This is an optimization exercise on Yosys and OpenROAD, whose aim is small area, a short achievable clock period and few clock cycles per item, not a production implementation. At most, simulation tests tie the RTL to the original design; equivalence was not proved. Some runs may be left out. An edit can pass the tests and still lose a function that they never use. No functional check of the RTL was part of runs 3, 4 and 10 to 12.

==> run_1/met3.png <==
Bar = 50 um.
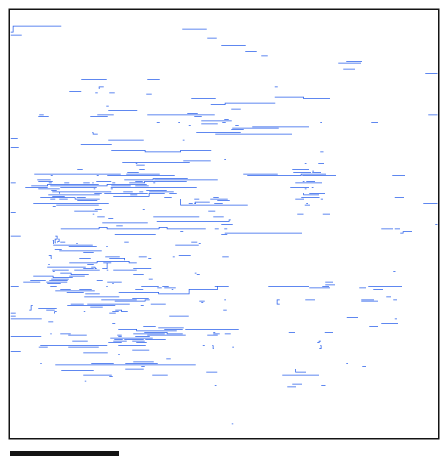
==> run_1/final_placement.png <==
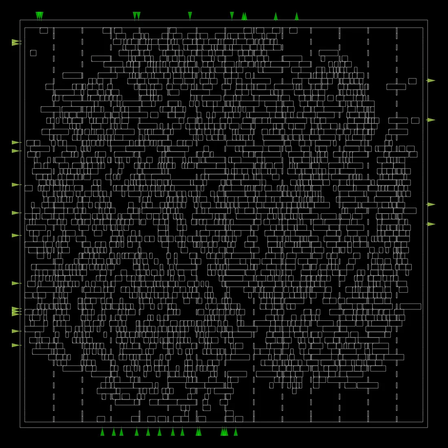
==> run_1/final_clocks.png <==
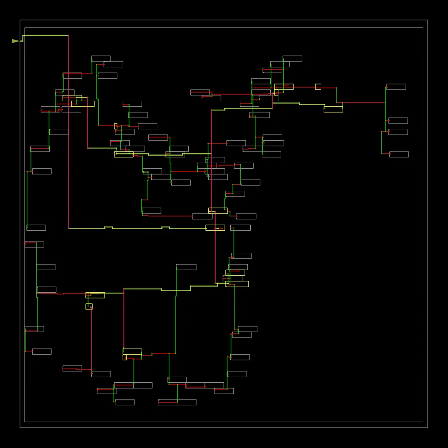
$ cat flow/run.sh
#!/bin/bash
# synth_recipe.tcl (not shown) runs the flow's synth.tcl, then flattens the netlist and writes it again
# the make line also repeats each setting of config.mk as NAME=value (left out here)
make -C /OpenROAD-flow-scripts/flow DESIGN_CONFIG=/design/flow/config.mk WORK_HOME=/design/flow/orfs CLKGATE_MAP_FILE= SYNTH_SCRIPT=/design/flow/synth_recipe.tcl finish
$ cat flow/config.mk
export PLATFORM = sky130hd
export DESIGN_NAME = UT_TOP
export DESIGN_NICKNAME = UT_TOP
export VERILOG_FILES = /design/flow/design.v
export SDC_FILE = /design/flow/constraint.sdc
export NUM_CORES = 4
export LEC_CHECK = 0
export CAP_MARGIN = 20
export CORE_MARGIN = 2
export CORE_UTILIZATION = 40
export SLEW_MARGIN = 20
$ cat flow/constraint.sdc
create_clock -name core_clock -period 15.0 [get_ports {clk}]
set_input_delay 3.0000 -clock core_clock [delete_from_list [all_inputs] [get_ports {clk}]]
set_output_delay 3.0000 -clock core_clock [all_outputs]
set_load 0.01 [all_outputs]
$ cat flow/design.v
module B2BCD_IP #(parameter WIDTH = 4, parameter DIGIT = 2)(
    Binary_code,
    BCD_code
);
input  [WIDTH-1: 0]   Binary_code;
output [4*DIGIT-1: 0]    BCD_code;
wire [4*DIGIT-1: 0] shift_result [2:WIDTH-1];
wire [4*DIGIT-1: 0]   add_result [2:WIDTH-2];
genvar i, j;
generate
    for(i=2; i<WIDTH; i=i+1)begin : loop_shift
        if(i==2)begin
            assign shift_result[i] = {{(4*DIGIT-3){1'b0}}, Binary_code[WIDTH-1 : WIDTH-3]};
        end
        else begin
            assign shift_result[i] = {add_result[i-1][4*DIGIT-2: 0], Binary_code[WIDTH-i-1]};
        end   
    end
    for(i=2; i<WIDTH-1; i=i+1)begin : loop_add1
        for(j=0; j<DIGIT; j=j+1)begin
            assign add_result[i][4*j+3:4*j] = (shift_result[i][4*j+3:4*j] > 4)? shift_result[i][4*j+3:4*j] + 3 : shift_result[i][4*j+3:4*j]; 
        end      
    end
endgenerate
assign BCD_code = shift_result[WIDTH-1];
endmodule
module UT_TOP (
    clk, 
    rst_n, 
    in_valid, 
    in_time,
    out_valid, 
    out_display, 
    out_day
);
input        clk, rst_n, in_valid;
input [30:0] in_time;
output reg       out_valid;
output reg [3:0] out_display;
output reg [2:0] out_day;
reg  [3:0]  current_state, next_state;
parameter IDLE       = 4'd0  ;
parameter INPUT      = 4'd1  ;
parameter CAL_16YEAR = 4'd2  ;
parameter CAL_4YEAR  = 4'd3  ;
parameter CAL_YEAR   = 4'd4  ;
parameter CAL_MONTH  = 4'd5  ;
parameter CAL_DAY    = 4'd6  ;
parameter CAL_4HOUR  = 4'd7  ;
parameter CAL_HOUR   = 4'd8  ;
parameter CAL_15MIN  = 4'd9  ;
parameter CAL_MIN    = 4'd10 ;
parameter CAL_SEC    = 4'd11 ;
parameter OUT        = 4'd12 ;
parameter time_16years      = 31'd504921600;   
parameter time_4years       = 31'd126230400;   
parameter time_common_years = 31'd31536000;    
parameter time_leap_years   = 31'd31622400;    
parameter time_odd_month    = 31'd2678400;     
parameter time_even_month   = 31'd2592000;     
parameter time_leap_month   = 31'd2505600;     
parameter time_com_month    = 31'd2419200;     
parameter time_day          = 31'd86400;       
parameter time_4hour        = 31'd14400;       
parameter time_hour         = 31'd3600;        
parameter time_15minute     = 31'd900;         
parameter time_minute       = 31'd60;          
reg [3:0] counter;
reg [30:0] in_time_reg;
reg leap;
reg [10:0] year;
reg [3:0]  month;
reg [4:0]  day;
reg [4:0]  hour;
reg [5:0]  minute;
reg [5:0]  second;
wire [10:0] temp_year;
wire [3:0]  temp_month;
wire [2:0]  week;
reg  [10:0] Binary_code;
wire [15:0] BCD_code;
assign temp_year =  (month < 3)? year-1 : year;
assign temp_month = (month < 3)? month + 12 : month;
assign week = (day + 2*temp_month + 3*(temp_month + 1)/5 + temp_year + temp_year/4 - temp_year/100 + temp_year/400 + 1) % 7;
B2BCD_IP #(11, 4) I_B2BCD_IP ( .Binary_code(Binary_code), .BCD_code(BCD_code) );
always @(*)begin
    case (counter)
        0 : Binary_code = year; 
        1 : Binary_code = year;
        2 : Binary_code = year;
        3 : Binary_code = year;
        4 : Binary_code = {7'b0, month};
        5 : Binary_code = {7'b0, month};
        6 : Binary_code = {6'b0, day};
        7 : Binary_code = {6'b0, day};
        8 : Binary_code = {6'b0, hour};
        9 : Binary_code = {6'b0, hour};
        10: Binary_code = {5'b0, minute};
        11: Binary_code = {5'b0, minute};
        12: Binary_code = {5'b0, second};
        13: Binary_code = {5'b0, second};  
        default: Binary_code = year;
    endcase
end
always @(*) begin
    leap = (year[1:0] == 2'b00)? 1: 0;
end
always @(posedge clk or negedge rst_n) begin
    if(!rst_n)begin
        in_time_reg <= 0;
    end
    else if(in_valid)begin
        in_time_reg <= in_time;
    end
    else if(next_state == CAL_16YEAR)begin
        in_time_reg <= (in_time_reg < time_16years)? in_time_reg : in_time_reg - time_16years;
    end
    else if(next_state == CAL_4YEAR)begin
        in_time_reg <= (in_time_reg < time_4years)? in_time_reg : in_time_reg - time_4years;
    end
    else if(next_state == CAL_YEAR)begin
        if(leap)
            in_time_reg <= (in_time_reg < time_leap_years)? in_time_reg : in_time_reg - time_leap_years;
        else
            in_time_reg <= (in_time_reg < time_common_years)? in_time_reg : in_time_reg - time_common_years;
    end
    else if(next_state == CAL_MONTH)begin
        if(month == 2 && leap) 
            in_time_reg <= (in_time_reg < time_leap_month)? in_time_reg: in_time_reg - time_leap_month;
        else if(month == 2 && !leap) 
            in_time_reg <= (in_time_reg < time_com_month)? in_time_reg: in_time_reg - time_com_month;
        else if(month == 1 || month == 3 || month == 5  || month == 7 || month == 8 || month == 10 || month == 12) 
            in_time_reg <= (in_time_reg < time_odd_month)? in_time_reg: in_time_reg - time_odd_month;
        else 
            in_time_reg <= (in_time_reg < time_even_month)? in_time_reg: in_time_reg - time_even_month;
    end
    else if(next_state == CAL_DAY)begin
        in_time_reg <= (in_time_reg < time_day)? in_time_reg: in_time_reg - time_day;
    end
    else if(next_state == CAL_4HOUR)begin
        in_time_reg <= (in_time_reg < time_4hour)? in_time_reg: in_time_reg - time_4hour;
    end
    else if(next_state == CAL_HOUR)begin
        in_time_reg <= (in_time_reg < time_hour)? in_time_reg: in_time_reg - time_hour;
    end
    else if(next_state == CAL_15MIN)begin
        in_time_reg <= (in_time_reg < time_15minute)? in_time_reg: in_time_reg - time_15minute;
    end
    else if(next_state == CAL_MIN)begin
        in_time_reg <= (in_time_reg < time_minute)? in_time_reg: in_time_reg - time_minute;
    end
end
always @(posedge clk or negedge rst_n) begin
    if(!rst_n)begin
        year <= 'd1970;
    end
    else if(next_state == CAL_16YEAR)begin
        year <= (in_time_reg < time_16years)? year: year + 'd16;
    end
    else if(next_state == CAL_4YEAR)begin
        year <= (in_time_reg < time_4years)? year: year + 'd4;
    end
    else if(next_state == CAL_YEAR)begin
        if(leap)
            year <= (in_time_reg < time_leap_years)? year: year + 'd1;
        else
            year <= (in_time_reg < time_common_years)? year: year + 'd1;
    end
    else if(next_state == IDLE)begin
        year <= 'd1970;
    end
end
always @(posedge clk or negedge rst_n) begin
    if(!rst_n)begin
        month <= 'd1;
    end
    else if(next_state == CAL_MONTH)begin
        if(month == 2 && leap) 
            month <= (in_time_reg < time_leap_month)? month: month + 'd1;
        else if(month == 2 && !leap) 
            month <= (in_time_reg < time_com_month)? month: month + 'd1;
        else if(month == 1 || month == 3 || month == 5  || month == 7 || month == 8 || month == 10 || month == 12)
            month <= (in_time_reg < time_odd_month)? month: month + 'd1;
        else 
            month <= (in_time_reg < time_even_month)? month: month + 'd1;
    end
    else if(next_state == IDLE)begin
        month <= 'd1;
    end
end
always @(posedge clk or negedge rst_n) begin
    if(!rst_n)begin
        day <= 'd1;
    end
    else if(next_state == CAL_DAY)begin
        day <= (in_time_reg < time_day)? day : day + 'd1;
    end
    else if(next_state == IDLE)begin
        day <= 'd1;
    end
end
always @(posedge clk or negedge rst_n) begin
    if(!rst_n)begin
        hour <= 'd0;
    end
    else if(next_state == CAL_4HOUR)begin
        hour <= (in_time_reg < time_4hour)? hour : hour + 'd4;
    end
    else if(next_state == CAL_HOUR)begin
        hour <= (in_time_reg < time_hour)? hour : hour + 'd1;
    end
    else if(next_state == IDLE)begin
        hour <= 'd0;
    end
end
always @(posedge clk or negedge rst_n) begin
    if(!rst_n)begin
        minute <= 'd0;
    end
    else if(next_state == CAL_15MIN)begin
        minute <= (in_time_reg < time_15minute)? minute : minute + 'd15;
    end
    else if(next_state == CAL_MIN)begin
        minute <= (in_time_reg < time_minute)? minute : minute + 'd1;
    end
    else if(next_state == IDLE)begin
        minute <= 'd0;
    end
end
always @(*)begin
    second = in_time_reg[5:0];
end
always @(posedge clk or negedge rst_n) begin
    if(!rst_n)begin
        counter <= 'd0;
    end
    else if(next_state == OUT)begin
        counter <= counter + 1;
    end
    else if(next_state == IDLE)begin
        counter <= 'd0;
    end
end
always@(posedge clk or negedge rst_n)begin
    if(!rst_n)begin
        current_state <= IDLE;
    end
    else begin
        current_state <= next_state;
    end
end
always@(*)begin
    if(!rst_n)
        next_state = IDLE ;
    else begin
        case(current_state)
        IDLE:
            next_state = (!in_valid)? IDLE : INPUT;
        INPUT:
            next_state = CAL_16YEAR;
        CAL_16YEAR:
            next_state = (in_time_reg < time_16years)? CAL_4YEAR : CAL_16YEAR;
        CAL_4YEAR:
            next_state = (in_time_reg < time_4years)? CAL_YEAR : CAL_4YEAR;
        CAL_YEAR:begin
            if(leap) 
                next_state = (in_time_reg < time_leap_years)? CAL_MONTH : CAL_YEAR;
            else 
                next_state = (in_time_reg < time_common_years)? CAL_MONTH : CAL_YEAR;
        end
        CAL_MONTH:begin
            if(month == 2 && leap) 
                next_state = (in_time_reg < time_leap_month)? CAL_DAY : CAL_MONTH;
            else if(month == 2 && !leap) 
                next_state = (in_time_reg < time_com_month)? CAL_DAY : CAL_MONTH;
            else if(month == 1 || month == 3 || month == 5  || month == 7 || month == 8 || month == 10 || month == 12) 
                next_state = (in_time_reg < time_odd_month)? CAL_DAY : CAL_MONTH;
            else 
                next_state = (in_time_reg < time_even_month)? CAL_DAY : CAL_MONTH;
        end 
        CAL_DAY:
            next_state = (in_time_reg < time_day)? CAL_4HOUR : CAL_DAY;  
        CAL_4HOUR:
            next_state = (in_time_reg < time_4hour)? CAL_HOUR : CAL_4HOUR;
        CAL_HOUR:
            next_state = (in_time_reg < time_hour)? CAL_15MIN : CAL_HOUR;
        CAL_15MIN:
            next_state = (in_time_reg < time_15minute)? CAL_MIN : CAL_15MIN;
        CAL_MIN:
            next_state = (in_time_reg < time_minute)? OUT : CAL_MIN;
        OUT:
            next_state = (counter == 14)? IDLE : OUT;
        default :
            next_state = IDLE ;
        endcase
    end
end
always @(posedge clk or negedge rst_n) begin
    if (!rst_n) out_valid <= 'd0;
    else if(next_state == OUT) out_valid <= 'd1;
	else out_valid <= 'd0; 
end
always @(posedge clk or negedge rst_n) begin
	if (!rst_n) out_display <= 'd0;
    else if(next_state == OUT)begin
        case (counter)
            0 : out_display <= BCD_code[15:12];
            1 : out_display <= BCD_code[11:8];
            2 : out_display <= BCD_code[7:4];
            3 : out_display <= BCD_code[3:0];
            4 : out_display <= BCD_code[7:4];
            5 : out_display <= BCD_code[3:0];
            6 : out_display <= BCD_code[7:4];
            7 : out_display <= BCD_code[3:0];
            8 : out_display <= BCD_code[7:4];
            9 : out_display <= BCD_code[3:0];
            10: out_display <= BCD_code[7:4];
            11: out_display <= BCD_code[3:0];
            12: out_display <= BCD_code[7:4];
            13: out_display <= BCD_code[3:0];
        endcase
    end 
	else out_display <= 'd0;
end
always @(posedge clk or negedge rst_n) begin
	if (!rst_n) out_day <= 'd0;
    else if(next_state == OUT) out_day <= week;
	else out_day <= 'd0;
end
endmodule
==> metrics.yaml, run 1 <==
timing:
  fmax_mhz: 68.9
  fin_ws_ps: 486
  setup_viol: 0
  period_share_pct: 96.8
  clock_skew_ps: 8.28
  hold_viol: 0
place:
  dp_worst_setup_slack_ps: -324
  port-buffer-count: 41
worst_setup_path:
  reg2reg_to: "out_day[2]"
  crit_type: "reg2reg"
  worstSetupEndpoint: "out_day[2]"
  critPathTopFamily: "compound AO/OA/AOI/OAI gates"
finish:
  seq_area_share_pct: 11.3
  layout.nonclk_buf_share_pct: 7.63
  inv_count: 119
  multi_input_area_share_pct: 73.3
  seqCellArea_sq_um: 1960
  layout_commonest_cell: "nor2_1"
synthesis:
  synthArstFlopShare_pct: 100
  ys_ff_latch: 78
  synthMuxAreaShare_pct: 4.00
  netlist.area_leader.share_pct: 11.6
  avgSynthCellArea_sq_um: 7.13
  synth-main-ff-cell: "dfrtp_1"
  synth_simple_gate_area_share_pct: 22.7
  synth.cell_area_sq_um: 14900
  synthTopCellsByArea: "dfrtp_1 12%, ha_1 11%, a21oi_1 6.2%"
  synth_top_area_cell: "dfrtp_1"
run_status:
  status: "timing/DRC/antenna clean"
routing:
  routedWlPerCell_um: 19.2
  dr_wl_met2_um: 23800
global_routing:
  antenna_found_initial: 0
  overflow: 0
  grt_usage_pct: 25.3
run:
  maxCapViolations: 0
clock_network:
  postCtsResizedCells: 28
  cts_root_buffer: "clkbuf_16"
  post_cts_buffers: 6
floorplan:
  fp.dieArea_sq_um: 38700
Testbench counts for the RTL of run 1, summed over its fixed seeds: cycles 132,079, items 2,400.
## Picture notes: met3.png
wire length on this layer: 2920 um
nets with wire on the layer: 214
share of all routed wire: 5.8%
DRT Wirelength: 50000 um
met3 Use GR: 3.71%

## Picture notes: final_placement.png
Finished Layout Cells: 2600
n_taps: 468
layout sequential cell count: 78
num rows: 70
total core area: 36600 sq um

## Picture notes: final_clocks.png
Skew-Pair Late Insertion Delay: 370 ps
total CTS buffers: 9

## Run 2: files that changed since run 1, shown whole
==> flow/design.v <==
module UT_TOP (
    clk,
    rst_n,
    in_valid,
    in_time,
    out_valid,
    out_display,
    out_day
);
input        clk, rst_n, in_valid;
input [30:0] in_time;
output reg       out_valid;
output reg [3:0] out_display;
output reg [2:0] out_day;
localparam STEPS = 4;
localparam MAIN  = 16;                
localparam NCYC  = (MAIN + 12) / STEPS;   
localparam LW    = MAIN + 7;          
reg [9:0]    R;
reg [LW-1:0] L;
reg [10:0]   R2;
reg [4:0]    C;
reg [2:0]    W;
reg          busy;
reg [4:0]    k;
reg [9:0]    r_s  [0:STEPS];
reg [LW-1:0] l_s  [0:STEPS];
reg [10:0]   r2_s [0:STEPS];
reg [4:0]    c_s  [0:STEPS];
reg [2:0]    w_s  [0:STEPS];
reg [10:0]   t, t2, kk;
reg [3:0]    w2;
reg          q, q2;
integer      i, g;
always @(*) begin
    r_s[0]  = R;
    l_s[0]  = L;
    r2_s[0] = R2;
    c_s[0]  = C;
    w_s[0]  = W;
    for (i = 0; i < STEPS; i = i + 1) begin
        g = k * STEPS + i;
        if (g < MAIN)          kk = 11'd675;
        else if (g < MAIN + 5) kk = 11'd900;
        else                   kk = 11'd960;
        t = {r_s[i], l_s[i][LW-1]};
        q = (t >= kk);
        r_s[i+1] = q ? (t - kk) : t[9:0];
        l_s[i+1] = {l_s[i][LW-2:0], q};
        if (g < MAIN) begin
            t2 = {r2_s[i][9:0], q};
            q2 = r2_s[i][10] | (t2 >= 11'd1461);
            r2_s[i+1] = q2 ? (t2 - 11'd1461) : t2;
            c_s[i+1]  = {c_s[i][3:0], q2};
            w2 = {w_s[i], q};
            w_s[i+1] = (w2 >= 4'd7) ? w2 - 4'd7 : w2[2:0];
        end else begin
            r2_s[i+1] = r2_s[i];
            c_s[i+1]  = c_s[i];
            w_s[i+1]  = w_s[i];
        end
    end
end
always @(posedge clk) begin
    if (in_valid) begin
        R  <= {{(10-(31-LW)){1'b0}}, in_time[30:LW]};
        L  <= in_time[LW-1:0];
        R2 <= 11'd0;
        C  <= 5'd0;
        W  <= 3'd0;
    end else if (busy && k < NCYC) begin
        R  <= r_s[STEPS];
        L  <= l_s[STEPS];
        R2 <= r2_s[STEPS];
        C  <= c_s[STEPS];
        W  <= w_s[STEPS];
    end
end
always @(posedge clk or negedge rst_n) begin
    if (!rst_n) begin
        busy <= 1'b0;
        k    <= 5'd0;
    end else if (in_valid) begin
        busy <= 1'b1;
        k    <= 5'd0;
    end else if (busy) begin
        k    <= k + 5'd1;
        if (k == MAIN / STEPS + 13) busy <= 1'b0;
    end
end
reg  [1:0] yc;
reg  [8:0] doy, doyn, mstart;
reg        leap, feb29;
reg  [7:0] yr;
reg  [6:0] yy;
reg        y20;
reg  [3:0] mon;
reg  [4:0] dom;
always @(*) begin
    if (R2 >= 11'd1096)      begin yc = 2'd3; doy = R2 - 11'd1096; end
    else if (R2 >= 11'd730)  begin yc = 2'd2; doy = R2 - 11'd730;  end
    else if (R2 >= 11'd365)  begin yc = 2'd1; doy = R2 - 11'd365;  end
    else                     begin yc = 2'd0; doy = R2[8:0];       end
    leap  = (yc == 2'd2);
    feb29 = leap && (doy == 9'd59);
    doyn  = (leap && doy > 9'd59) ? doy - 9'd1 : doy;
    yr    = {1'b0, C, 2'b00} + yc + 8'd70;
    y20   = (yr >= 8'd100);
    yy    = y20 ? yr - 8'd100 : yr;
    if      (doyn >= 9'd334) begin mon = 4'd12; mstart = 9'd334; end
    else if (doyn >= 9'd304) begin mon = 4'd11; mstart = 9'd304; end
    else if (doyn >= 9'd273) begin mon = 4'd10; mstart = 9'd273; end
    else if (doyn >= 9'd243) begin mon = 4'd9;  mstart = 9'd243; end
    else if (doyn >= 9'd212) begin mon = 4'd8;  mstart = 9'd212; end
    else if (doyn >= 9'd181) begin mon = 4'd7;  mstart = 9'd181; end
    else if (doyn >= 9'd151) begin mon = 4'd6;  mstart = 9'd151; end
    else if (doyn >= 9'd120) begin mon = 4'd5;  mstart = 9'd120; end
    else if (doyn >= 9'd90)  begin mon = 4'd4;  mstart = 9'd90;  end
    else if (doyn >= 9'd59)  begin mon = 4'd3;  mstart = 9'd59;  end
    else if (doyn >= 9'd31)  begin mon = 4'd2;  mstart = 9'd31;  end
    else                     begin mon = 4'd1;  mstart = 9'd0;   end
    dom = doyn - mstart + 9'd1;
    if (feb29) begin mon = 4'd2; dom = 5'd29; end
end
wire [4:0] hour = L[11:7];
wire [5:0] minute = L[6:1];
wire [5:0] second = (L[0] ? 6'd30 : 6'd0) + R[9:5];
function [7:0] bcd2;    
    input [6:0] b;
    reg [3:0] tn;
    begin
        if      (b >= 7'd90) tn = 4'd9;
        else if (b >= 7'd80) tn = 4'd8;
        else if (b >= 7'd70) tn = 4'd7;
        else if (b >= 7'd60) tn = 4'd6;
        else if (b >= 7'd50) tn = 4'd5;
        else if (b >= 7'd40) tn = 4'd4;
        else if (b >= 7'd30) tn = 4'd3;
        else if (b >= 7'd20) tn = 4'd2;
        else if (b >= 7'd10) tn = 4'd1;
        else                 tn = 4'd0;
        bcd2 = {tn, b[3:0] - tn[3:0] * 4'd10};
    end
endfunction
wire [7:0] yy_b  = bcd2(yy);
wire [7:0] mon_b = bcd2({3'd0, mon});
wire [7:0] dom_b = bcd2({2'd0, dom});
wire [7:0] hr_b  = bcd2({2'd0, hour});
wire [7:0] mi_b  = bcd2({1'd0, minute});
wire [7:0] se_b  = bcd2({1'd0, second});
reg [3:0] digit;
always @(*) begin
    case (k - MAIN / STEPS)
        5'd0:  digit = y20 ? 4'd2 : 4'd1;
        5'd1:  digit = y20 ? 4'd0 : 4'd9;
        5'd2:  digit = yy_b[7:4];
        5'd3:  digit = yy_b[3:0];
        5'd4:  digit = mon_b[7:4];
        5'd5:  digit = mon_b[3:0];
        5'd6:  digit = dom_b[7:4];
        5'd7:  digit = dom_b[3:0];
        5'd8:  digit = hr_b[7:4];
        5'd9:  digit = hr_b[3:0];
        5'd10: digit = mi_b[7:4];
        5'd11: digit = mi_b[3:0];
        5'd12: digit = se_b[7:4];
        default: digit = se_b[3:0];
    endcase
end
wire outing = busy && !in_valid && (k >= MAIN / STEPS);
wire [2:0] wday = (W >= 3'd3) ? W - 3'd3 : W + 3'd4;    
always @(posedge clk or negedge rst_n) begin
    if (!rst_n) begin
        out_valid   <= 1'b0;
        out_display <= 4'd0;
        out_day     <= 3'd0;
    end else if (outing) begin
        out_valid   <= 1'b1;
        out_display <= digit;
        out_day     <= wday;
    end else begin
        out_valid   <= 1'b0;
        out_display <= 4'd0;
        out_day     <= 3'd0;
    end
end
endmodule
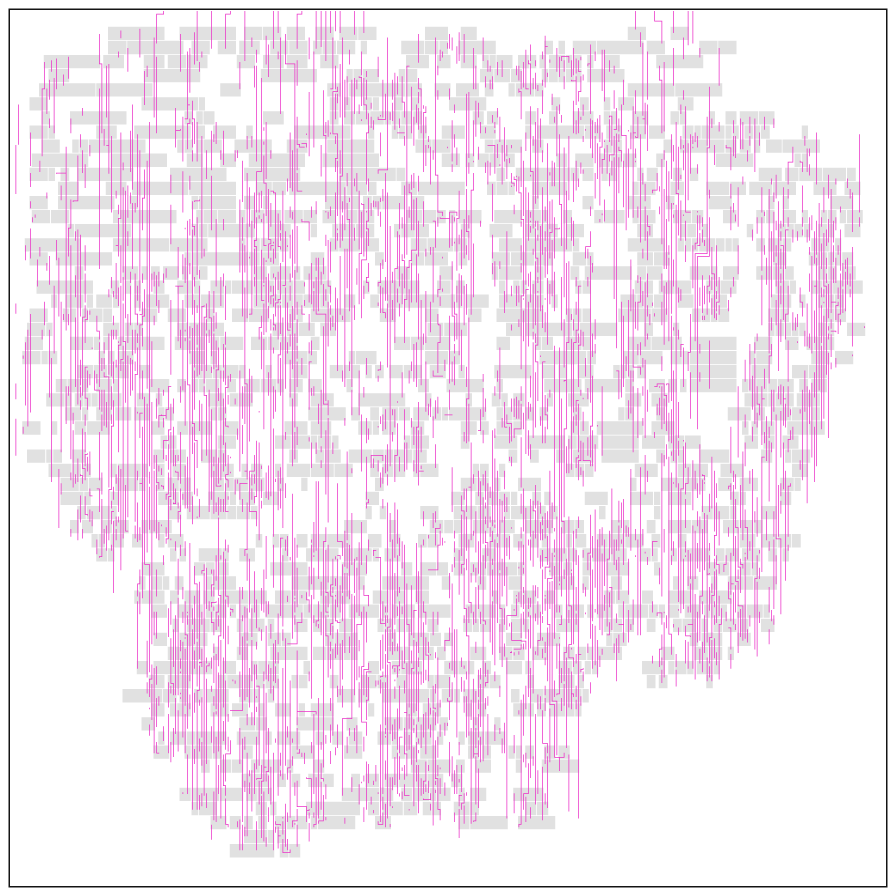
(run_2/met2.png)
Cells faint in the background.
nets with wire on the layer: 1325
wire length on this layer: 15400 um
main direction: vertical
share of all routed wire: 44%
DRT Wirelength: 34700 um
DR vias: 11300
met2 Use GR: 37.8%

==> run 2 against run 1 <==
  * Cell area decreased by 32%
  * Flip-flop and latch count decreased by 12
  * Largest cell class unchanged
  * Highest routed layer unchanged
==> metrics.yaml, run 2 <==
run_status:
  status: "timing/DRC/antenna clean"  # unchanged
finish:
  largest_reg_flops: 23  # was 31
  layout_commonest_cell: "nand2_1"  # was nor2_1
  multi_input_area_share_pct: 72.7  # was 73.3%
  design_area_sq_um: 11800  # was 17400 sq um
  seq_area_share_pct: 14.4  # was 11.3%
  seq_cells: 66  # was 78
  layout.nonclk_buf_share_pct: 4.26  # was 7.63%
  multi_input_area_sq_um: 8580  # was 12700 sq um
  num-multi-input-gates: 1259  # was 1763
  instances_no_fill: 1812  # was 2600
  nNetsFinal: 1590  # was 2316
  seqCellArea_sq_um: 1700  # was 1960 sq um
  antenna_cells_inserted: 0  # unchanged
  post-route-util_pct: 43.9  # was 47.5%
  inv_count: 76  # was 119
clock_network:
  clockBufferDepth: 2  # unchanged
  cts_root_buffer: "clkbuf_16"  # unchanged
  cts.htree.levels: 3  # unchanged
  post_cts_buffers: 0  # was 6
  cts_buffers: 9  # unchanged
  clock_latency_ps: 350  # was 370 ps
  postCtsResizedCells: 0  # was 28
  tritoncts: "yes"  # unchanged
timing:
  fmax_mhz: 78.1  # was 68.9 MHz
  maxSlewHeadroom_pct: 31.1  # was 19.8%
  fin_ws_ps: 2190  # was 486 ps
  hold_viol: 0  # unchanged
  rsz0062_at_grt: "false"
  hold_ws_ps: 553  # was 479 ps
  setup_viol: 0  # unchanged
  clock_skew_ps: 8.11  # was 8.28 ps
  period_share_pct: 85.4  # was 96.8%
  fin_crit_ps: 12810  # was 14510 ps
min_path:
  holdPathStages: 1  # unchanged
  hp-class: "reg2reg"  # unchanged
  whs_endpoint: "L[18]"  # was minute[5]
  hold_path_startpoint: "L[14]"  # was minute[5]
place:
  placed_cells: 1796  # was 2548
  dp_hpwl_um: 26500  # was 36700 um
  dp_worst_setup_slack_ps: 2460  # was -324 ps
  port-buffer-count: 41  # unchanged
floorplan:
  die_y_um: 169  # was 197 um
  io-pin-count: 42  # unchanged
  initial_core_util_pct: 40.6  # about the same
  die_w_um: 169  # was 197 um
  placementRows: 60  # was 70
  fp.dieArea_sq_um: 28600  # was 38700 sq um
routing:
  drt-initial-drc-count: 1078  # was 1385
  routedWlPerCell_um: 19.2  # about the same
  dr_wl_met2_um: 15400  # was 23800 um
  drc: 0  # unchanged
synthesis:
  yosys-top-cells-count: "147 x nand2_1, 138 x nor2_1, 111 x a21oi_1"  # was 195 x nand2_1, 194 x nor2_1, 183 x a21oi_1
  synth_cells: 1475  # was 2087
  synth-edff-count: 31  # was 0
  ys_ff_latch: 66  # was 78
  avgSynthCellArea_sq_um: 7.39  # was 7.13 sq um
  yosys.area_share.adder_pct: 11.2  # was 14.7%
  synth.cell_area_sq_um: 10900  # was 14900 sq um
  ys_types: 106  # was 101
  synthArstFlopShare_pct: 21.2  # was 100%
  synth_simple_gate_area_share_pct: 24.6  # was 22.7%
  yosysWarnings: 6  # was 2
  netlist.area_leader.share_pct: 9.30  # was 11.6%
  synthMuxAreaShare_pct: 4.89  # was 4.00%
  synth_top_area_cell: "ha_1"  # was dfrtp_1
  synth-main-ff-cell: "edfxtp_1"  # was dfrtp_1
  synthTopCellsByArea: "ha_1 9.3%, edfxtp_1 8.5%, a21oi_1 5.1%"  # was dfrtp_1 12%, ha_1 11%, a21oi_1 6.2%
worst_setup_path:
  crit_start: "k[2]"  # was month[2]
  critPathTopFamily: "compound AO/OA/AOI/OAI gates"  # unchanged
  path_common_cell: "ha_1"  # was inv_2
  cp.required_ps: 15200  # was 15260 ps
  worstSetupEndpoint: "R2[1]"  # was out_day[2]
  reg2reg_setup_slack_ps: 2190  # was 490 ps
  crit_cells: 43  # was 72
  crit_type: "reg2reg"  # unchanged
  cp.arrival_ps: 13000  # was 14770 ps
  end_kind: "flop"  # unchanged
  reg2reg_to: "R2[1]"  # was out_day[2]
  worstSetupStartpointType: "flop"  # unchanged
global_routing:
  grt_pass1_vias: 10300  # was 15600
  grtUsageMet3_pct: 2.57  # was 3.71%
  grt_pass1_wl_um: 55000  # was 80400 um
  grt_usage_pct: 23.8  # was 25.3%
  antenna_found_initial: 0  # unchanged
  overflow: 0  # unchanged
  grt_max_degree: 80  # was 56
run:
  maxCapViolations: 0  # unchanged
Testbench counts for the RTL of run 2, summed over its fixed seeds: cycles 48,000, items 2,400.
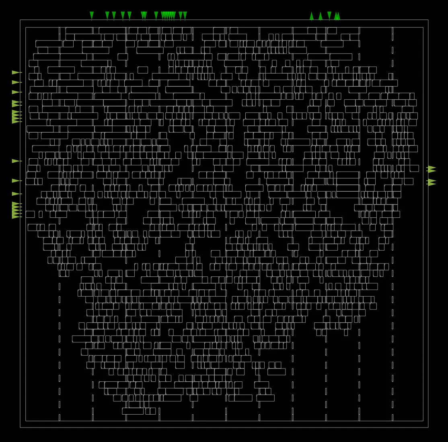
(run_2/final_placement.png)
FILL cells: 2729
n_taps: 341
total core area: 26900 sq um

## Run 3: files that changed since run 2, shown whole
==> flow/design.v <==
module UT_TOP (
    clk,
    rst_n,
    in_valid,
    in_time,
    out_valid,
    out_display,
    out_day
);
input        clk, rst_n, in_valid;
input [30:0] in_time;
output reg       out_valid;
output reg [3:0] out_display;
output reg [2:0] out_day;
reg [9:0]  R;      
reg [22:0] L;      
reg [10:0] R2;     
reg [7:0]  B;      
reg [3:0]  C2;     
reg [2:0]  W;      
reg        y20;    
reg        jf;     
reg        busy;
reg [4:0]  k;      
wire main_ph  = (k <= 5'd8);
wire date_ph  = (k <= 5'd9);
wire mon_ph   = (k == 5'd10) || (k == 5'd11);
wire eng_en   = busy && (k <= 5'd14);
wire div2_en  = busy && (k <= 5'd11);
wire hr0 = (k == 5'd9) || (k == 5'd10) || (k == 5'd11);
wire hr1 = (k == 5'd9) || (k == 5'd10);
function [11:0] step;    
    input [10:0] t;
    input [1:0]  m;      
    begin
        case (m)
            2'd0: step = (t >= 11'd675) ? {1'b1, t - 11'd675} : {1'b0, t};
            2'd1: step = (t >= 11'd900) ? {1'b1, t - 11'd900} : {1'b0, t};
            default: step = (t >= 11'd960) ? {1'b1, t - 11'd960} : {1'b0, t};
        endcase
    end
endfunction
wire [1:0] m0 = main_ph ? 2'd0 : hr0 ? 2'd1 : 2'd2;
wire [1:0] m1 = main_ph ? 2'd0 : hr1 ? 2'd1 : 2'd2;
wire [11:0] s0 = step({R, L[22]}, m0);
wire [9:0]  r1 = s0[9:0];
wire [21:0] l1 = L[21:0];
wire [11:0] s1 = step({r1, l1[21]}, m1);
wire        q0 = s0[11];
wire        q1 = s1[11];
function [11:0] step2;   
    input [11:0] t;
    input        mon;
    begin
        if (mon) step2 = (t >= 12'd1958) ? {1'b1, t[10:0] - 11'd1958} : {1'b0, t[10:0]};
        else     step2 = (t >= 12'd1461) ? {1'b1, t[10:0] - 11'd1461} : {1'b0, t[10:0]};
    end
endfunction
wire [10:0] r2i = (k == 5'd10) ? {R2[10:2], 2'b01} : R2;
wire        b0  = main_ph ? q0 : (k == 5'd9) || (k == 5'd10);
wire        b1  = main_ph ? q1 : (k == 5'd9);
wire [11:0] u0  = step2({r2i, b0}, mon_ph);
wire [11:0] u1  = step2({u0[10:0], b1}, mon_ph);
function [5:0] dbl_lo;   
    input [3:0] d;
    input       q;
    integer i, j;
    reg [1:0] c;
    reg [3:0] o;
    begin
        dbl_lo = 6'd0;
        for (i = 0; i < 10; i = i + 1)
            for (j = 0; j < 2; j = j + 1) begin
                c = (2 * i + j + 4) / 10;
                o = (2 * i + j + 4) % 10;
                if (d == i && q == j) dbl_lo = {c, o};
            end
    end
endfunction
function [3:0] dbl_hi;
    input [3:0] d;
    input [1:0] c;
    integer i, j;
    begin
        dbl_hi = 4'd0;
        for (i = 0; i < 10; i = i + 1)
            for (j = 0; j < 3; j = j + 1)
                if (d == i && c == j)
                    dbl_hi = ((2 * i + j) % 10) & 15;
    end
endfunction
wire [5:0] bl0 = dbl_lo(B[3:0], u0[11]);
wire [3:0] bh0 = dbl_hi(B[7:4], bl0[5:4]);
wire [5:0] bl1 = dbl_lo(bl0[3:0], u1[11]);
wire [3:0] bh1 = dbl_hi(bh0, bl1[5:4]);
function [2:0] mod7x2;   
    input [2:0] w;
    input       b;
    integer i, j;
    begin
        mod7x2 = 3'd0;
        for (i = 0; i < 7; i = i + 1)
            for (j = 0; j < 2; j = j + 1)
                if (w == i && b == j) mod7x2 = ((2 * i + j) % 7) & 7;
    end
endfunction
wire [2:0] w2 = mod7x2(mod7x2(W, q0), q1);
always @(posedge clk) begin
    if (in_valid) begin
        R  <= {2'b00, in_time[30:23]};
        L  <= in_time[22:0];
        R2 <= 11'd1304;
        B  <= 8'h96;
        W  <= 3'd0;
    end else begin
        if (eng_en) begin
            R <= s1[9:0];
            L <= {l1[20:0], q0, q1};
        end
        if (div2_en) R2 <= u1[10:0];
        if (busy && main_ph) W <= w2;
        if (busy && date_ph) B <= {bh1, bl1[3:0]};
        if (busy && mon_ph)  C2 <= {C2[1:0], u0[11], u1[11]};
        if (busy && k == 5'd1) y20 <= ({R, L} >= 33'd946684800);
        if (busy && k == 5'd10) jf <= (R2 >= 11'd1224);
    end
end
always @(posedge clk or negedge rst_n) begin
    if (!rst_n) begin
        busy <= 1'b0;
        k    <= 5'd0;
    end else if (in_valid) begin
        busy <= 1'b1;
        k    <= 5'd1;
    end else if (busy) begin
        k    <= k + 5'd1;
        if (k == 5'd21) busy <= 1'b0;
    end
end
wire       jfc = (k == 5'd10) ? (R2 >= 11'd1224) : jf;
wire       yc  = jfc && (B[3:0] == 4'd9);
wire [3:0] yt  = yc ? ((B[7:4] == 4'd9) ? 4'd0 : B[7:4] + 4'd1) : B[7:4];
wire [3:0] yo  = yc ? 4'd0 : B[3:0] + jfc;
function [3:0] mtab;     
    input [3:0] m;
    integer i;
    begin
        mtab = 4'd0;
        for (i = 0; i < 12; i = i + 1)
            if (m == i) mtab = (i < 10 ? i + 3 : i - 9) & 15;
    end
endfunction
wire [4:0] dom  = R2[10:6] + 5'd1;
wire [4:0] hour = L[11:7];
wire [5:0] mnt  = L[6:1];
reg [5:0] fld;
always @(*) begin
    case (k)
        5'd12, 5'd13: fld = {2'd0, mtab(C2)};
        5'd14, 5'd15: fld = {1'd0, dom};
        5'd16, 5'd17: fld = {1'd0, hour};
        5'd18, 5'd19: fld = mnt;
        default:      fld = {1'd0, R[9:5]};    
    endcase
end
function [6:0] bcd;      
    input [5:0] x;
    integer i;
    reg [2:0] tn;
    reg [3:0] on;
    begin
        bcd = 7'd0;
        for (i = 0; i < 64; i = i + 1) begin
            tn = i / 10;
            on = i % 10;
            if (x == i) bcd = {tn, on};
        end
    end
endfunction
wire [6:0] fb = bcd(fld);
wire       s30 = (k == 5'd20) && L[0];
wire [2:0] ft = s30 ? fb[6:4] + 3'd3 : fb[6:4];
reg [3:0] digit;
always @(*) begin
    case (k)
        5'd8:    digit = y20 ? 4'd2 : 4'd1;
        5'd9:    digit = y20 ? 4'd0 : 4'd9;
        5'd10:   digit = yt;
        5'd11:   digit = yo;
        default: digit = k[0] ? fb[3:0] : {1'b0, ft};
    endcase
end
wire [2:0] wd   = (k == 5'd8) ? w2 : W;
wire [2:0] wday = (wd >= 3'd3) ? wd - 3'd3 : wd + 3'd4;
wire outing = busy && !in_valid && (k >= 5'd8);
always @(posedge clk or negedge rst_n) begin
    if (!rst_n) begin
        out_valid   <= 1'b0;
        out_display <= 4'd0;
        out_day     <= 3'd0;
    end else if (outing) begin
        out_valid   <= 1'b1;
        out_display <= digit;
        out_day     <= wday;
    end else begin
        out_valid   <= 1'b0;
        out_display <= 4'd0;
        out_day     <= 3'd0;
    end
end
endmodule
==> flow/config.mk <==
export PLATFORM = sky130hd
export DESIGN_NAME = UT_TOP
export DESIGN_NICKNAME = UT_TOP
export VERILOG_FILES = /design/flow/design.v
export SDC_FILE = /design/flow/constraint.sdc
export NUM_CORES = 4
export LEC_CHECK = 0
export ABC_AREA = 1
export CAP_MARGIN = 20
export CORE_MARGIN = 2
export CORE_UTILIZATION = 40
export SLEW_MARGIN = 20
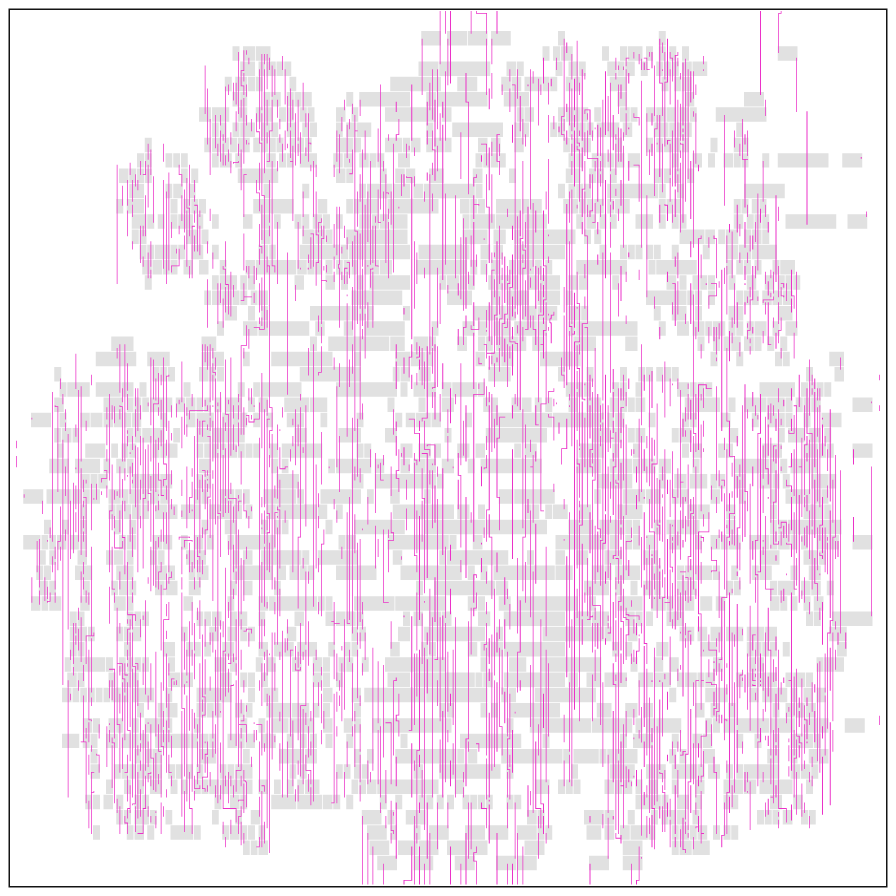
(run_3/met2.png)
Cells faint in the background.
main direction: vertical
wire length on this layer: 13700 um
share of all routed wire: 47%
longest straight run: 65.5 um
met2 Use GR: 40.7%
DR vias: 10000
DRT Wirelength: 29200 um

==> run 3 against run 2 <==
  * Still clean
  * Synthesized cell count is 3.8% higher
  * First-iteration DRC count is 34% lower
  * Die area is 15% lower
  * Flip-flop and latch count is 9 higher
  * Worst setup slack better by 7800 ps
  * Non-clock buffer count is 11 lower
  * Area after synthesis is 15% lower
  * Hold slack worse by 51 ps
  * Critical path type unchanged
  * Critical endpoint is now R2[0]
==> metrics.yaml, run 3 <==
synthesis:
  yosys.area_share.adder_pct: 4.60  # was 11.2%
  synth-edff-count: 37  # was 31
  yosys-top-cells-count: "458 x nand2_1, 189 x inv_1, 154 x nor2_1"  # was 147 x nand2_1, 138 x nor2_1, 111 x a21oi_1
  synthArstFlopShare_pct: 18.7  # was 21.2%
  ys_ff_latch: 75  # was 66
  synth_top_family_by_area: "simple AND/OR/NAND/NOR gates"  # was compound AO/OA/AOI/OAI gates
  avgSynthCellArea_sq_um: 6.03  # was 7.39 sq um
  synth_cells: 1531  # was 1475
  synth_top_area_cell: "nand2_1"  # was ha_1
  synth.cell_area_sq_um: 9240  # was 10900 sq um
  ys_types: 63  # was 106
  synthMuxAreaShare_pct: 0  # was 4.89%
  synthTopCellsByArea: "nand2_1 19%, edfxtp_1 12%, inv_1 7.7%"  # was ha_1 9.3%, edfxtp_1 8.5%, a21oi_1 5.1%
  netlist.area_leader.share_pct: 18.6  # was 9.30%
  yosysWarnings: 1  # was 6
floorplan:
  io-pin-count: 42  # unchanged
  fp.dieArea_sq_um: 24300  # was 28600 sq um
  initial_core_util_pct: 40.8  # was 40.6%
  die_y_um: 156  # was 169 um
  die_w_um: 156  # was 169 um
clock_network:
  post_cts_buffers: 0  # unchanged
  clock_latency_ps: 360  # was 350 ps
  cts_buffers: 9  # unchanged
  postCtsResizedCells: 0  # unchanged
  tritoncts: "yes"  # unchanged
  cts.htree.levels: 3  # unchanged
  clock-sinks: 75  # was 66
  clockBufferDepth: 2  # unchanged
  cts_root_buffer: "clkbuf_16"  # unchanged
timing:
  rsz0062_at_grt: "false"  # unchanged
  fin_crit_ps: 4970  # was 12810 ps
  clock_skew_ps: 13.6  # was 8.11 ps
  period_share_pct: 33.2  # was 85.4%
  setup_viol: 0  # unchanged
  hold_ws_ps: 502  # was 553 ps
  fin_ws_ps: 10030  # was 2190 ps
  fmax_mhz: 201  # was 78.1 MHz
min_path:
  hold_path_startpoint: "C2[0]"  # was L[14]
  hp-class: "reg2reg"  # unchanged
  whs_endpoint: "C2[2]"  # was L[18]
  holdPathStages: 0  # was 1
finish:
  seq_area_share_pct: 19.1  # was 14.4%
  inv_count: 218  # was 76
  design_area_sq_um: 10100  # was 11800 sq um
  num-multi-input-gates: 1204  # was 1259
  multi_input_area_sq_um: 6300  # was 8580 sq um
  antenna_cells_inserted: 0  # unchanged
  seqCellArea_sq_um: 1940  # was 1700 sq um
  nNetsFinal: 1619  # was 1590
  layout.nonclk_buf_share_pct: 4.14  # was 4.26%
  post-route-util_pct: 44.8  # was 43.9%
  seq_cells: 75  # was 66
  largest_reg_flops: 23  # unchanged
  most-common-layout-cells: "458 x nand2_1, 189 x inv_1, 154 x nor2_1"  # was 147 x nand2_1, 138 x nor2_1, 111 x a21oi_1
worst_setup_path:
  critPathTopFamily: "simple AND/OR/NAND/NOR gates"  # was compound AO/OA/AOI/OAI gates
  reg2reg_to: "R2[0]"  # was R2[1]
  path_common_cell: "nand2_1"  # was ha_1
  end_kind: "flop"  # unchanged
  worstSetupStartpointType: "flop"  # unchanged
  worstSetupEndpoint: "R2[0]"  # was R2[1]
  reg2reg_setup_slack_ps: 10030  # was 2190 ps
  crit_start: "k[0]"  # was k[2]
  cp.required_ps: 15260  # was 15200 ps
  cp.arrival_ps: 5230  # was 13000 ps
  crit_cells: 26  # was 43
routing:
  drc: 0  # unchanged
  drt-initial-drc-count: 716  # was 1078
  dr_wl_met2_um: 13700  # was 15400 um
  routedWlPerCell_um: 15.9  # was 19.2 um
global_routing:
  grt_pass1_vias: 9327  # was 10300
  antenna_found_initial: 0  # unchanged
  grtUsageMet3_pct: 2.83  # was 2.57%
  overflow: 0  # unchanged
  grt_max_degree: 71  # was 80
  grt_usage_pct: 24.1  # was 23.8%
place:
  dp_worst_setup_slack_ps: 9670  # was 2460 ps
run_status:
  status: "timing/DRC/antenna clean"  # unchanged
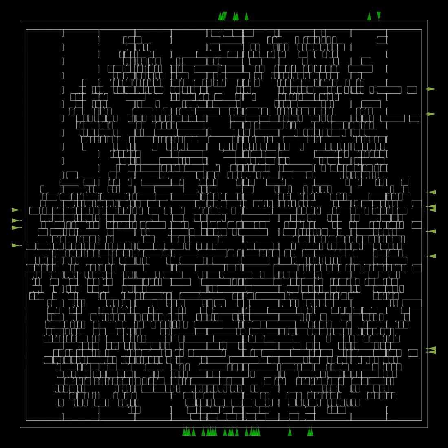
(run_3/final_placement.png)
total core area: 22600 sq um
FILL cells: 2396
num rows: 55
n_taps: 285

==> run 4: changes to the inputs <==
--- a/flow/config.mk
+++ b/flow/config.mk
@@ -6,5 +6,4 @@
 export NUM_CORES = 4
 export LEC_CHECK = 0
-export ABC_AREA = 1
 export CAP_MARGIN = 20
 export CORE_MARGIN = 2
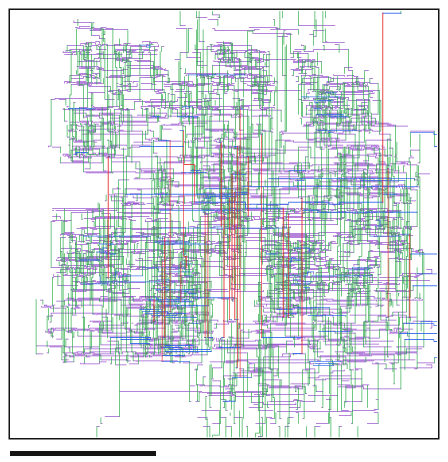
(run_4/metal_stack.png)
Bar = 50 um.
legend:
  met1:
    color: purple
    wire_length: 10700 um
  met4:
    color: red
    wire_length: 1060 um
  met3:
    color: blue
    wire_length: 1220 um
  met2:
    color: green
    wire_length: 11000 um
DRT Wirelength: 23900 um
per-cell routed wire length: 18.5 um
DR vias: 7934

==> run 4 against run 3 <==
  * Flip-flop and latch count did not move
  * Routed wire length down 18%
  * Worst setup slack worse by 1500 ps
  * Via count is 21% lower
  * Area after synthesis is 12% lower
  * Utilization decreased by 0.13 points
  * Fmax down 23%
  * Cell count down 30%
  * Hold slack improved by 81 ps
  * Critical path type unchanged
  * Critical endpoint is now out_day[0]
==> metrics.yaml, run 4 <==
finish:
  seq_cells: 75  # unchanged
  multi_input_area_share_pct: 64.0  # was 62.1%
  seqCellArea_sq_um: 1940  # unchanged
  largest_reg_flops: 23  # unchanged
  post-route-util_pct: 44.7  # was 44.8%
  num-multi-input-gates: 838  # was 1204
  most-common-layout-cells: "92 x nand2_1, 89 x nor2_1, 72 x a21oi_1"  # was 458 x nand2_1, 189 x inv_1, 154 x nor2_1
global_routing:
  grt_usage_pct: 22.3  # was 24.1%
  overflow: 0  # unchanged
  antenna_found_initial: 0  # unchanged
  grt_pass1_vias: 7442  # was 9327
routing:
  drc: 0  # unchanged
  drt-initial-drc-count: 716  # unchanged
  dr_wl_met2_um: 11000  # was 13700 um
timing:
  hold_ws_ps: 583  # was 502 ps
  rsz0062_at_grt: "false"  # unchanged
  fin_crit_ps: 6450  # was 4970 ps
  clock_skew_ps: 10.3  # was 13.6 ps
  hold_viol: 0  # unchanged
  fin_ws_ps: 8550  # was 10030 ps
synthesis:
  synth_top_family_by_area: "compound AO/OA/AOI/OAI gates"  # was simple AND/OR/NAND/NOR gates
  synth-main-ff-cell: "edfxtp_1"  # unchanged
  synth_cells: 1014  # was 1531
  synthTopCellsByArea: "edfxtp_1 14%, dfxtp_1 5.9%, ha_1 5.3%"  # was nand2_1 19%, edfxtp_1 12%, inv_1 7.7%
  ys_types: 111  # was 63
  synth.cell_area_sq_um: 8100  # was 9240 sq um
  yosysWarnings: 1  # unchanged
  synth-edff-count: 37  # unchanged
  yosys-top-cells-count: "92 x nand2_1, 89 x nor2_1, 72 x a21oi_1"  # was 458 x nand2_1, 189 x inv_1, 154 x nor2_1
  yosys.area_share.adder_pct: 5.38  # was 4.60%
place:
  placed_cells: 1274  # was 1825
  dp_worst_setup_slack_ps: 8680  # was 9670 ps
floorplan:
  fp.dieArea_sq_um: 21400  # was 24300 sq um
  core_area_sq_um: 20000  # was 22600 sq um
  io-pin-count: 42  # unchanged
  placementRows: 52  # was 55
  die_w_um: 146  # was 156 um
clock_network:
  cts_buffers: 9  # unchanged
  clock_latency_ps: 350  # was 360 ps
  clock-sinks: 75  # unchanged
  cts.htree.levels: 3  # unchanged
  tritoncts: "yes"  # unchanged
  cts_root_buffer: "clkbuf_16"  # unchanged
  clockBufferDepth: 2  # unchanged
worst_setup_path:
  worstSetupStartpointType: "flop"  # unchanged
  cp.arrival_ps: 6690  # was 5230 ps
  crit_type: "reg2reg"  # unchanged
  end_kind: "flop"  # unchanged
  reg2reg_to: "out_day[0]"  # was R2[0]
  cp.required_ps: 15240  # was 15260 ps
  crit_start: "R[1]"  # was k[0]
  reg2reg_setup_slack_ps: 8550  # was 10030 ps
min_path:
  whs_endpoint: "L[15]"  # was C2[2]
  hp-class: "reg2reg"  # unchanged
  holdPathStages: 1  # was 0
run_status:
  status: "timing/DRC/antenna clean"  # unchanged
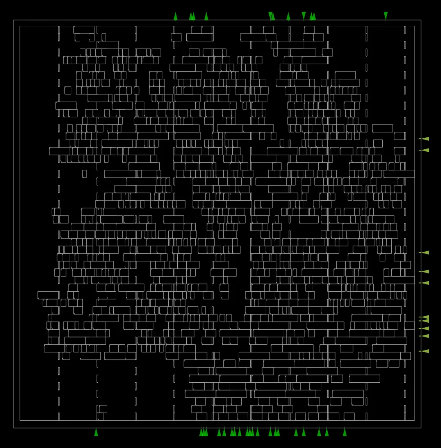
(run_4/final_placement.png)
FILL cells: 2057
Seq/total area: 21.7%

==> run 5: a larger rewrite; changed files in full <==
==> flow/design.v <==
module UT_TOP (
    clk,
    rst_n,
    in_valid,
    in_time,
    out_valid,
    out_display,
    out_day
);
input        clk, rst_n, in_valid;
input [30:0] in_time;
output reg       out_valid;
output reg [3:0] out_display;
output reg [2:0] out_day;
reg [9:0]  R;      
reg [22:0] L;      
reg [10:0] R2;     
reg [7:0]  B;      
reg [3:0]  C2;     
reg [2:0]  W;      
reg        y20;    
reg        jf;     
reg        busy;
reg [4:0]  k;      
function ge11;       
    input [10:0] t;
    input [10:0] K;
    reg   [15:0] g, e;
    integer i, w;
    begin
        for (i = 0; i < 16; i = i + 1) begin
            g[i] = (i < 11) ? (t[i] & ~K[i]) : 1'b0;
            e[i] = (i < 11) ? ~(t[i] ^ K[i]) : 1'b1;
        end
        for (w = 1; w < 16; w = w * 2)
            for (i = 0; i < 16; i = i + 2 * w) begin
                g[i] = g[i + w] | (e[i + w] & g[i]);
                e[i] = e[i + w] & e[i];
            end
        ge11 = g[0] | e[0];
    end
endfunction
function ge24;       
    input [23:0] t;
    input [23:0] K;
    reg   [31:0] g, e;
    integer i, w;
    begin
        for (i = 0; i < 32; i = i + 1) begin
            g[i] = (i < 24) ? (t[i] & ~K[i]) : 1'b0;
            e[i] = (i < 24) ? ~(t[i] ^ K[i]) : 1'b1;
        end
        for (w = 1; w < 32; w = w * 2)
            for (i = 0; i < 32; i = i + 2 * w) begin
                g[i] = g[i + w] | (e[i + w] & g[i]);
                e[i] = e[i + w] & e[i];
            end
        ge24 = g[0] | e[0];
    end
endfunction
function [3:0] dd;   
    input [3:0] d;
    integer i;
    reg [3:0] v;
    begin
        dd = 4'd0;
        for (i = 0; i < 16; i = i + 1) begin
            v = (i >= 5) ? i + 3 : i;
            if (d == i) dd = v;
        end
    end
endfunction
function [6:0] bcd;      
    input [5:0] x;
    integer i;
    reg [2:0] tn;
    reg [3:0] on;
    begin
        bcd = 7'd0;
        for (i = 0; i < 64; i = i + 1) begin
            tn = i / 10;
            on = i % 10;
            if (x == i) bcd = {tn, on};
        end
    end
endfunction
function [2:0] m7;       
    input [2:0] w;
    input       b;
    integer i;
    reg [2:0] v;
    begin
        m7 = 3'd0;
        for (i = 0; i < 7; i = i + 1) begin
            v = (2 * i + b) % 7;
            if (w == i) m7 = v;
        end
    end
endfunction
function [2:0] wmap;     
    input [2:0] w;
    integer i;
    reg [2:0] v;
    begin
        wmap = 3'd0;
        for (i = 0; i < 7; i = i + 1) begin
            v = (i + 4) % 7;
            if (w == i) wmap = v;
        end
    end
endfunction
reg  f1, f8, f9, f10, pm, h0, n0, h1, n1, mon;
wire k8  = f8;
wire k9  = f9;
wire k10 = f10;
wire k1  = f1;
wire [4:0] kn = busy ? k + 5'd1 : 5'd1;       
always @(posedge clk) begin
    f1  <= (kn == 5'd1);
    f8  <= (kn == 5'd8);
    f9  <= (kn == 5'd9);
    f10 <= (kn == 5'd10);
    pm  <= (kn <= 5'd8);
    h0  <= (kn == 5'd9) || (kn == 5'd10) || (kn == 5'd11);    
    n0  <= (kn == 5'd12) || (kn == 5'd13) || (kn == 5'd14);   
    h1  <= (kn == 5'd9) || (kn == 5'd10);                     
    n1  <= (kn >= 5'd11) && (kn <= 5'd14);                    
    mon <= (kn == 5'd10) || (kn == 5'd11);                    
end
function [10:0] step;    
    input [10:0] t;
    input        m, h, n;
    reg          q6, q9, q96;
    reg   [10:0] d6, d9, d96;
    begin
        q6  = ge11(t, 11'd675);
        q9  = ge11(t, 11'd900);
        q96 = ge11(t, 11'd960);
        d6  = t - 11'd675;
        d9  = t - 11'd900;
        d96 = t - 11'd960;
        if (m && q6)       step = {1'b1, d6[9:0]};
        else if (h && q9)  step = {1'b1, d9[9:0]};
        else if (n && q96) step = {1'b1, d96[9:0]};
        else               step = {1'b0, t[9:0]};
    end
endfunction
wire [10:0] s0 = step({R, L[22]}, pm, h0, n0);
wire [10:0] s1 = step({s0[9:0], L[21]}, pm, h1, n1);
wire        q0 = s0[10];
wire        q1 = s1[10];
function [11:0] step2;   
    input [11:0] t;
    input        mo;
    reg          qa, qb;
    reg   [11:0] da, db;
    begin
        qa = ge11(t[11:1], 11'd730) & (t[0] | ~(t[11:1] == 11'd730));    
        qb = ge11(t[11:1], 11'd979);                                      
        da = t - 12'd1461;
        db = t - 12'd1958;
        if (!mo && qa)     step2 = {1'b1, da[10:0]};
        else if (mo && qb) step2 = {1'b1, db[10:0]};
        else               step2 = {1'b0, t[10:0]};
    end
endfunction
wire [10:0] r2i = k10 ? {R2[10:2], 2'b01} : R2;
wire        b0  = pm ? q0 : (k9 || k10);
wire        b1  = pm ? q1 : k9;
wire [11:0] u0  = step2({r2i, b0}, mon);
wire [11:0] u1a = step2({u0[10:0], 1'b1}, mon);
wire [11:0] u1b = step2({u0[10:0], 1'b0}, mon);
wire [11:0] u1  = b1 ? u1a : u1b;
wire [7:0] bb0 = {dd(B[7:4]), dd(B[3:0])};
wire [7:0] bb1 = {bb0[6:0], u0[11]};
wire [7:0] bb2 = {dd(bb1[7:4]), dd(bb1[3:0])};
wire [7:0] bb3 = {bb2[6:0], u1[11]};
wire [2:0] wa = q0 ? m7(W, 1'b1) : m7(W, 1'b0);
wire [2:0] w2 = q1 ? m7(wa, 1'b1) : m7(wa, 1'b0);
always @(posedge clk) begin
    if (!busy) begin
        R  <= {2'b00, in_time[30:23]};
        L  <= in_time[22:0];
        R2 <= 11'd1304;
        B  <= 8'h09;
        W  <= 3'd0;
    end else begin
        if (pm || h0 || n0) begin
            R <= s1[9:0];
            L <= {L[20:0], q0, q1};
        end
        if (pm || k9 || mon) R2 <= u1[10:0];
        if (pm || k9) B <= bb3;
        if (pm) W <= w2;
        if (mon) C2 <= {C2[1:0], u0[11], u1[11]};
        if (k1) y20 <= ge24({R[7:0], L[22:7]}, 24'd7395975);
        if (k10) jf <= ge11(R2, 11'd1224);
    end
end
always @(posedge clk or negedge rst_n) begin
    if (!rst_n) begin
        busy <= 1'b0;
        k    <= 5'd0;
    end else if (in_valid) begin
        busy <= 1'b1;
        k    <= 5'd1;
    end else if (busy) begin
        k    <= k + 5'd1;
        if (k == 5'd21) busy <= 1'b0;
    end
end
wire       jfc = k10 ? ge11(R2, 11'd1224) : jf;
wire       yc  = jfc && (B[3:0] == 4'd9);
wire [3:0] yt  = !yc ? B[7:4] : (B[7:4] == 4'd9) ? 4'd0 : B[7:4] + 4'd1;
wire [3:0] yo  = !jfc ? B[3:0] : yc ? 4'd0 : B[3:0] + 4'd1;
reg [3:0] mt, mo;
always @(*) begin
    case (C2)
        4'd7, 4'd8, 4'd9: begin mt = 4'd1; mo = C2 - 4'd7; end
        4'd10, 4'd11:     begin mt = 4'd0; mo = C2 - 4'd9; end
        default:          begin mt = 4'd0; mo = C2 + 4'd3; end
    endcase
end
reg [5:0] fld;
always @(*) begin
    if (k[4:1] == 4'd7)      fld = {1'b0, R2[10:6]};    
    else if (k[4:1] == 4'd8) fld = {1'b0, L[11:7]};     
    else if (k[4:1] == 4'd9) fld = L[6:1];              
    else                     fld = {1'b0, R[9:5]};      
end
wire [6:0] fb   = bcd(fld);
wire       dinc = (k[4:1] == 4'd7);                      
wire       s30  = (k[4:1] == 4'd10) && L[0];             
wire       o9   = (fb[3:0] == 4'd9);
wire [3:0] fo   = !dinc ? fb[3:0] : o9 ? 4'd0 : fb[3:0] + 4'd1;
wire [3:0] ft   = (dinc && o9) ? fb[6:4] + 4'd1 : s30 ? fb[6:4] + 4'd3 : {1'b0, fb[6:4]};
reg [3:0] digit;
always @(*) begin
    case (k)
        5'd8:    digit = y20 ? 4'd2 : 4'd1;
        5'd9:    digit = y20 ? 4'd0 : 4'd9;
        5'd10:   digit = yt;
        5'd11:   digit = yo;
        5'd12:   digit = mt;
        5'd13:   digit = mo;
        default: digit = k[0] ? fo : ft;
    endcase
end
wire [2:0] wday   = k8 ? wmap(w2) : wmap(W);
wire       outing = busy && (k >= 5'd8);
always @(posedge clk or negedge rst_n) begin
    if (!rst_n) begin
        out_valid   <= 1'b0;
        out_display <= 4'd0;
        out_day     <= 3'd0;
    end else if (outing) begin
        out_valid   <= 1'b1;
        out_display <= digit;
        out_day     <= wday;
    end else begin
        out_valid   <= 1'b0;
        out_display <= 4'd0;
        out_day     <= 3'd0;
    end
end
endmodule
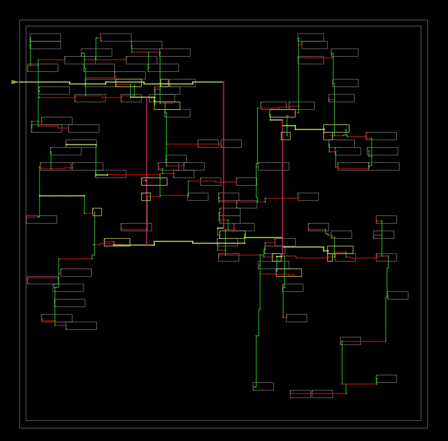
(run_5/final_clocks.png)
CTS Sinks: 85
clkbuf count: 9

==> run 5 against run 4 <==
  * Still clean
  * Fmax up 14%
  * Worst setup slack better by 800 ps
  * Via count decreased by 3.3%
  * Register-to-register slack gained 800 ps
  * Critical path depth is 4 lower
  * Hold slack got worse by 51 ps
  * Critical endpoint is now out_day[2]
  * Largest cell class unchanged
  * Highest routed layer unchanged
==> metrics.yaml, run 5 <==
worst_setup_path:
  crit_start: "R[1]"  # unchanged
  reg2reg_setup_slack_ps: 9350  # was 8550 ps
  reg2reg_to: "out_day[2]"  # was out_day[0]
  end_kind: "flop"  # unchanged
finish:
  layout.nonclk_buf_share_pct: 4.86  # was 5.03%
  inv_count: 48  # was 44
  design_area_sq_um: 8900  # was 8960 sq um
  seqCellArea_sq_um: 2140  # was 1940 sq um
  multi_input_area_share_pct: 62.1  # was 64.0%
  post-route-util_pct: 44.4  # was 44.7%
  antenna_cells_inserted: 0  # was 1
  most-common-layout-cells: "100 x nand2_1, 98 x nor2_1, 77 x a21oi_1"  # was 92 x nand2_1, 89 x nor2_1, 72 x a21oi_1
  seq_cells: 85  # was 75
  n_fill_cell: 2055  # was 2057
  instances_no_fill: 1294  # was 1291
  seq_area_share_pct: 24.1  # was 21.7%
  largest_reg_flops: 23  # unchanged
clock_network:
  clock_latency_ps: 360  # was 350 ps
  post_cts_buffers: 0  # unchanged
  postCtsResizedCells: 0  # unchanged
  tritoncts: "yes"  # unchanged
global_routing:
  met2_usage_pct: 32.9  # was 35.8%
  grt_max_degree: 65  # was 41
  grt_pass1_wl_um: 36500  # was 39100 um
  grtUsageMet3_pct: 3.25  # was 3.41%
floorplan:
  tap_cells: 270  # unchanged
  io-pin-count: 42  # unchanged
  fp.dieArea_sq_um: 21400  # about the same
  initial_core_util_pct: 40.4  # about the same
  core_area_sq_um: 20000  # unchanged
synthesis:
  ys_ff_latch: 85  # was 75
  synthMuxAreaShare_pct: 5.73  # was 5.96%
  synth-main-ff-cell: "edfxtp_1"  # unchanged
  avgSynthCellArea_sq_um: 7.93  # was 7.99 sq um
  synth-edff-count: 37  # unchanged
  synthArstFlopShare_pct: 16.5  # was 18.7%
min_path:
  whs_endpoint: "R2[1]"  # was L[15]
  hp-class: "reg2reg"  # unchanged
run_status:
  status: "timing/DRC/antenna clean"  # unchanged
timing:
  setup_viol: 0  # unchanged
  maxSlewHeadroom_pct: 31.7  # was 31.0%
  period_share_pct: 37.7  # was 43.0%
routing:
  drc: 0  # unchanged
  drt-initial-drc-count: 663  # was 716
  dr_wl_met2_um: 10000  # was 11000 um
place:
  dp_hpwl_um: 16300  # was 17700 um
Testbench counts for the RTL of run 5, summed over its fixed seeds: cycles 55,200, items 2,400.
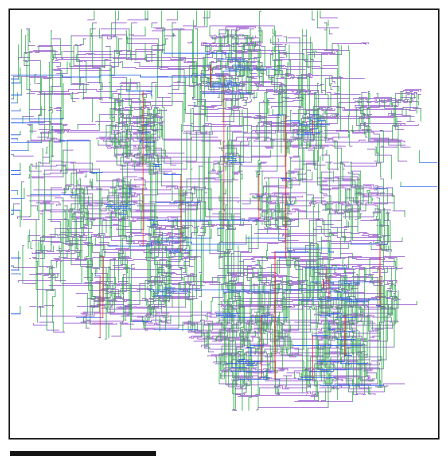
(run_5/metal_stack.png)
Bar = 50 um.
legend:
  met2:
    color: green
    wire_length: 10000 um
  met3:
    color: blue
    wire_length: 1150 um
  met1:
    color: purple
    wire_length: 10800 um
  met4:
    color: red
    wire_length: 384 um
per-cell routed wire length: 17.3 um
DR vias: 7671
global router's overall resource usage: 20.7%
DRT Wirelength: 22400 um

==> run 6: changes to the inputs <==
--- a/flow/config.mk
+++ b/flow/config.mk
@@ -6,4 +6,5 @@
 export NUM_CORES = 4
 export LEC_CHECK = 0
+export ABC_AREA = 1
 export CAP_MARGIN = 20
 export CORE_MARGIN = 2
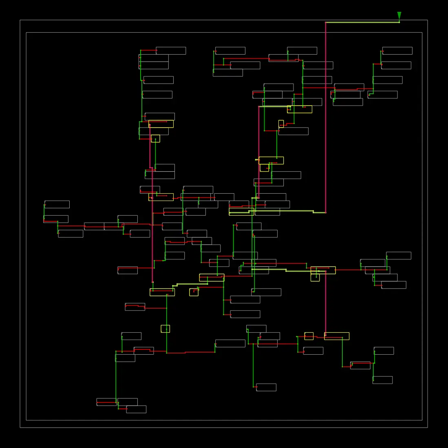
(run_6/final_clocks.png)
layout sequential cell count: 85
Skew-Pair Late Insertion Delay: 360 ps
clkbuf count: 10

==> run 6 against run 5 <==
  * Still clean
  * Clock skew down 1.2 ps
  * Worst setup slack better by 1000 ps
  * Via count up 15%
  * Clock-buffer cell count up 1
  * Critical path type unchanged
  * Highest routed layer unchanged
==> metrics.yaml, run 6 <==
run_status:
  status: "timing/DRC/antenna clean"  # unchanged
synthesis:
  synth_top_area_cell: "nand2_1"  # was edfxtp_1
  synth.cell_area_sq_um: 8700  # was 8110 sq um
  synthMuxAreaShare_pct: 0  # was 5.73%
  synthArstFlopShare_pct: 16.5  # unchanged
  synth-main-ff-cell: "edfxtp_1"  # unchanged
  yosysWarnings: 1  # unchanged
  netlist.area_leader.share_pct: 18.1  # was 13.7%
  yosys-top-cells-count: "420 x nand2_1, 202 x inv_1, 125 x nor2_1"  # was 100 x nand2_1, 98 x nor2_1, 77 x a21oi_1
  ys_ff_latch: 85  # unchanged
  synth-edff-count: 37  # unchanged
  synth_top_family_by_area: "simple AND/OR/NAND/NOR gates"  # was compound AO/OA/AOI/OAI gates
  avgSynthCellArea_sq_um: 6.16  # was 7.93 sq um
  synth_cells: 1414  # was 1022
  synthTopCellsByArea: "nand2_1 18%, edfxtp_1 13%, inv_1 8.7%"  # was edfxtp_1 14%, dfxtp_1 8.4%, ha_1 5.6%
  yosys.area_share.adder_pct: 5.17  # was 5.56%
  ys_types: 60  # was 101
finish:
  layout.nonclk_buf_share_pct: 4.52  # was 4.86%
  n_fill_cell: 2277  # was 2055
  antenna_cells_inserted: 0  # unchanged
  layout_commonest_cell: "nand2_1"  # unchanged
  num-multi-input-gates: 1075  # was 831
  inv_count: 223  # was 48
  post-route-util_pct: 45.1  # was 44.4%
  nNetsFinal: 1508  # was 1089
  seqCellArea_sq_um: 2140  # about the same
  seq_area_share_pct: 22.4  # was 24.1%
  most-common-layout-cells: "420 x nand2_1, 201 x inv_1, 125 x nor2_1"  # was 100 x nand2_1, 98 x nor2_1, 77 x a21oi_1
  instances_no_fill: 1718  # was 1294
  design_area_sq_um: 9580  # was 8900 sq um
  multi_input_area_sq_um: 5540  # was 5530 sq um
  largest_reg_flops: 23  # unchanged
place:
  placed_cells: 1702  # was 1278
  dp_worst_setup_slack_ps: 10410  # was 9430 ps
  port-buffer-count: 41  # unchanged
  dp_hpwl_um: 18300  # was 16300 um
timing:
  clock_skew_ps: 12.8  # was 14.0 ps
  setup_viol: 0  # unchanged
  hold_viol: 0  # unchanged
  worst_pin_slew_ps: 805  # was 1020 ps
  period_share_pct: 31.0  # was 37.7%
  fin_ws_ps: 10360  # was 9350 ps
  fmax_mhz: 215  # was 177 MHz
  hold_ws_ps: 512  # was 533 ps
  fin_crit_ps: 4640  # was 5650 ps
  maxSlewHeadroom_pct: 46.4  # was 31.7%
  rsz0062_at_grt: "false"  # unchanged
routing:
  dr_wl_met2_um: 10400  # was 10000 um
  drt-initial-drc-count: 683  # was 663
  routedWlPerCell_um: 13.8  # was 17.3 um
  drc: 0  # unchanged
min_path:
  whs_endpoint: "y20"  # was R2[1]
  holdPathStages: 2  # unchanged
  hold_path_startpoint: "f1"  # was R2[1]
  hp-class: "reg2reg"  # unchanged
clock_network:
  tritoncts: "yes"  # unchanged
  clockBufferDepth: 2  # unchanged
  cts_buffers: 9  # unchanged
  postCtsResizedCells: 0  # unchanged
  clock-sinks: 85  # unchanged
  cts.htree.levels: 3  # unchanged
  post_cts_buffers: 0  # unchanged
  cts_root_buffer: "clkbuf_16"  # unchanged
worst_setup_path:
  crit_cells: 25  # was 20
  cp.arrival_ps: 4730  # was 5890 ps
  path_common_cell: "nand2_1"
  critPathTopFamily: "simple AND/OR/NAND/NOR gates"  # unchanged
  cp.required_ps: 15090  # was 15230 ps
  reg2reg_to: "R[4]"  # was out_day[2]
  worstSetupEndpoint: "R[4]"  # was out_day[2]
  end_kind: "flop"  # unchanged
  crit_start: "R[1]"  # unchanged
  worstSetupStartpointType: "flop"  # unchanged
  crit_type: "reg2reg"  # unchanged
floorplan:
  initial_core_util_pct: 41.0  # was 40.4%
  fp.dieArea_sq_um: 23000  # was 21400 sq um
  io-pin-count: 42  # unchanged
  core_area_sq_um: 21200  # was 20000 sq um
  die_y_um: 152  # was 146 um
  die_w_um: 152  # was 146 um
global_routing:
  met2_usage_pct: 32.6  # was 32.9%
  grt_pass1_vias: 7896  # was 7135
  grt_usage_pct: 21.0  # was 20.7%
  grt_max_degree: 50  # was 65
  top_usage_layer: "met2"  # unchanged
  grt_pass1_wl_um: 38600  # was 36500 um
  overflow: 0  # unchanged
run:
  maxCapViolations: 0  # unchanged
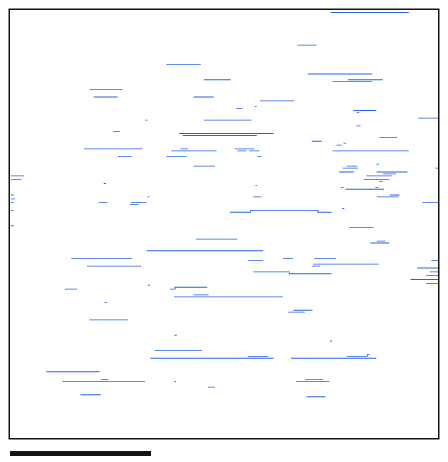
(run_6/met3.png)
Bar = 50 um.
nets with wire on the layer: 87
main direction: horizontal
wire length on this layer: 975 um
met3 Use GR: 2.37%
DR vias: 8815
DRT Wirelength: 23800 um

==> run 7: changes to the inputs <==
==> flow/flow/run.sh (new file) <==
#!/bin/bash
# The standard layout, with timing repair aiming at 10.5 ns of setup slack
# (a 4.5 ns cycle) instead of 0; the clock and constraints stay the design's.
set -o pipefail
bash standard.sh SETUP_SLACK_MARGIN=10.5 finish > standard.log 2>&1
==> flow/standard.sh (new file) <==
#!/bin/bash
# synth_recipe.tcl (not shown) runs the flow's synth.tcl, then flattens the netlist and writes it again
# the make line also repeats each setting of config.mk as NAME=value (left out here)
make -C /OpenROAD-flow-scripts/flow DESIGN_CONFIG=/design/flow/config.mk WORK_HOME=/design/flow/orfs CLKGATE_MAP_FILE= SYNTH_SCRIPT=/design/flow/synth_recipe.tcl "${@:-finish}"
removed: flow/run.sh
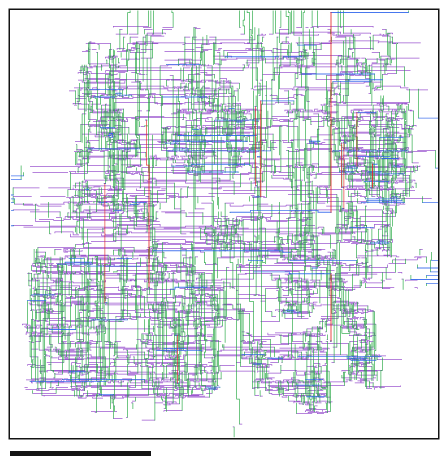
(run_7/metal_stack.png)
Bar = 50 um.
legend:
  met4:
    color: red
    wire_length: 342 um
  met3:
    color: blue
    wire_length: 1050 um
  met2:
    color: green
    wire_length: 10600 um
  met1:
    color: purple
    wire_length: 12100 um
DR vias: 8912
global router's overall resource usage: 21.1%
per-cell routed wire length: 13.9 um
DRT Wirelength: 24100 um

==> run 7 against run 6 <==
  * Still clean on timing, DRC and antenna
  * Cell count rose by 0.93%
  * Via count grew 1.1%
  * Global-route usage about the same
  * Critical path depth is 24 lower
  * Fmax up 9.8%
  * Clock-buffer cell count unchanged
  * Cell area grew 1.7%
  * Register-to-register slack better by 500 ps
  * Area after synthesis unchanged
  * Critical endpoint is now out_day[1]
  * Largest cell class unchanged
  * Highest routed layer unchanged
==> metrics.yaml, run 7 <==
finish:
  nNetsFinal: 1524  # was 1508
  multi_input_area_share_pct: 57.2  # was 57.8%
  n_fill_cell: 2265  # was 2277
  design_area_sq_um: 9740  # was 9580 sq um
  clkbuf_count: 10  # unchanged
  inv_count: 223  # unchanged
  instances_no_fill: 1734  # was 1718
  num-multi-input-gates: 1075  # unchanged
  seq_area_share_pct: 22.0  # was 22.4%
  antenna_cells_inserted: 0  # unchanged
  post-route-util_pct: 45.9  # was 45.1%
  largest_reg_flops: 23  # unchanged
  layout.nonclk_buf_share_pct: 5.68  # was 4.52%
  multi_input_area_sq_um: 5580  # was 5540 sq um
  most-common-layout-cells: "419 x nand2_1, 199 x inv_1, 124 x nor2_1"  # was 420 x nand2_1, 201 x inv_1, 125 x nor2_1
  biggestCellCategory: "multi-input gates"  # unchanged
clock_network:
  cts.htree.levels: 3  # unchanged
  cts_root_buffer: "clkbuf_16"  # unchanged
  cts_buffers: 9  # unchanged
  clockBufferDepth: 2  # unchanged
  clock-sinks: 85  # unchanged
  postCtsResizedCells: 1  # was 0
  tritoncts: "yes"  # unchanged
  clock_latency_ps: 360  # about the same
worst_setup_path:
  crit_type: "reg2out"  # was reg2reg
  crit_cells: 1  # was 25
  worstSetupStartpointType: "flop"  # unchanged
  cp.required_ps: 12000  # was 15090 ps
  crit_start: "out_day[1]"  # was R[1]
  end_kind: "output pin"  # was flop
  cp.arrival_ps: 1230  # was 4730 ps
synthesis:
  synthMuxAreaShare_pct: 0  # unchanged
  synthArstFlopShare_pct: 16.5  # unchanged
  synthTopCellsByArea: "nand2_1 18%, edfxtp_1 13%, inv_1 8.7%"  # unchanged
  netlist.area_leader.share_pct: 18.1  # unchanged
  synth_simple_gate_area_share_pct: 38.0  # unchanged
  synth_cells: 1414  # unchanged
  synth-edff-count: 37  # unchanged
  synth-main-ff-cell: "edfxtp_1"  # unchanged
  avgSynthCellArea_sq_um: 6.16  # unchanged
  ys_types: 60  # unchanged
  yosys-top-cells-count: "420 x nand2_1, 202 x inv_1, 125 x nor2_1"  # unchanged
  ys_ff_latch: 85  # unchanged
  synth_top_area_cell: "nand2_1"  # unchanged
  yosys.area_share.adder_pct: 5.17  # unchanged
  yosysWarnings: 1  # unchanged
  synth.cell_area_sq_um: 8700  # unchanged
timing:
  hold_viol: 0  # unchanged
  clock_skew_ps: 11.8  # was 12.8 ps
  rsz0062_at_grt: "false"  # unchanged
  maxSlewHeadroom_pct: 44.8  # was 46.4%
  fin_crit_ps: 4230  # was 4640 ps
  worst_pin_slew_ps: 828  # was 805 ps
  setup_viol: 0  # unchanged
  hold_ws_ps: 513  # was 512 ps
  fmax_mhz: 237  # was 215 MHz
  fin_ws_ps: 10770  # was 10360 ps
place:
  dp_worst_setup_slack_ps: 10410  # unchanged
  placed_cells: 1702  # unchanged
floorplan:
  die_y_um: 152  # unchanged
  core_area_sq_um: 21200  # unchanged
  placementRows: 53  # unchanged
  die_w_um: 152  # unchanged
  fp.dieArea_sq_um: 23000  # unchanged
  io-pin-count: 42  # unchanged
min_path:
  hp-class: "reg2reg"  # unchanged
  hold_path_startpoint: "f1"  # unchanged
  whs_endpoint: "y20"  # unchanged
  holdPathStages: 2  # unchanged
global_routing:
  antenna_found_initial: 0  # unchanged
  grt_max_degree: 50  # unchanged
  top_usage_layer: "met2"  # unchanged
  grtUsageMet3_pct: 2.37  # unchanged
  grt_pass1_wl_um: 38700  # was 38600 um
  overflow: 0  # unchanged
run_status:
  status: "timing/DRC/antenna clean"  # unchanged
run:
  maxCapViolations: 0  # unchanged
routing:
  dr_wl_met2_um: 10600  # was 10400 um
  drc: 0  # unchanged
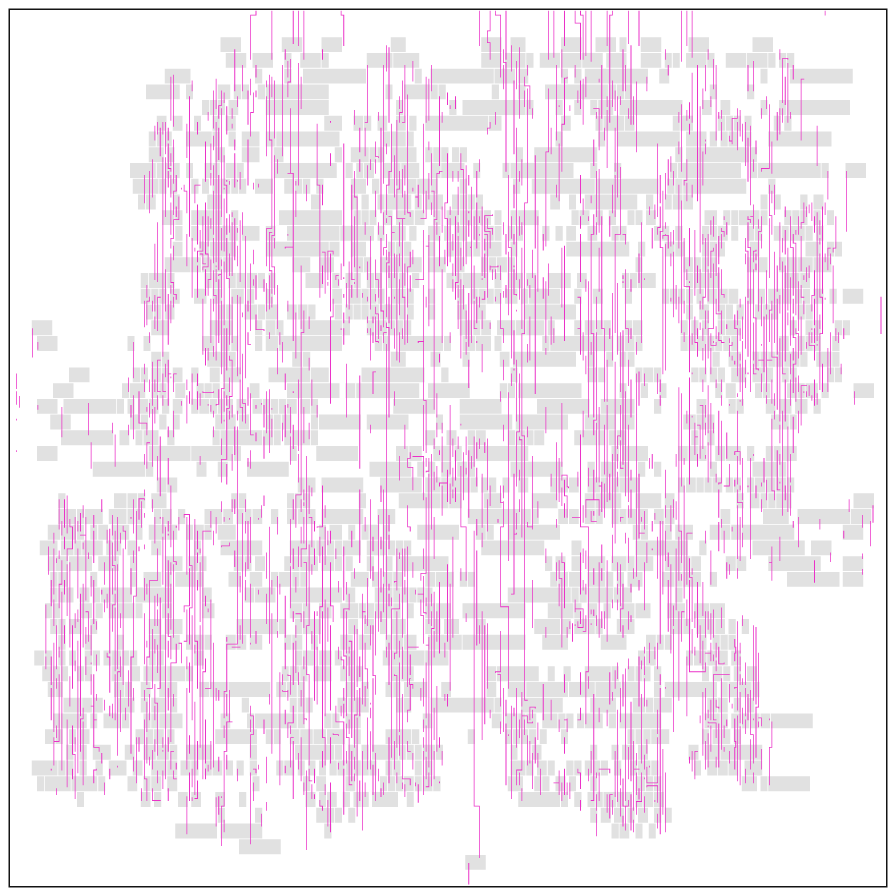
(run_7/met2.png)
Cells faint in the background.
nets with wire on the layer: 1132
longest straight run: 51.0 um
wire length on this layer: 10600 um
main direction: vertical
share of all routed wire: 44%
met2 Use GR: 32.8%

==> run 8: changes to the inputs <==
==> flow/flow/run.sh (replaced) <==
#!/bin/bash
# The standard layout, with timing repair aiming at 11.2 ns of setup slack
# (a 3.8000000000000007 ns cycle) instead of 0; the clock and constraints stay the design's.
set -o pipefail
bash standard.sh SETUP_SLACK_MARGIN=11.2 finish > standard.log 2>&1
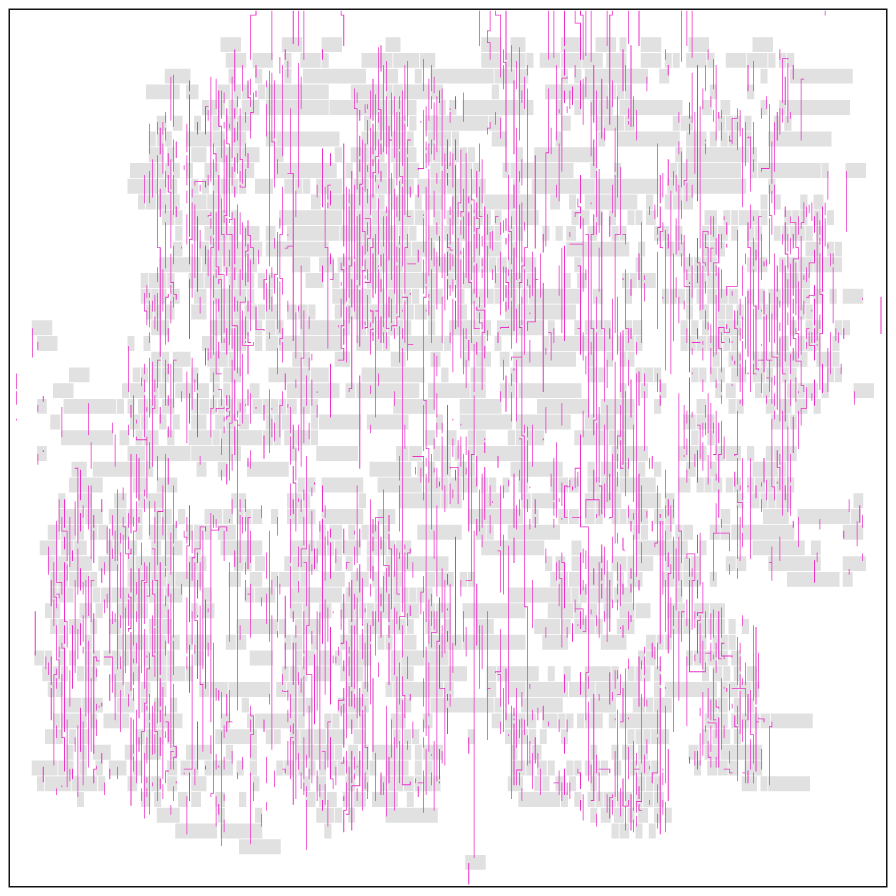
(run_8/met2.png)
Cells faint in the background.
nets with wire on the layer: 1184
share of all routed wire: 45%
DRT Wirelength: 25400 um
DR vias: 9195

==> run 8 against run 7 <==
  * Register-to-register slack better by 330 ps
  * Flip-flop and latch count stayed put
  * Utilization is 2.9 points higher
  * Clock skew is 2.7 ps lower
  * Still clean on timing, DRC and antenna
  * First-iteration DRC count is 19% higher
  * Non-clock buffer count is 41 higher
  * Fmax is 9.3% higher
  * Worst setup slack better by 360 ps
  * Clock-buffer cell count stayed put
==> metrics.yaml, run 8 <==
global_routing:
  met2_usage_pct: 34.5  # was 32.8%
  grt_pass1_vias: 8264  # was 7911
  overflow: 0  # unchanged
  grtUsageMet3_pct: 2.60  # was 2.37%
  grt_pass1_wl_um: 40100  # was 38700 um
  antenna_found_initial: 0  # unchanged
finish:
  post-route-util_pct: 48.8  # was 45.9%
  layout.nonclk_buf_share_pct: 8.07  # was 5.68%
  seqCellArea_sq_um: 2150  # was 2140 sq um
  most-common-layout-cells: "407 x nand2_1, 186 x inv_1, 116 x nor2_1"  # was 419 x nand2_1, 199 x inv_1, 124 x nor2_1
min_path:
  holdPathStages: 2  # unchanged
synthesis:
  yosysWarnings: 1  # unchanged
  synth_cells: 1414  # unchanged
  yosys-top-cells-count: "420 x nand2_1, 202 x inv_1, 125 x nor2_1"  # unchanged
  synthTopCellsByArea: "nand2_1 18%, edfxtp_1 13%, inv_1 8.7%"  # unchanged
  yosys.area_share.adder_pct: 5.17  # unchanged
  synth_top_family_by_area: "simple AND/OR/NAND/NOR gates"  # unchanged
  ys_ff_latch: 85  # unchanged
timing:
  hold_viol: 0  # unchanged
  fin_crit_ps: 3870  # was 4230 ps
  worst_pin_slew_ps: 765  # was 828 ps
  fmax_mhz: 259  # was 237 MHz
floorplan:
  die_y_um: 152  # unchanged
  die_w_um: 152  # unchanged
worst_setup_path:
  critPathTopFamily: "flip-flops"  # was buffers and inverters
  worstSetupStartpointType: "flop"  # unchanged
  end_kind: "output pin"  # unchanged
  crit_type: "reg2out"  # unchanged
place:
  dp_hpwl_um: 18300  # unchanged
  dp_worst_setup_slack_ps: 10410  # unchanged
clock_network:
  cts_root_buffer: "clkbuf_16"  # unchanged
  clock_latency_ps: 360  # about the same
  clock-sinks: 85  # unchanged
  tritoncts: "yes"  # unchanged
  cts.htree.levels: 3  # unchanged
  post_cts_buffers: 33  # was 2
  postCtsResizedCells: 77  # was 1
run_status:
  status: "timing/DRC/antenna clean"  # unchanged
run:
  maxCapViolations: 0  # unchanged
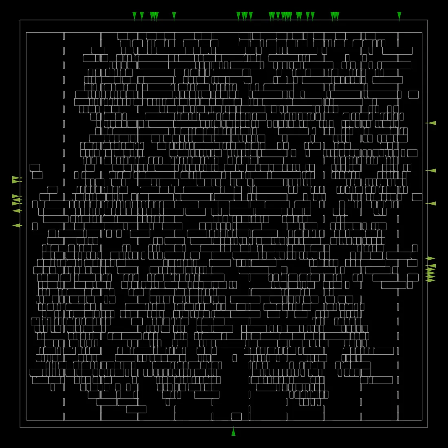
(run_8/final_placement.png)
total core area: 21200 sq um
n_taps: 275
num rows: 53
Seq/total area: 20.7%
Finished Layout Cells: 1778

==> run 9: changes to the inputs <==
==> flow/flow/run.sh (replaced) <==
#!/bin/bash
# The standard layout, with timing repair aiming at 11.2 ns of setup slack
# instead of 0; the clock and the constraints stay the design's.
set -o pipefail
bash standard.sh SETUP_SLACK_MARGIN=11.2 finish > standard.log 2>&1
--- a/flow/config.mk
+++ b/flow/config.mk
@@ -9,4 +9,4 @@
 export CAP_MARGIN = 20
 export CORE_MARGIN = 2
-export CORE_UTILIZATION = 40
+export CORE_UTILIZATION = 65
 export SLEW_MARGIN = 20
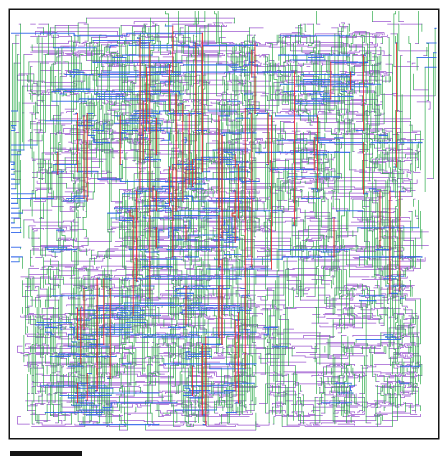
(run_9/metal_stack.png)
Bar = 20 um.
legend:
  met1:
    color: purple
    wire_length: 11100 um
  met2:
    color: green
    wire_length: 12800 um
  met3:
    color: blue
    wire_length: 2480 um
  met4:
    color: red
    wire_length: 1360 um
per-cell routed wire length: 16.4 um
DRT Wirelength: 27800 um
DR vias: 10000
global router's overall resource usage: 36.0%

==> run 9 against run 8 <==
  * Hold slack better by 13 ps
  * Die area shrank 38%
  * Flip-flop and latch count is the same
  * Highest routed layer unchanged
  * Non-clock buffer count up 16
  * Critical endpoint is now R2[4]
  * Fmax fell by 2.5%
  * Routed wire length is 9.3% higher
==> metrics.yaml, run 9 <==
clock_network:
  clockBufferDepth: 2  # unchanged
  cts.htree.levels: 3  # unchanged
  cts_root_buffer: "clkbuf_16"  # unchanged
  post_cts_buffers: 40  # was 33
  cts_buffers: 9  # unchanged
run_status:
  status: "timing/DRC/antenna clean"  # unchanged
global_routing:
  overflow: 0  # unchanged
  grt_pass1_vias: 8883  # was 8264
  top_usage_layer: "met2"  # unchanged
worst_setup_path:
  critPathTopFamily: "simple AND/OR/NAND/NOR gates"  # was flip-flops
  worstSetupEndpoint: "R2[4]"  # was out_day[1]
  crit_type: "reg2reg"  # was reg2out
  reg2reg_to: "R2[4]"  # was R2[10]
  path_common_cell: "nand2_1"
  worstSetupStartpointType: "flop"  # unchanged
finish:
  most-common-layout-cells: "401 x nand2_1, 187 x inv_1, 117 x nor2_1"  # was 407 x nand2_1, 186 x inv_1, 116 x nor2_1
  layout_commonest_cell: "nand2_1"  # unchanged
  post-route-util_pct: 80.5  # was 48.8%
  nNetsFinal: 1584  # was 1568
  seq_cells: 85  # unchanged
  design_area_sq_um: 10600  # was 10400 sq um
  multi_input_area_sq_um: 6000  # was 5900 sq um
run:
  maxCapViolations: 0  # unchanged
timing:
  fmax_mhz: 252  # was 259 MHz
  hold_ws_ps: 525  # was 512 ps
  clock_skew_ps: 11.4  # was 9.13 ps
  setup_viol: 0  # unchanged
  hold_viol: 0  # unchanged
  rsz0062_at_grt: "true"  # unchanged
  worst_pin_slew_ps: 778  # was 765 ps
place:
  port-buffer-count: 41  # unchanged
synthesis:
  synth_simple_gate_area_share_pct: 38.0  # unchanged
  ys_ff_latch: 85  # unchanged
  synth.cell_area_sq_um: 8700  # unchanged
  synth-edff-count: 37  # unchanged
  synthTopCellsByArea: "nand2_1 18%, edfxtp_1 13%, inv_1 8.7%"  # unchanged
  yosys.area_share.adder_pct: 5.17  # unchanged
  avgSynthCellArea_sq_um: 6.16  # unchanged
min_path:
  whs_endpoint: "y20"  # unchanged
  hold_path_startpoint: "f1"  # unchanged
routing:
  drt-initial-drc-count: 1236  # was 794
floorplan:
  placementRows: 42  # was 53
  io-pin-count: 42  # unchanged
  fp.dieArea_sq_um: 14300  # was 23000 sq um
  initial_core_util_pct: 66.3  # was 41.0%
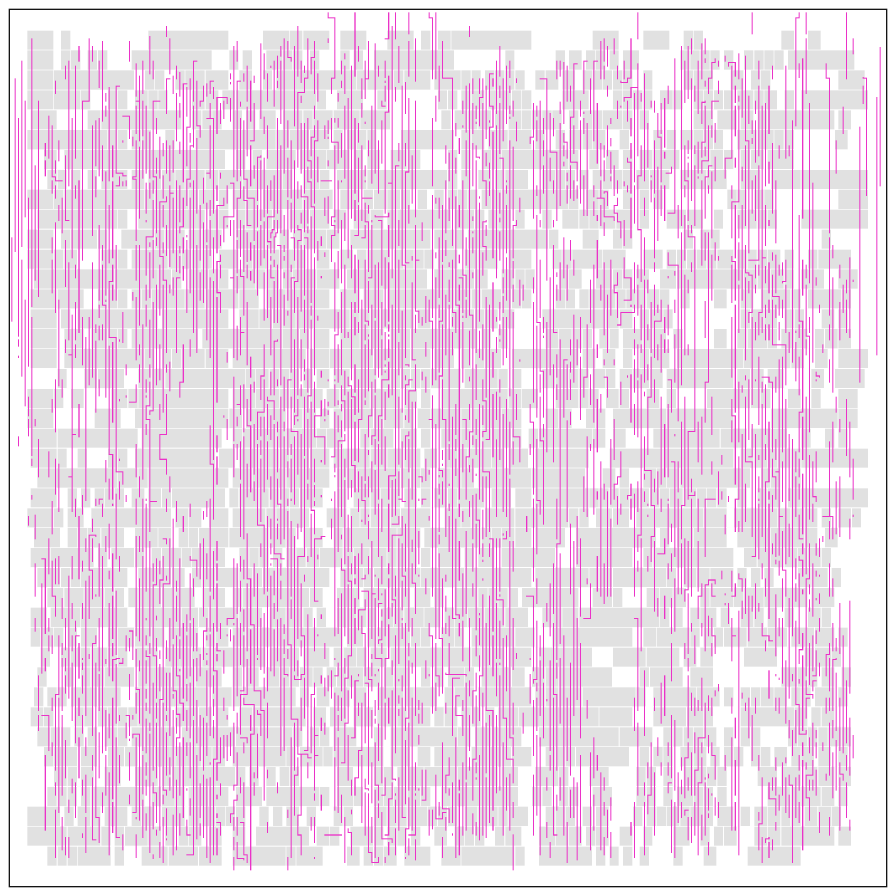
(run_9/met2.png)
Cells faint in the background.
wire length on this layer: 12800 um
nets with wire on the layer: 1261
main direction: vertical
longest straight run: 42.4 um
share of all routed wire: 46%
met2 Use GR: 60.3%

==> run 10: changes to the inputs <==
--- a/flow/design.v
+++ b/flow/design.v
@@ -169,7 +169,5 @@
 wire        b1  = pm ? q1 : k9;
 wire [11:0] u0  = step2({r2i, b0}, mon);
-wire [11:0] u1a = step2({u0[10:0], 1'b1}, mon);
-wire [11:0] u1b = step2({u0[10:0], 1'b0}, mon);
-wire [11:0] u1  = b1 ? u1a : u1b;
+wire [11:0] u1  = step2({u0[10:0], b1}, mon);
 wire [7:0] bb0 = {dd(B[7:4]), dd(B[3:0])};
 wire [7:0] bb1 = {bb0[6:0], u0[11]};
--- a/flow/config.mk
+++ b/flow/config.mk
@@ -9,4 +9,4 @@
 export CAP_MARGIN = 20
 export CORE_MARGIN = 2
-export CORE_UTILIZATION = 65
+export CORE_UTILIZATION = 40
 export SLEW_MARGIN = 20
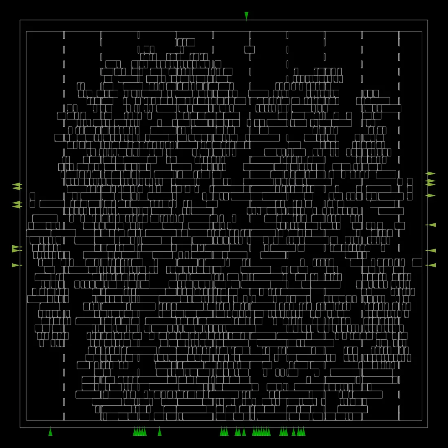
(run_10/final_placement.png)
Seq/total area: 20.4%
Finished Layout Cells: 1765

==> run 10 against run 9 <==
  * Die area grew 59%
  * Area after synthesis decreased by 0.57%
  * Hold slack got worse by 12 ps
==> metrics.yaml, run 10 <==
run_status:
  status: "timing/DRC/antenna clean"  # unchanged
place:
  port-buffer-count: 41  # unchanged
  dp_worst_setup_slack_ps: 10590  # was 10400 ps
  dp_hpwl_um: 18500  # was 18200 um
  placed_cells: 1684  # was 1603
global_routing:
  grtUsageMet3_pct: 2.47  # was 5.13%
  met2_usage_pct: 36.9  # was 60.3%
  antenna_found_initial: 0  # unchanged
  grt_pass1_wl_um: 40900  # was 41700 um
  top_usage_layer: "met2"  # unchanged
  grt_max_degree: 57  # was 59
  overflow: 0  # unchanged
  grt_pass1_vias: 8404  # was 8883
timing:
  period_share_pct: 25.7  # was 26.4%
  hold_viol: 0  # unchanged
  worst_pin_slew_ps: 917  # was 778 ps
  hold_ws_ps: 512  # was 525 ps
  maxSlewHeadroom_pct: 38.9  # was 48.0%
  fmax_mhz: 259  # was 252 MHz
  fin_ws_ps: 11140  # was 11030 ps
  setup_viol: 0  # unchanged
  rsz0062_at_grt: "true"  # unchanged
  clock_skew_ps: 7.59  # was 11.4 ps
  fin_crit_ps: 3860  # was 3970 ps
finish:
  design_area_sq_um: 10500  # was 10600 sq um
  multi_input_area_share_pct: 56.7  # about the same
  areaGrowthSynthToFinish_pct: 21.8  # was 21.5%
  num-multi-input-gates: 1060  # was 1077
  multi_input_area_sq_um: 5980  # was 6000 sq um
  inv_count: 222  # was 224
  clkbuf_count: 11  # was 12
  largest_reg_flops: 23  # unchanged
  layout.nonclk_buf_share_pct: 8.44  # was 9.59%
  nNetsFinal: 1554  # was 1584
  n_fill_cell: 2140  # was 943
  layout_commonest_cell: "nand2_1"  # unchanged
  drive_gt1_share_pct: 17.0  # was 18.2%
  most-common-layout-cells: "388 x nand2_1, 182 x inv_1, 123 x nand3_1"  # was 401 x nand2_1, 187 x inv_1, 117 x nor2_1
  antenna_cells_inserted: 0  # unchanged
  biggestCellCategory: "multi-input gates"  # unchanged
  seqCellArea_sq_um: 2140  # was 2150 sq um
  seq_cells: 85  # unchanged
synthesis:
  synth_top_family_by_area: "simple AND/OR/NAND/NOR gates"  # unchanged
  avgSynthCellArea_sq_um: 6.20  # was 6.16 sq um
  syn-num-nets: 1466  # was 1484
  synth-edff-count: 37  # unchanged
  synthTopCellsByArea: "nand2_1 18%, edfxtp_1 13%, inv_1 8.6%"  # was nand2_1 18%, edfxtp_1 13%, inv_1 8.7%
  synth-main-ff-cell: "edfxtp_1"  # unchanged
  ys_types: 59  # was 60
  synthMuxAreaShare_pct: 0.116  # was 0%
  yosys-top-cells-count: "408 x nand2_1, 198 x inv_1, 126 x nand3_1"  # was 420 x nand2_1, 202 x inv_1, 125 x nor2_1
  synth_simple_gate_area_share_pct: 37.9  # was 38.0%
  synthArstFlopShare_pct: 16.5  # unchanged
  yosys.area_share.adder_pct: 5.06  # was 5.17%
  synth_top_area_cell: "nand2_1"  # unchanged
  synth.cell_area_sq_um: 8650  # was 8700 sq um
  ys_ff_latch: 85  # unchanged
  yosysWarnings: 1  # unchanged
  netlist.area_leader.share_pct: 17.7  # was 18.1%
  synth_cells: 1397  # was 1414
floorplan:
  tap_cells: 275  # was 176
  io-pin-count: 42  # unchanged
  core_area_sq_um: 21200  # was 13100 sq um
  placementRows: 53  # was 42
  die_w_um: 151  # was 120 um
  initial_core_util_pct: 40.9  # was 66.3%
  fp.dieArea_sq_um: 22800  # was 14300 sq um
clock_network:
  clock_latency_ps: 350  # was 360 ps
  clockBufferDepth: 2  # unchanged
  cts_root_buffer: "clkbuf_16"  # unchanged
  tritoncts: "yes"  # unchanged
  post_cts_buffers: 22  # was 40
  clock-sinks: 85  # unchanged
  cts.htree.levels: 3  # unchanged
routing:
  num_vias: 9296  # was 10000
  routedWlPerCell_um: 14.8  # was 16.4 um
  totalWireLength_um: 26100  # was 27800 um
  dr.pass1.iters: 5  # was 6
  drt-initial-drc-count: 718  # was 1236
  dr_wl_met2_um: 12100  # was 12800 um
run:
  maxCapViolations: 0  # unchanged
worst_setup_path:
  reg2reg_to: "R2[10]"  # was R2[4]
  cp.required_ps: 12000  # was 15250 ps
  crit_start: "out_day[2]"  # was R[0]
  reg2reg_setup_slack_ps: 11250  # was 11030 ps
  crit_type: "reg2out"  # was reg2reg
  worstSetupEndpoint: "out_day[2]"  # was R2[4]
  end_kind: "output pin"  # was flop
  worstSetupStartpointType: "flop"  # unchanged
  reg2reg_from: "R[5]"  # was R[0]
  cp.arrival_ps: 860  # was 4220 ps
  critPathTopFamily: "flip-flops"  # was simple AND/OR/NAND/NOR gates
  crit_cells: 1  # was 30
min_path:
  hp-class: "reg2reg"  # unchanged
  hold_path_startpoint: "f8"  # was f1
  whs_endpoint: "out_day[0]"  # was y20
  holdPathStages: 1  # was 2
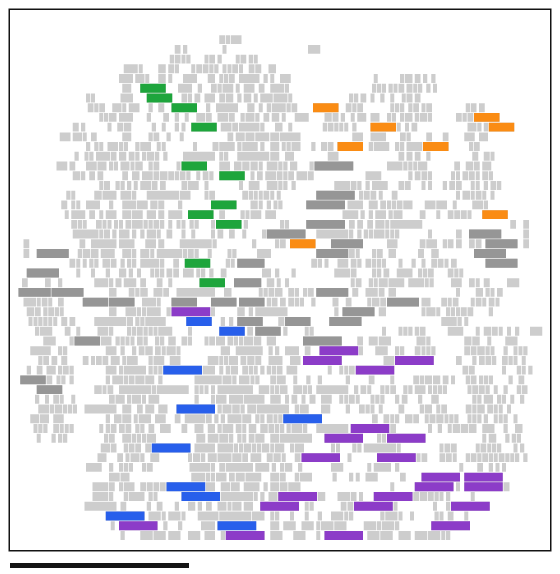
(run_10/registers.png)
Bar = 50 um.
legend:
  `L`:
    color: purple
    placed_flops: 23
  `R2`:
    color: green
    placed_flops: 11
  `R`:
    color: blue
    placed_flops: 10
  `B`:
    color: orange
    placed_flops: 8
not colored: 33
Layout Utilization: 49.8%

==> run 11: changes to the inputs <==
--- a/flow/design.v
+++ b/flow/design.v
@@ -71,18 +71,4 @@
     end
 endfunction
-function [6:0] bcd;      
-    input [5:0] x;
-    integer i;
-    reg [2:0] tn;
-    reg [3:0] on;
-    begin
-        bcd = 7'd0;
-        for (i = 0; i < 64; i = i + 1) begin
-            tn = i / 10;
-            on = i % 10;
-            if (x == i) bcd = {tn, on};
-        end
-    end
-endfunction
 function [2:0] m7;       
     input [2:0] w;
@@ -169,5 +155,7 @@
 wire        b1  = pm ? q1 : k9;
 wire [11:0] u0  = step2({r2i, b0}, mon);
-wire [11:0] u1  = step2({u0[10:0], b1}, mon);
+wire [11:0] u1a = step2({u0[10:0], 1'b1}, mon);
+wire [11:0] u1b = step2({u0[10:0], 1'b0}, mon);
+wire [11:0] u1  = b1 ? u1a : u1b;
 wire [7:0] bb0 = {dd(B[7:4]), dd(B[3:0])};
 wire [7:0] bb1 = {bb0[6:0], u0[11]};
@@ -210,14 +198,18 @@
 wire       jfc = k10 ? ge11(R2, 11'd1224) : jf;
 wire       yc  = jfc && (B[3:0] == 4'd9);
-wire [3:0] yt  = !yc ? B[7:4] : (B[7:4] == 4'd9) ? 4'd0 : B[7:4] + 4'd1;
-wire [3:0] yo  = !jfc ? B[3:0] : yc ? 4'd0 : B[3:0] + 4'd1;
-reg [3:0] mt, mo;
-always @(*) begin
-    case (C2)
-        4'd7, 4'd8, 4'd9: begin mt = 4'd1; mo = C2 - 4'd7; end
-        4'd10, 4'd11:     begin mt = 4'd0; mo = C2 - 4'd9; end
-        default:          begin mt = 4'd0; mo = C2 + 4'd3; end
-    endcase
-end
+wire [3:0] yt  = yc ? inc10(B[7:4]) : B[7:4];
+wire [3:0] yo  = jfc ? inc10(B[3:0]) : B[3:0];
+function [3:0] inc10;    
+    input [3:0] d;
+    begin
+        inc10 = (d == 4'd9) ? 4'd0 : {d[3] | (d[2] & d[1] & d[0]),
+                                     d[2] ^ (d[1] & d[0]),
+                                     d[1] ^ d[0],
+                                     ~d[0]};
+    end
+endfunction
+wire       mt = (C2 == 4'd7) || (C2 == 4'd8) || (C2 == 4'd9);
+wire [3:0] mo = (C2 == 4'd7) ? 4'd0 : (C2 == 4'd8) || (C2 == 4'd10) ? 4'd1 :
+                (C2 == 4'd9) || (C2 == 4'd11) ? 4'd2 : C2 + 4'd3;
 reg [5:0] fld;
 always @(*) begin
@@ -227,10 +219,19 @@
     else                     fld = {1'b0, R[9:5]};      
 end
-wire [6:0] fb   = bcd(fld);
+wire [3:0] dA   = dd({1'b0, fld[5:3]});
+wire [3:0] dB   = dd({dA[2:0], fld[2]});
+wire [3:0] dC   = dd({dB[2:0], fld[1]});
+wire [6:0] fb   = {dA[3], dB[3], dC[3], dC[2:0], fld[0]};
 wire       dinc = (k[4:1] == 4'd7);                      
 wire       s30  = (k[4:1] == 4'd10) && L[0];             
 wire       o9   = (fb[3:0] == 4'd9);
-wire [3:0] fo   = !dinc ? fb[3:0] : o9 ? 4'd0 : fb[3:0] + 4'd1;
-wire [3:0] ft   = (dinc && o9) ? fb[6:4] + 4'd1 : s30 ? fb[6:4] + 4'd3 : {1'b0, fb[6:4]};
+wire [3:0] fo   = dinc ? inc10(fb[3:0]) : fb[3:0];
+wire       tp1  = dinc && o9;                           
+reg  [2:0] ft;
+always @(*) begin
+    if (tp1)                ft = (fb[5:4] == 2'd0) ? 3'd1 : (fb[5:4] == 2'd1) ? 3'd2 : 3'd3;
+    else if (s30)           ft = (fb[5:4] == 2'd0) ? 3'd3 : (fb[5:4] == 2'd1) ? 3'd4 : 3'd5;
+    else                    ft = fb[6:4];
+end
 reg [3:0] digit;
 always @(*) begin
@@ -240,7 +241,7 @@
         5'd10:   digit = yt;
         5'd11:   digit = yo;
-        5'd12:   digit = mt;
+        5'd12:   digit = {3'b000, mt};
         5'd13:   digit = mo;
-        default: digit = k[0] ? fo : ft;
+        default: digit = k[0] ? fo : {1'b0, ft};
     endcase
 end
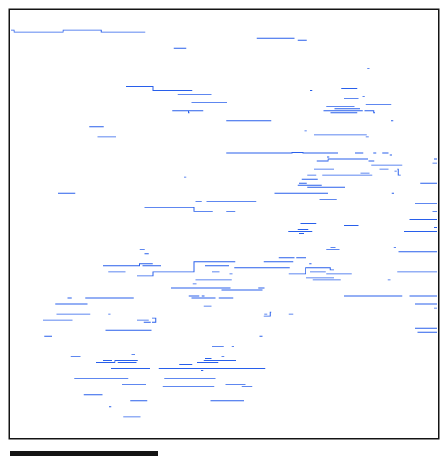
(run_11/met3.png)
Bar = 50 um.
nets with wire on the layer: 112
main direction: horizontal
longest straight run: 35.7 um
wire length on this layer: 1090 um
DR vias: 8261
met3 Use GR: 3.61%

==> run 11 against run 10 <==
  * Still clean on timing, DRC and antenna
  * Synthesized cell count shrank 14%
  * Routed wire length shrank 6.7%
  * Clock-buffer cell count shrank 1
  * Cell area shrank 6.7%
  * Die area shrank 8.5%
  * Global-route usage grew 0.73 points
  * Largest cell class unchanged
  * Highest routed layer unchanged
==> metrics.yaml, run 11 <==
synthesis:
  synth.cell_area_sq_um: 7900  # was 8650 sq um
  synth_top_area_cell: "nand2_1"  # unchanged
  synth_cells: 1202  # was 1397
  avgSynthCellArea_sq_um: 6.57  # was 6.20 sq um
  synth_simple_gate_area_share_pct: 34.0  # was 37.9%
  synthMuxAreaShare_pct: 0  # was 0.116%
  synthArstFlopShare_pct: 16.5  # unchanged
  yosys.area_share.adder_pct: 5.07  # was 5.06%
  ys_types: 62  # was 59
  yosysWarnings: 1  # unchanged
timing:
  clock_skew_ps: 10.4  # was 7.59 ps
  hold_viol: 0  # unchanged
  fmax_mhz: 259  # about the same
  worst_pin_slew_ps: 640  # was 917 ps
worst_setup_path:
  end_kind: "output pin"  # unchanged
  cp.required_ps: 12000  # about the same
  crit_type: "reg2out"  # unchanged
  crit_cells: 1  # unchanged
  worstSetupEndpoint: "out_display[1]"  # was out_day[2]
  reg2reg_setup_slack_ps: 11150  # was 11250 ps
finish:
  seq_cells: 85  # unchanged
  largest_reg_flops: 23  # unchanged
  layout.nonclk_buf_share_pct: 9.87  # was 8.44%
  biggestCellCategory: "multi-input gates"  # unchanged
  instances_no_fill: 1570  # was 1765
  antenna_cells_inserted: 0  # unchanged
  n_fill_cell: 1946  # was 2140
  seqCellArea_sq_um: 2140  # unchanged
  multi_input_area_sq_um: 5320  # was 5980 sq um
  post-route-util_pct: 50.7  # was 49.8%
  inv_count: 187  # was 222
  most-common-layout-cells: "300 x nand2_1, 148 x inv_1, 90 x o21ai_0"  # was 388 x nand2_1, 182 x inv_1, 123 x nand3_1
  nNetsFinal: 1366  # was 1554
  areaGrowthSynthToFinish_pct: 24.4  # was 21.8%
  num-multi-input-gates: 903  # was 1060
  clkbuf_count: 10  # was 11
  design_area_sq_um: 9830  # was 10500 sq um
  multi_input_area_share_pct: 54.1  # was 56.7%
global_routing:
  grt_pass1_vias: 7616  # was 8404
  top_usage_layer: "met2"  # unchanged
  grt_usage_pct: 22.9  # was 22.2%
  grt_max_degree: 60  # was 57
place:
  dp_hpwl_um: 17500  # was 18500 um
  dp_worst_setup_slack_ps: 10560  # was 10590 ps
  port-buffer-count: 41  # unchanged
  placed_cells: 1484  # was 1684
clock_network:
  cts_root_buffer: "clkbuf_16"  # unchanged
  clockBufferDepth: 2  # unchanged
  cts.htree.levels: 3  # unchanged
  post_cts_buffers: 28  # was 22
  clock_latency_ps: 360  # was 350 ps
  cts_buffers: 9  # unchanged
routing:
  drt-initial-drc-count: 602  # was 718
  routedWlPerCell_um: 15.5  # was 14.8 um
  drc: 0  # unchanged
  dr_wl_met2_um: 11600  # was 12100 um
  dr.pass1.iters: 5  # unchanged
run_status:
  status: "timing/DRC/antenna clean"  # unchanged
floorplan:
  io-pin-count: 42  # unchanged
  placementRows: 51  # was 53
  tap_cells: 265  # was 275
  fp.dieArea_sq_um: 20900  # was 22800 sq um
  core_area_sq_um: 19400  # was 21200 sq um
  die_w_um: 145  # was 151 um
  die_y_um: 145  # was 151 um
min_path:
  hold_path_startpoint: "f1"  # was f8
  whs_endpoint: "y20"  # was out_day[0]
  holdPathStages: 2  # was 1
  hp-class: "reg2reg"  # unchanged
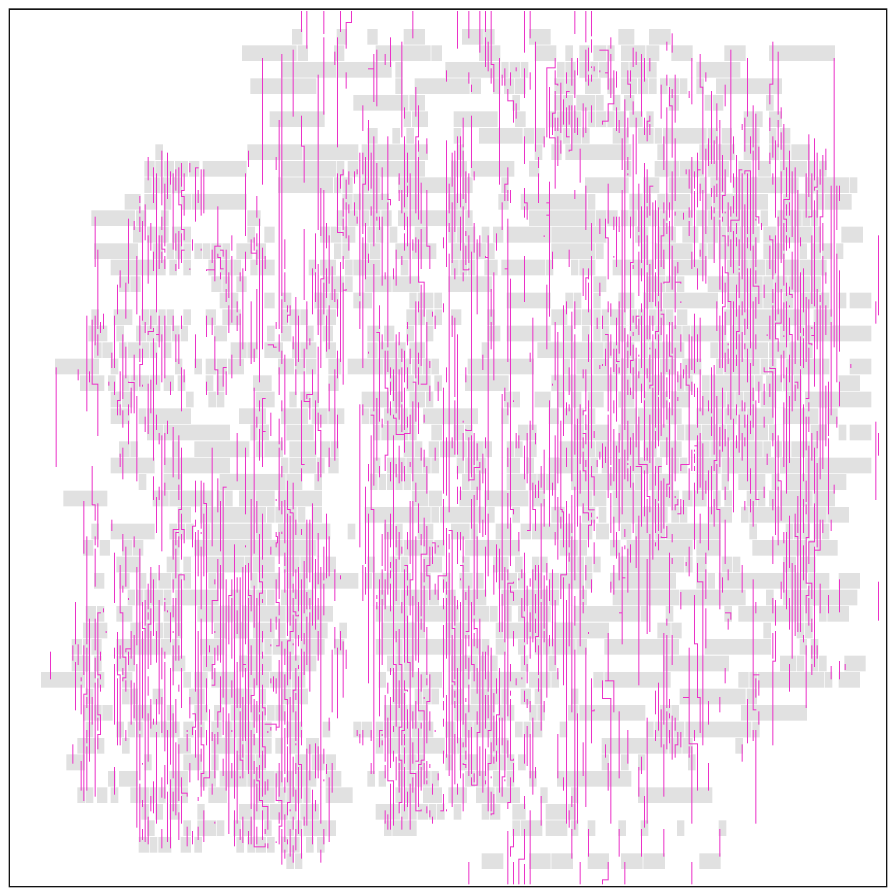
(run_11/met2.png)
Cells faint in the background.
longest straight run: 53.4 um
share of all routed wire: 48%
wire length on this layer: 11600 um
nets with wire on the layer: 1097
main direction: vertical
met2 Use GR: 39.3%
DRT Wirelength: 24400 um

==> run 12: changes to the inputs <==
==> flow/flow/run.sh (replaced) <==
#!/bin/bash
# The standard layout, with timing repair aiming at 11.5 ns of setup slack
# instead of 0; the clock and the constraints stay the design's.
set -o pipefail
bash standard.sh SETUP_SLACK_MARGIN=11.5 finish > standard.log 2>&1
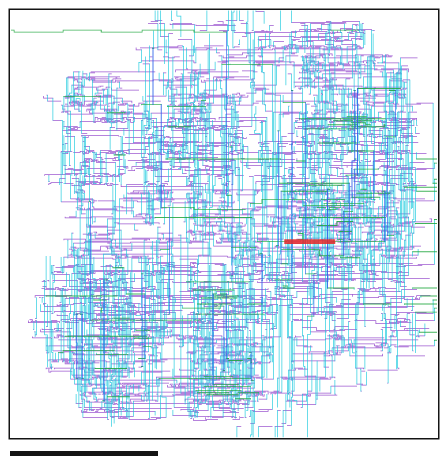
(run_12/metal_stack.png)
Bar = 50 um.
legend:
  met1:
    color: purple
    wire_length: 11000 um
  met2:
    color: cyan
    wire_length: 12500 um
  met3:
    color: green
    wire_length: 1210 um
  met5:
    color: red
    wire_length: 15.6 um
  met4:
    color: blue
    wire_length: 894 um
DRT Wirelength: 25700 um
per-cell routed wire length: 15.9 um
DR vias: 8536
global router's overall resource usage: 23.9%

==> run 12 against run 11 <==
  * Die area is the same
  * Via count is 3.3% higher
  * Sequential share of layout area fell by 1.6 points
  * Non-clock buffer count increased by 44
  * Cell area is 8.4% higher
  * Critical path type unchanged
==> metrics.yaml, run 12 <==
worst_setup_path:
  reg2reg_to: "R2[4]"  # unchanged
  crit_start: "out_day[2]"  # was out_display[1]
  crit_type: "reg2out"  # unchanged
  cp.required_ps: 12000  # about the same
  reg2reg_from: "R[0]"  # was R[6]
  crit_cells: 1  # unchanged
  end_kind: "output pin"  # unchanged
timing:
  clock_skew_ps: 9.30  # was 10.4 ps
  fin_ws_ps: 11150  # was 11140 ps
  setup_viol: 0  # unchanged
  rsz0062_at_grt: "true"  # unchanged
  period_share_pct: 25.7  # about the same
  maxSlewHeadroom_pct: 57.8  # was 57.3%
  hold_viol: 0  # unchanged
clock_network:
  clock_latency_ps: 350  # was 360 ps
  post_cts_buffers: 63  # was 28
  clockBufferDepth: 2  # unchanged
  postCtsResizedCells: 153  # was 68
  clock-sinks: 85  # unchanged
  cts.htree.levels: 3  # unchanged
  cts_buffers: 9  # unchanged
min_path:
  whs_endpoint: "y20"  # unchanged
global_routing:
  met2_usage_pct: 41.8  # was 39.3%
  top_usage_layer: "met2"  # unchanged
  grt_max_degree: 51  # was 60
floorplan:
  fp.dieArea_sq_um: 20900  # unchanged
  die_w_um: 145  # unchanged
  die_y_um: 145  # unchanged
  tap_cells: 265  # unchanged
  initial_core_util_pct: 40.7  # unchanged
synthesis:
  synth_top_area_cell: "nand2_1"  # unchanged
  synthArstFlopShare_pct: 16.5  # unchanged
  synth-edff-count: 37  # unchanged
  yosysWarnings: 1  # unchanged
  ys_types: 62  # unchanged
  synth.cell_area_sq_um: 7900  # unchanged
  synthMuxAreaShare_pct: 0  # unchanged
run_status:
  status: "timing/DRC/antenna clean"  # unchanged
finish:
  seqCellArea_sq_um: 2150  # was 2140 sq um
  design_area_sq_um: 10700  # was 9830 sq um
  antenna_cells_inserted: 0  # unchanged
  num-multi-input-gates: 905  # was 903
  drive_gt1_share_pct: 28.2  # was 20.0%
  layout_commonest_cell: "nand2_1"  # unchanged
place:
  dp_hpwl_um: 17500  # about the same
  port-buffer-count: 41  # unchanged
  placed_cells: 1484  # unchanged
run:
  maxCapViolations: 0  # unchanged
routing:
  drt-initial-drc-count: 544  # was 602
  dr_wl_met2_um: 12500  # was 11600 um
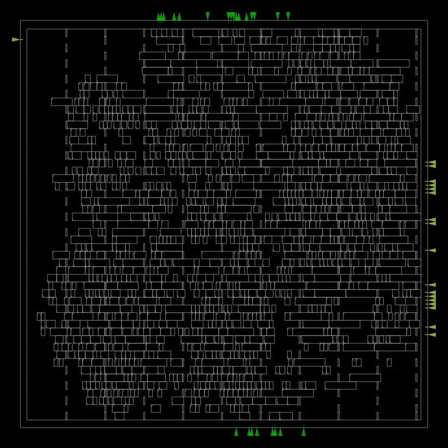
(run_12/final_placement.png)
Finished Layout Cells: 1616
Layout Utilization: 54.9%
num rows: 51
FILL cells: 1818


==> gallery <==
Signal wires on met2.
Cells faint in the background.
shot_01.png
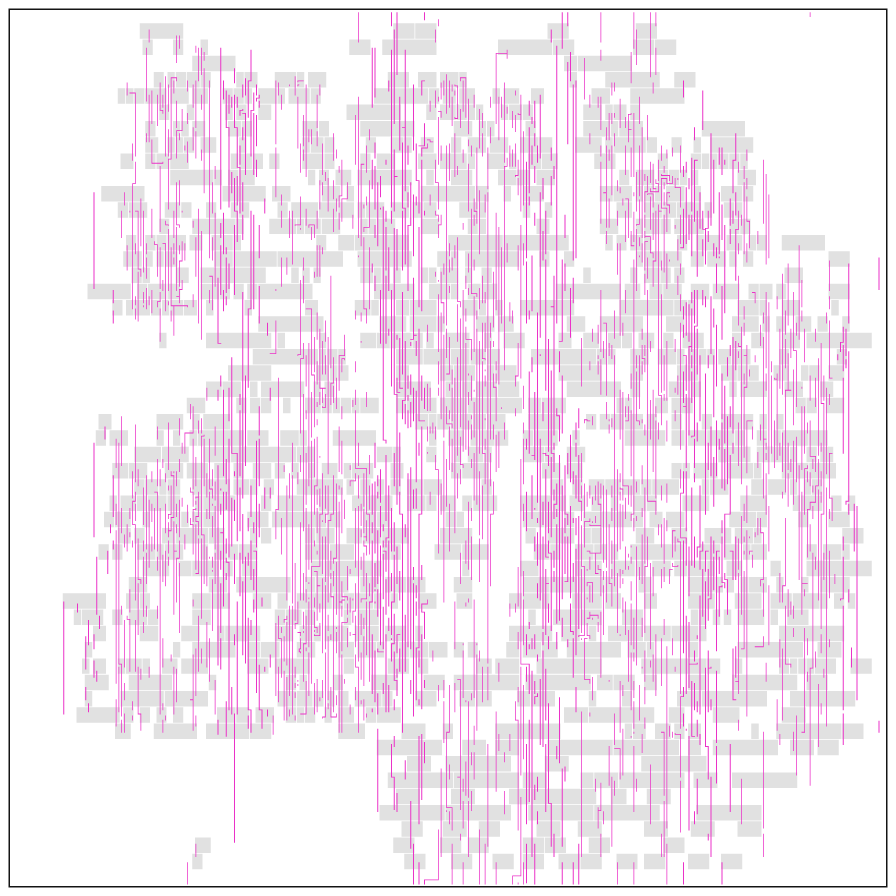
shot_02.png
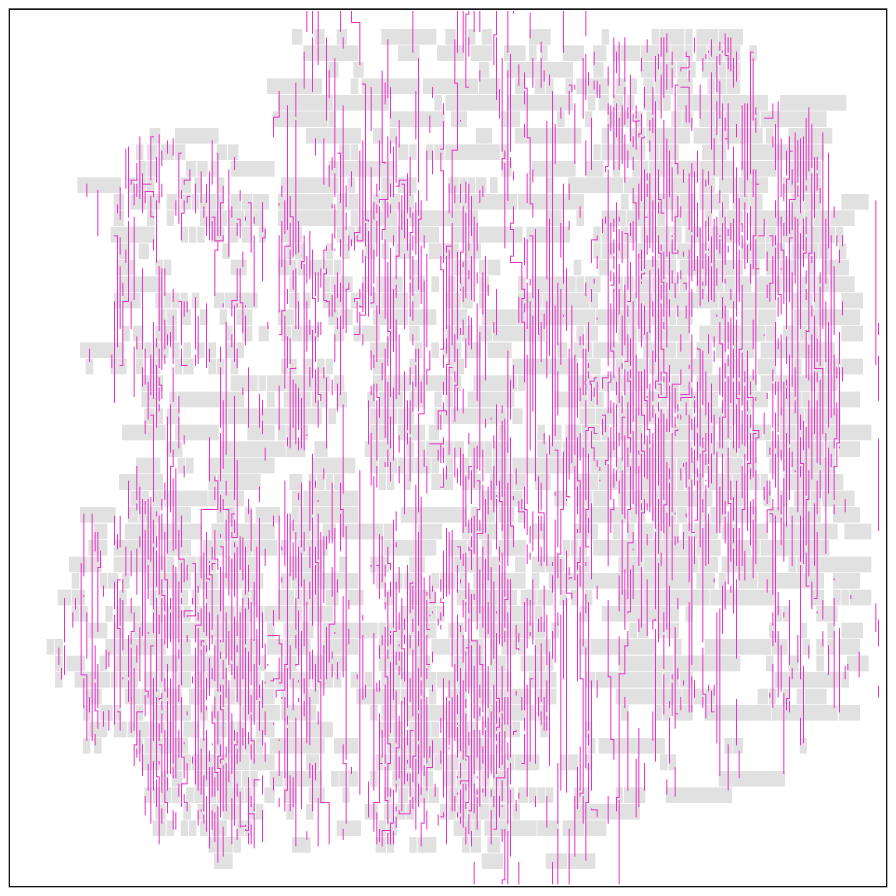
shot_03.png
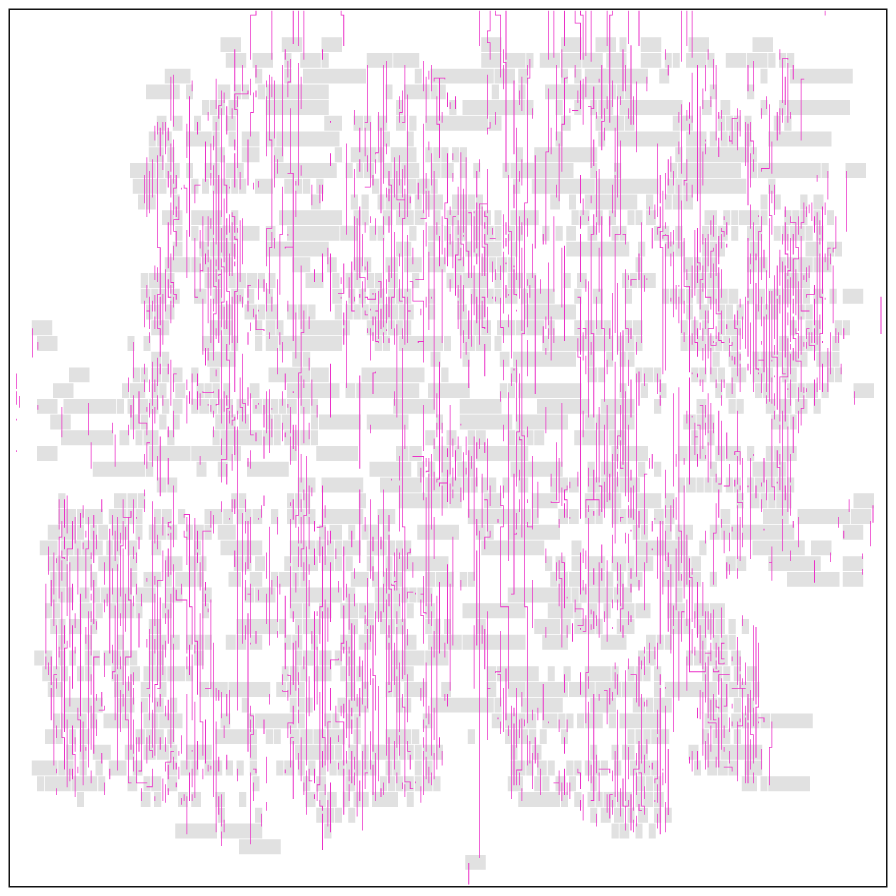
shot_04.png
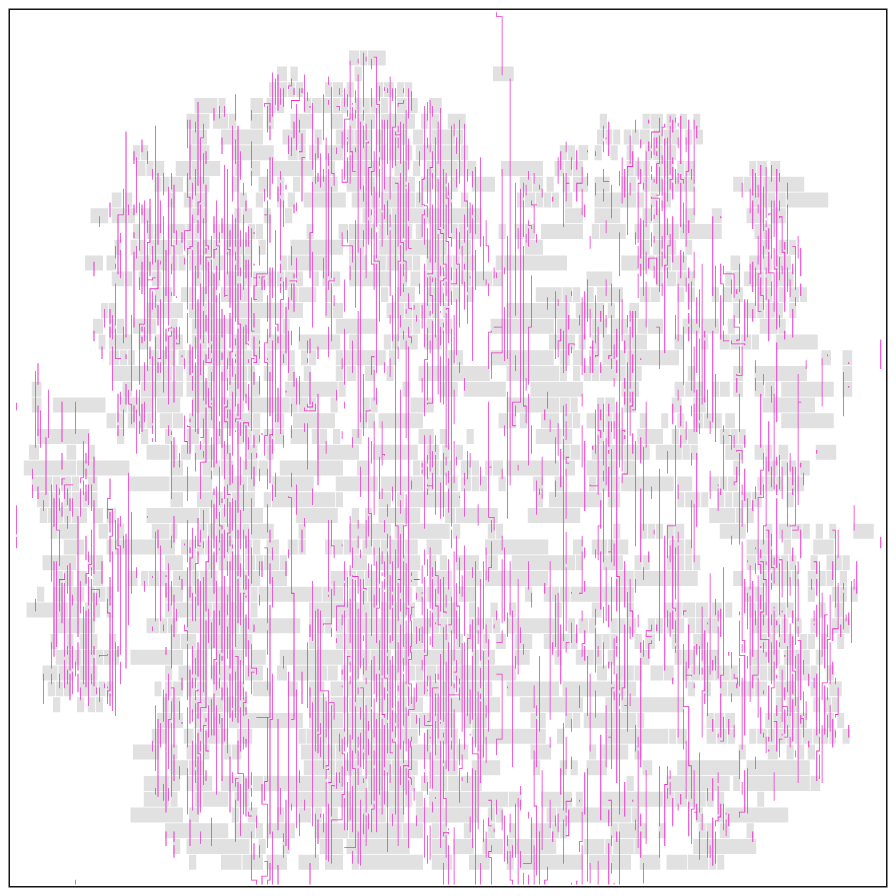
shot_05.png
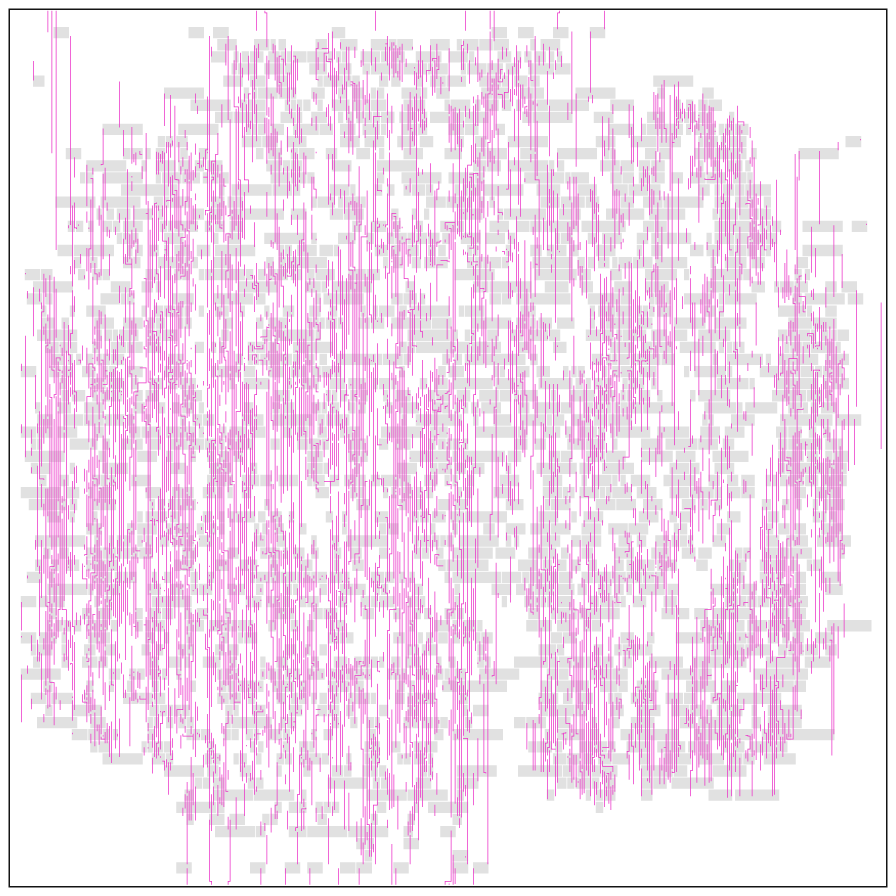
shot_06.png
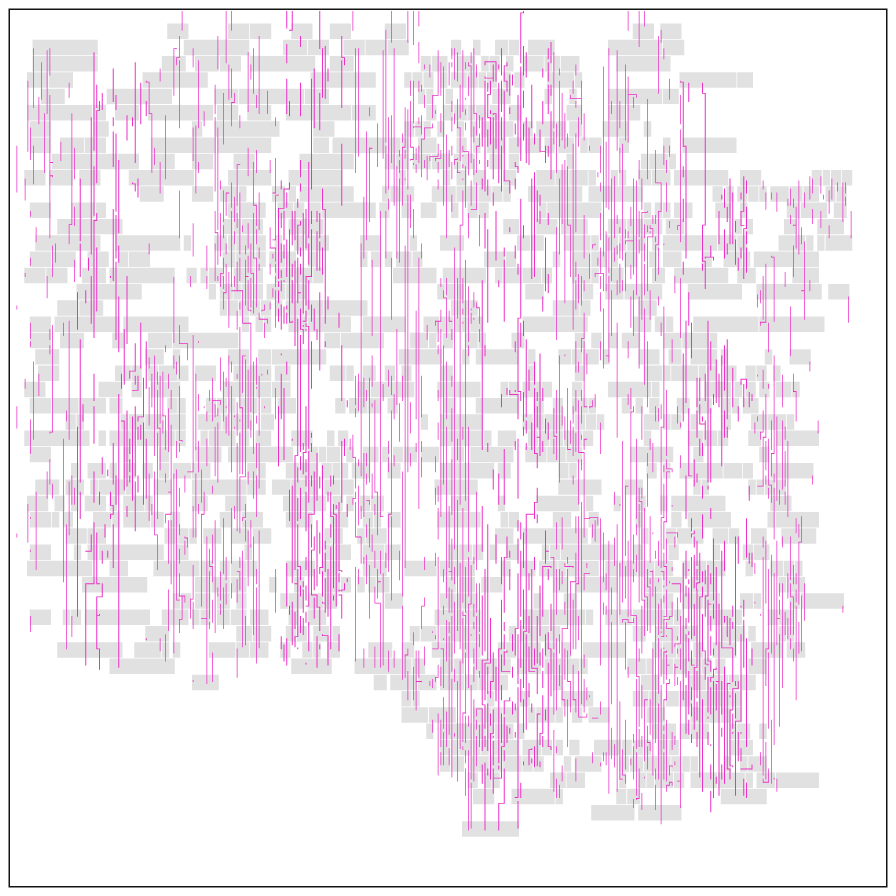
shot_01.png is run 4.
shot_06.png is run 5.
shot_05.png is run 1.
shot_02.png is run 12.
shot_04.png is run 10.
shot_03.png is run 6.


## Gallery

Placed standard cells.
panel A
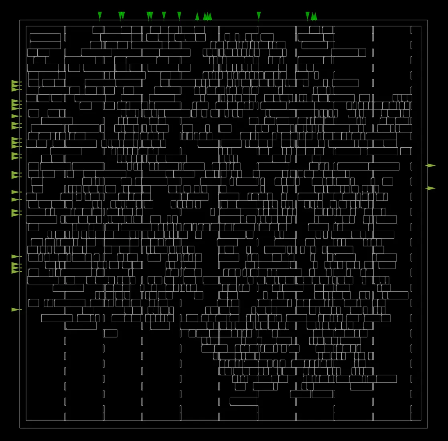
panel B
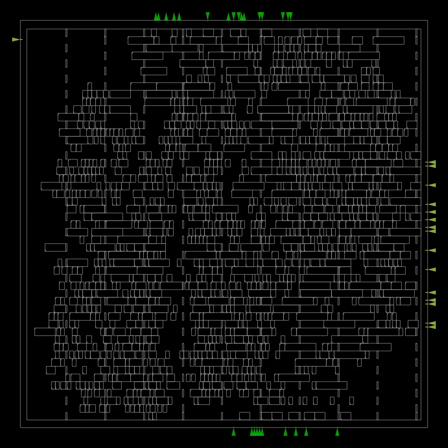
panel C
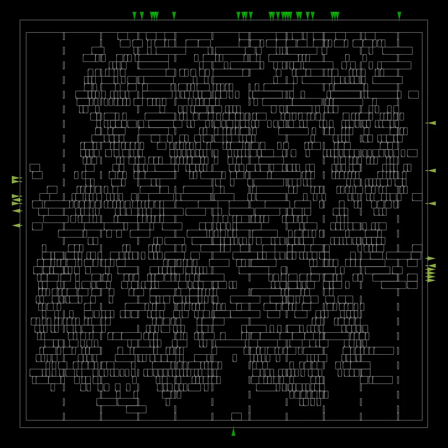
Of these, fewest cells: panel A
panel A -> run 5
panel B -> run 11
panel C -> run 6

[re-timing with driven ports]
The results above use ideal ports. As a check the final layouts listed here were re-extracted and re-timed, cells and wires unchanged.
Step 1 assumes that a clkbuf_16 drives the clock port and a buf_2 every other input.
Step 2 adds t to the input delays and takes it off the output delays; t is the mean of the earliest and latest rising clock arrival at the registers after step 1. Input paths then give back, and output paths get back, about the clock's delay inside the block.
Slacks: ideal ports / drivers / drivers and shift; pairs: ideal ports / drivers.
run | t, ns | slack for setup (ns) | worst hold slack (ns) | slew at the worst register clock pin (ns)
run 1 | 0.424 | 0.486 / 0.486 / 0.486 | 0.479 / 0.479 / 0.479 | 0.07 / 0.07
run 2 | 0.392 | 2.193 / 2.193 / 2.193 | 0.553 / 0.553 / 0.553 | 0.07 / 0.07
run 3 | 0.394 | 10.027 / 10.027 / 9.664 | 0.502 / 0.502 / 0.502 | 0.07 / 0.07
run 4 | 0.389 | 8.551 / 8.551 / 8.551 | 0.583 / 0.583 / 0.583 | 0.07 / 0.07
run 5 | 0.401 | 9.348 / 9.348 / 9.348 | 0.533 / 0.533 / 0.533 | 0.08 / 0.08
run 6 | 0.394 | 10.357 / 10.357 / 10.357 | 0.512 / 0.512 / 0.512 | 0.07 / 0.07
run 7 | 0.394 | 10.772 / 10.728 / 10.859 | 0.513 / 0.513 / 0.513 | 0.07 / 0.07
run 8 | 0.397 | 11.133 / 11.086 / 10.997 | 0.512 / 0.512 / 0.512 | 0.07 / 0.07
run 9 | 0.392 | 11.035 / 11.035 / 11.014 | 0.525 / 0.525 / 0.525 | 0.07 / 0.07
run 10 | 0.391 | 11.140 / 11.098 / 10.992 | 0.512 / 0.512 / 0.512 | 0.07 / 0.07
run 11 | 0.401 | 11.144 / 11.099 / 11.050 | 0.523 / 0.523 / 0.523 | 0.07 / 0.07
run 12 | 0.394 | 11.149 / 11.104 / 11.122 | 0.538 / 0.538 / 0.538 | 0.07 / 0.07
After both steps every run listed still meets setup and hold. For run 3, which loses most, drivers alone change the setup slack by 0.000 ns; drivers and shift together by -0.363 ns. The worst setup slack also covers recovery checks on asynchronous resets.
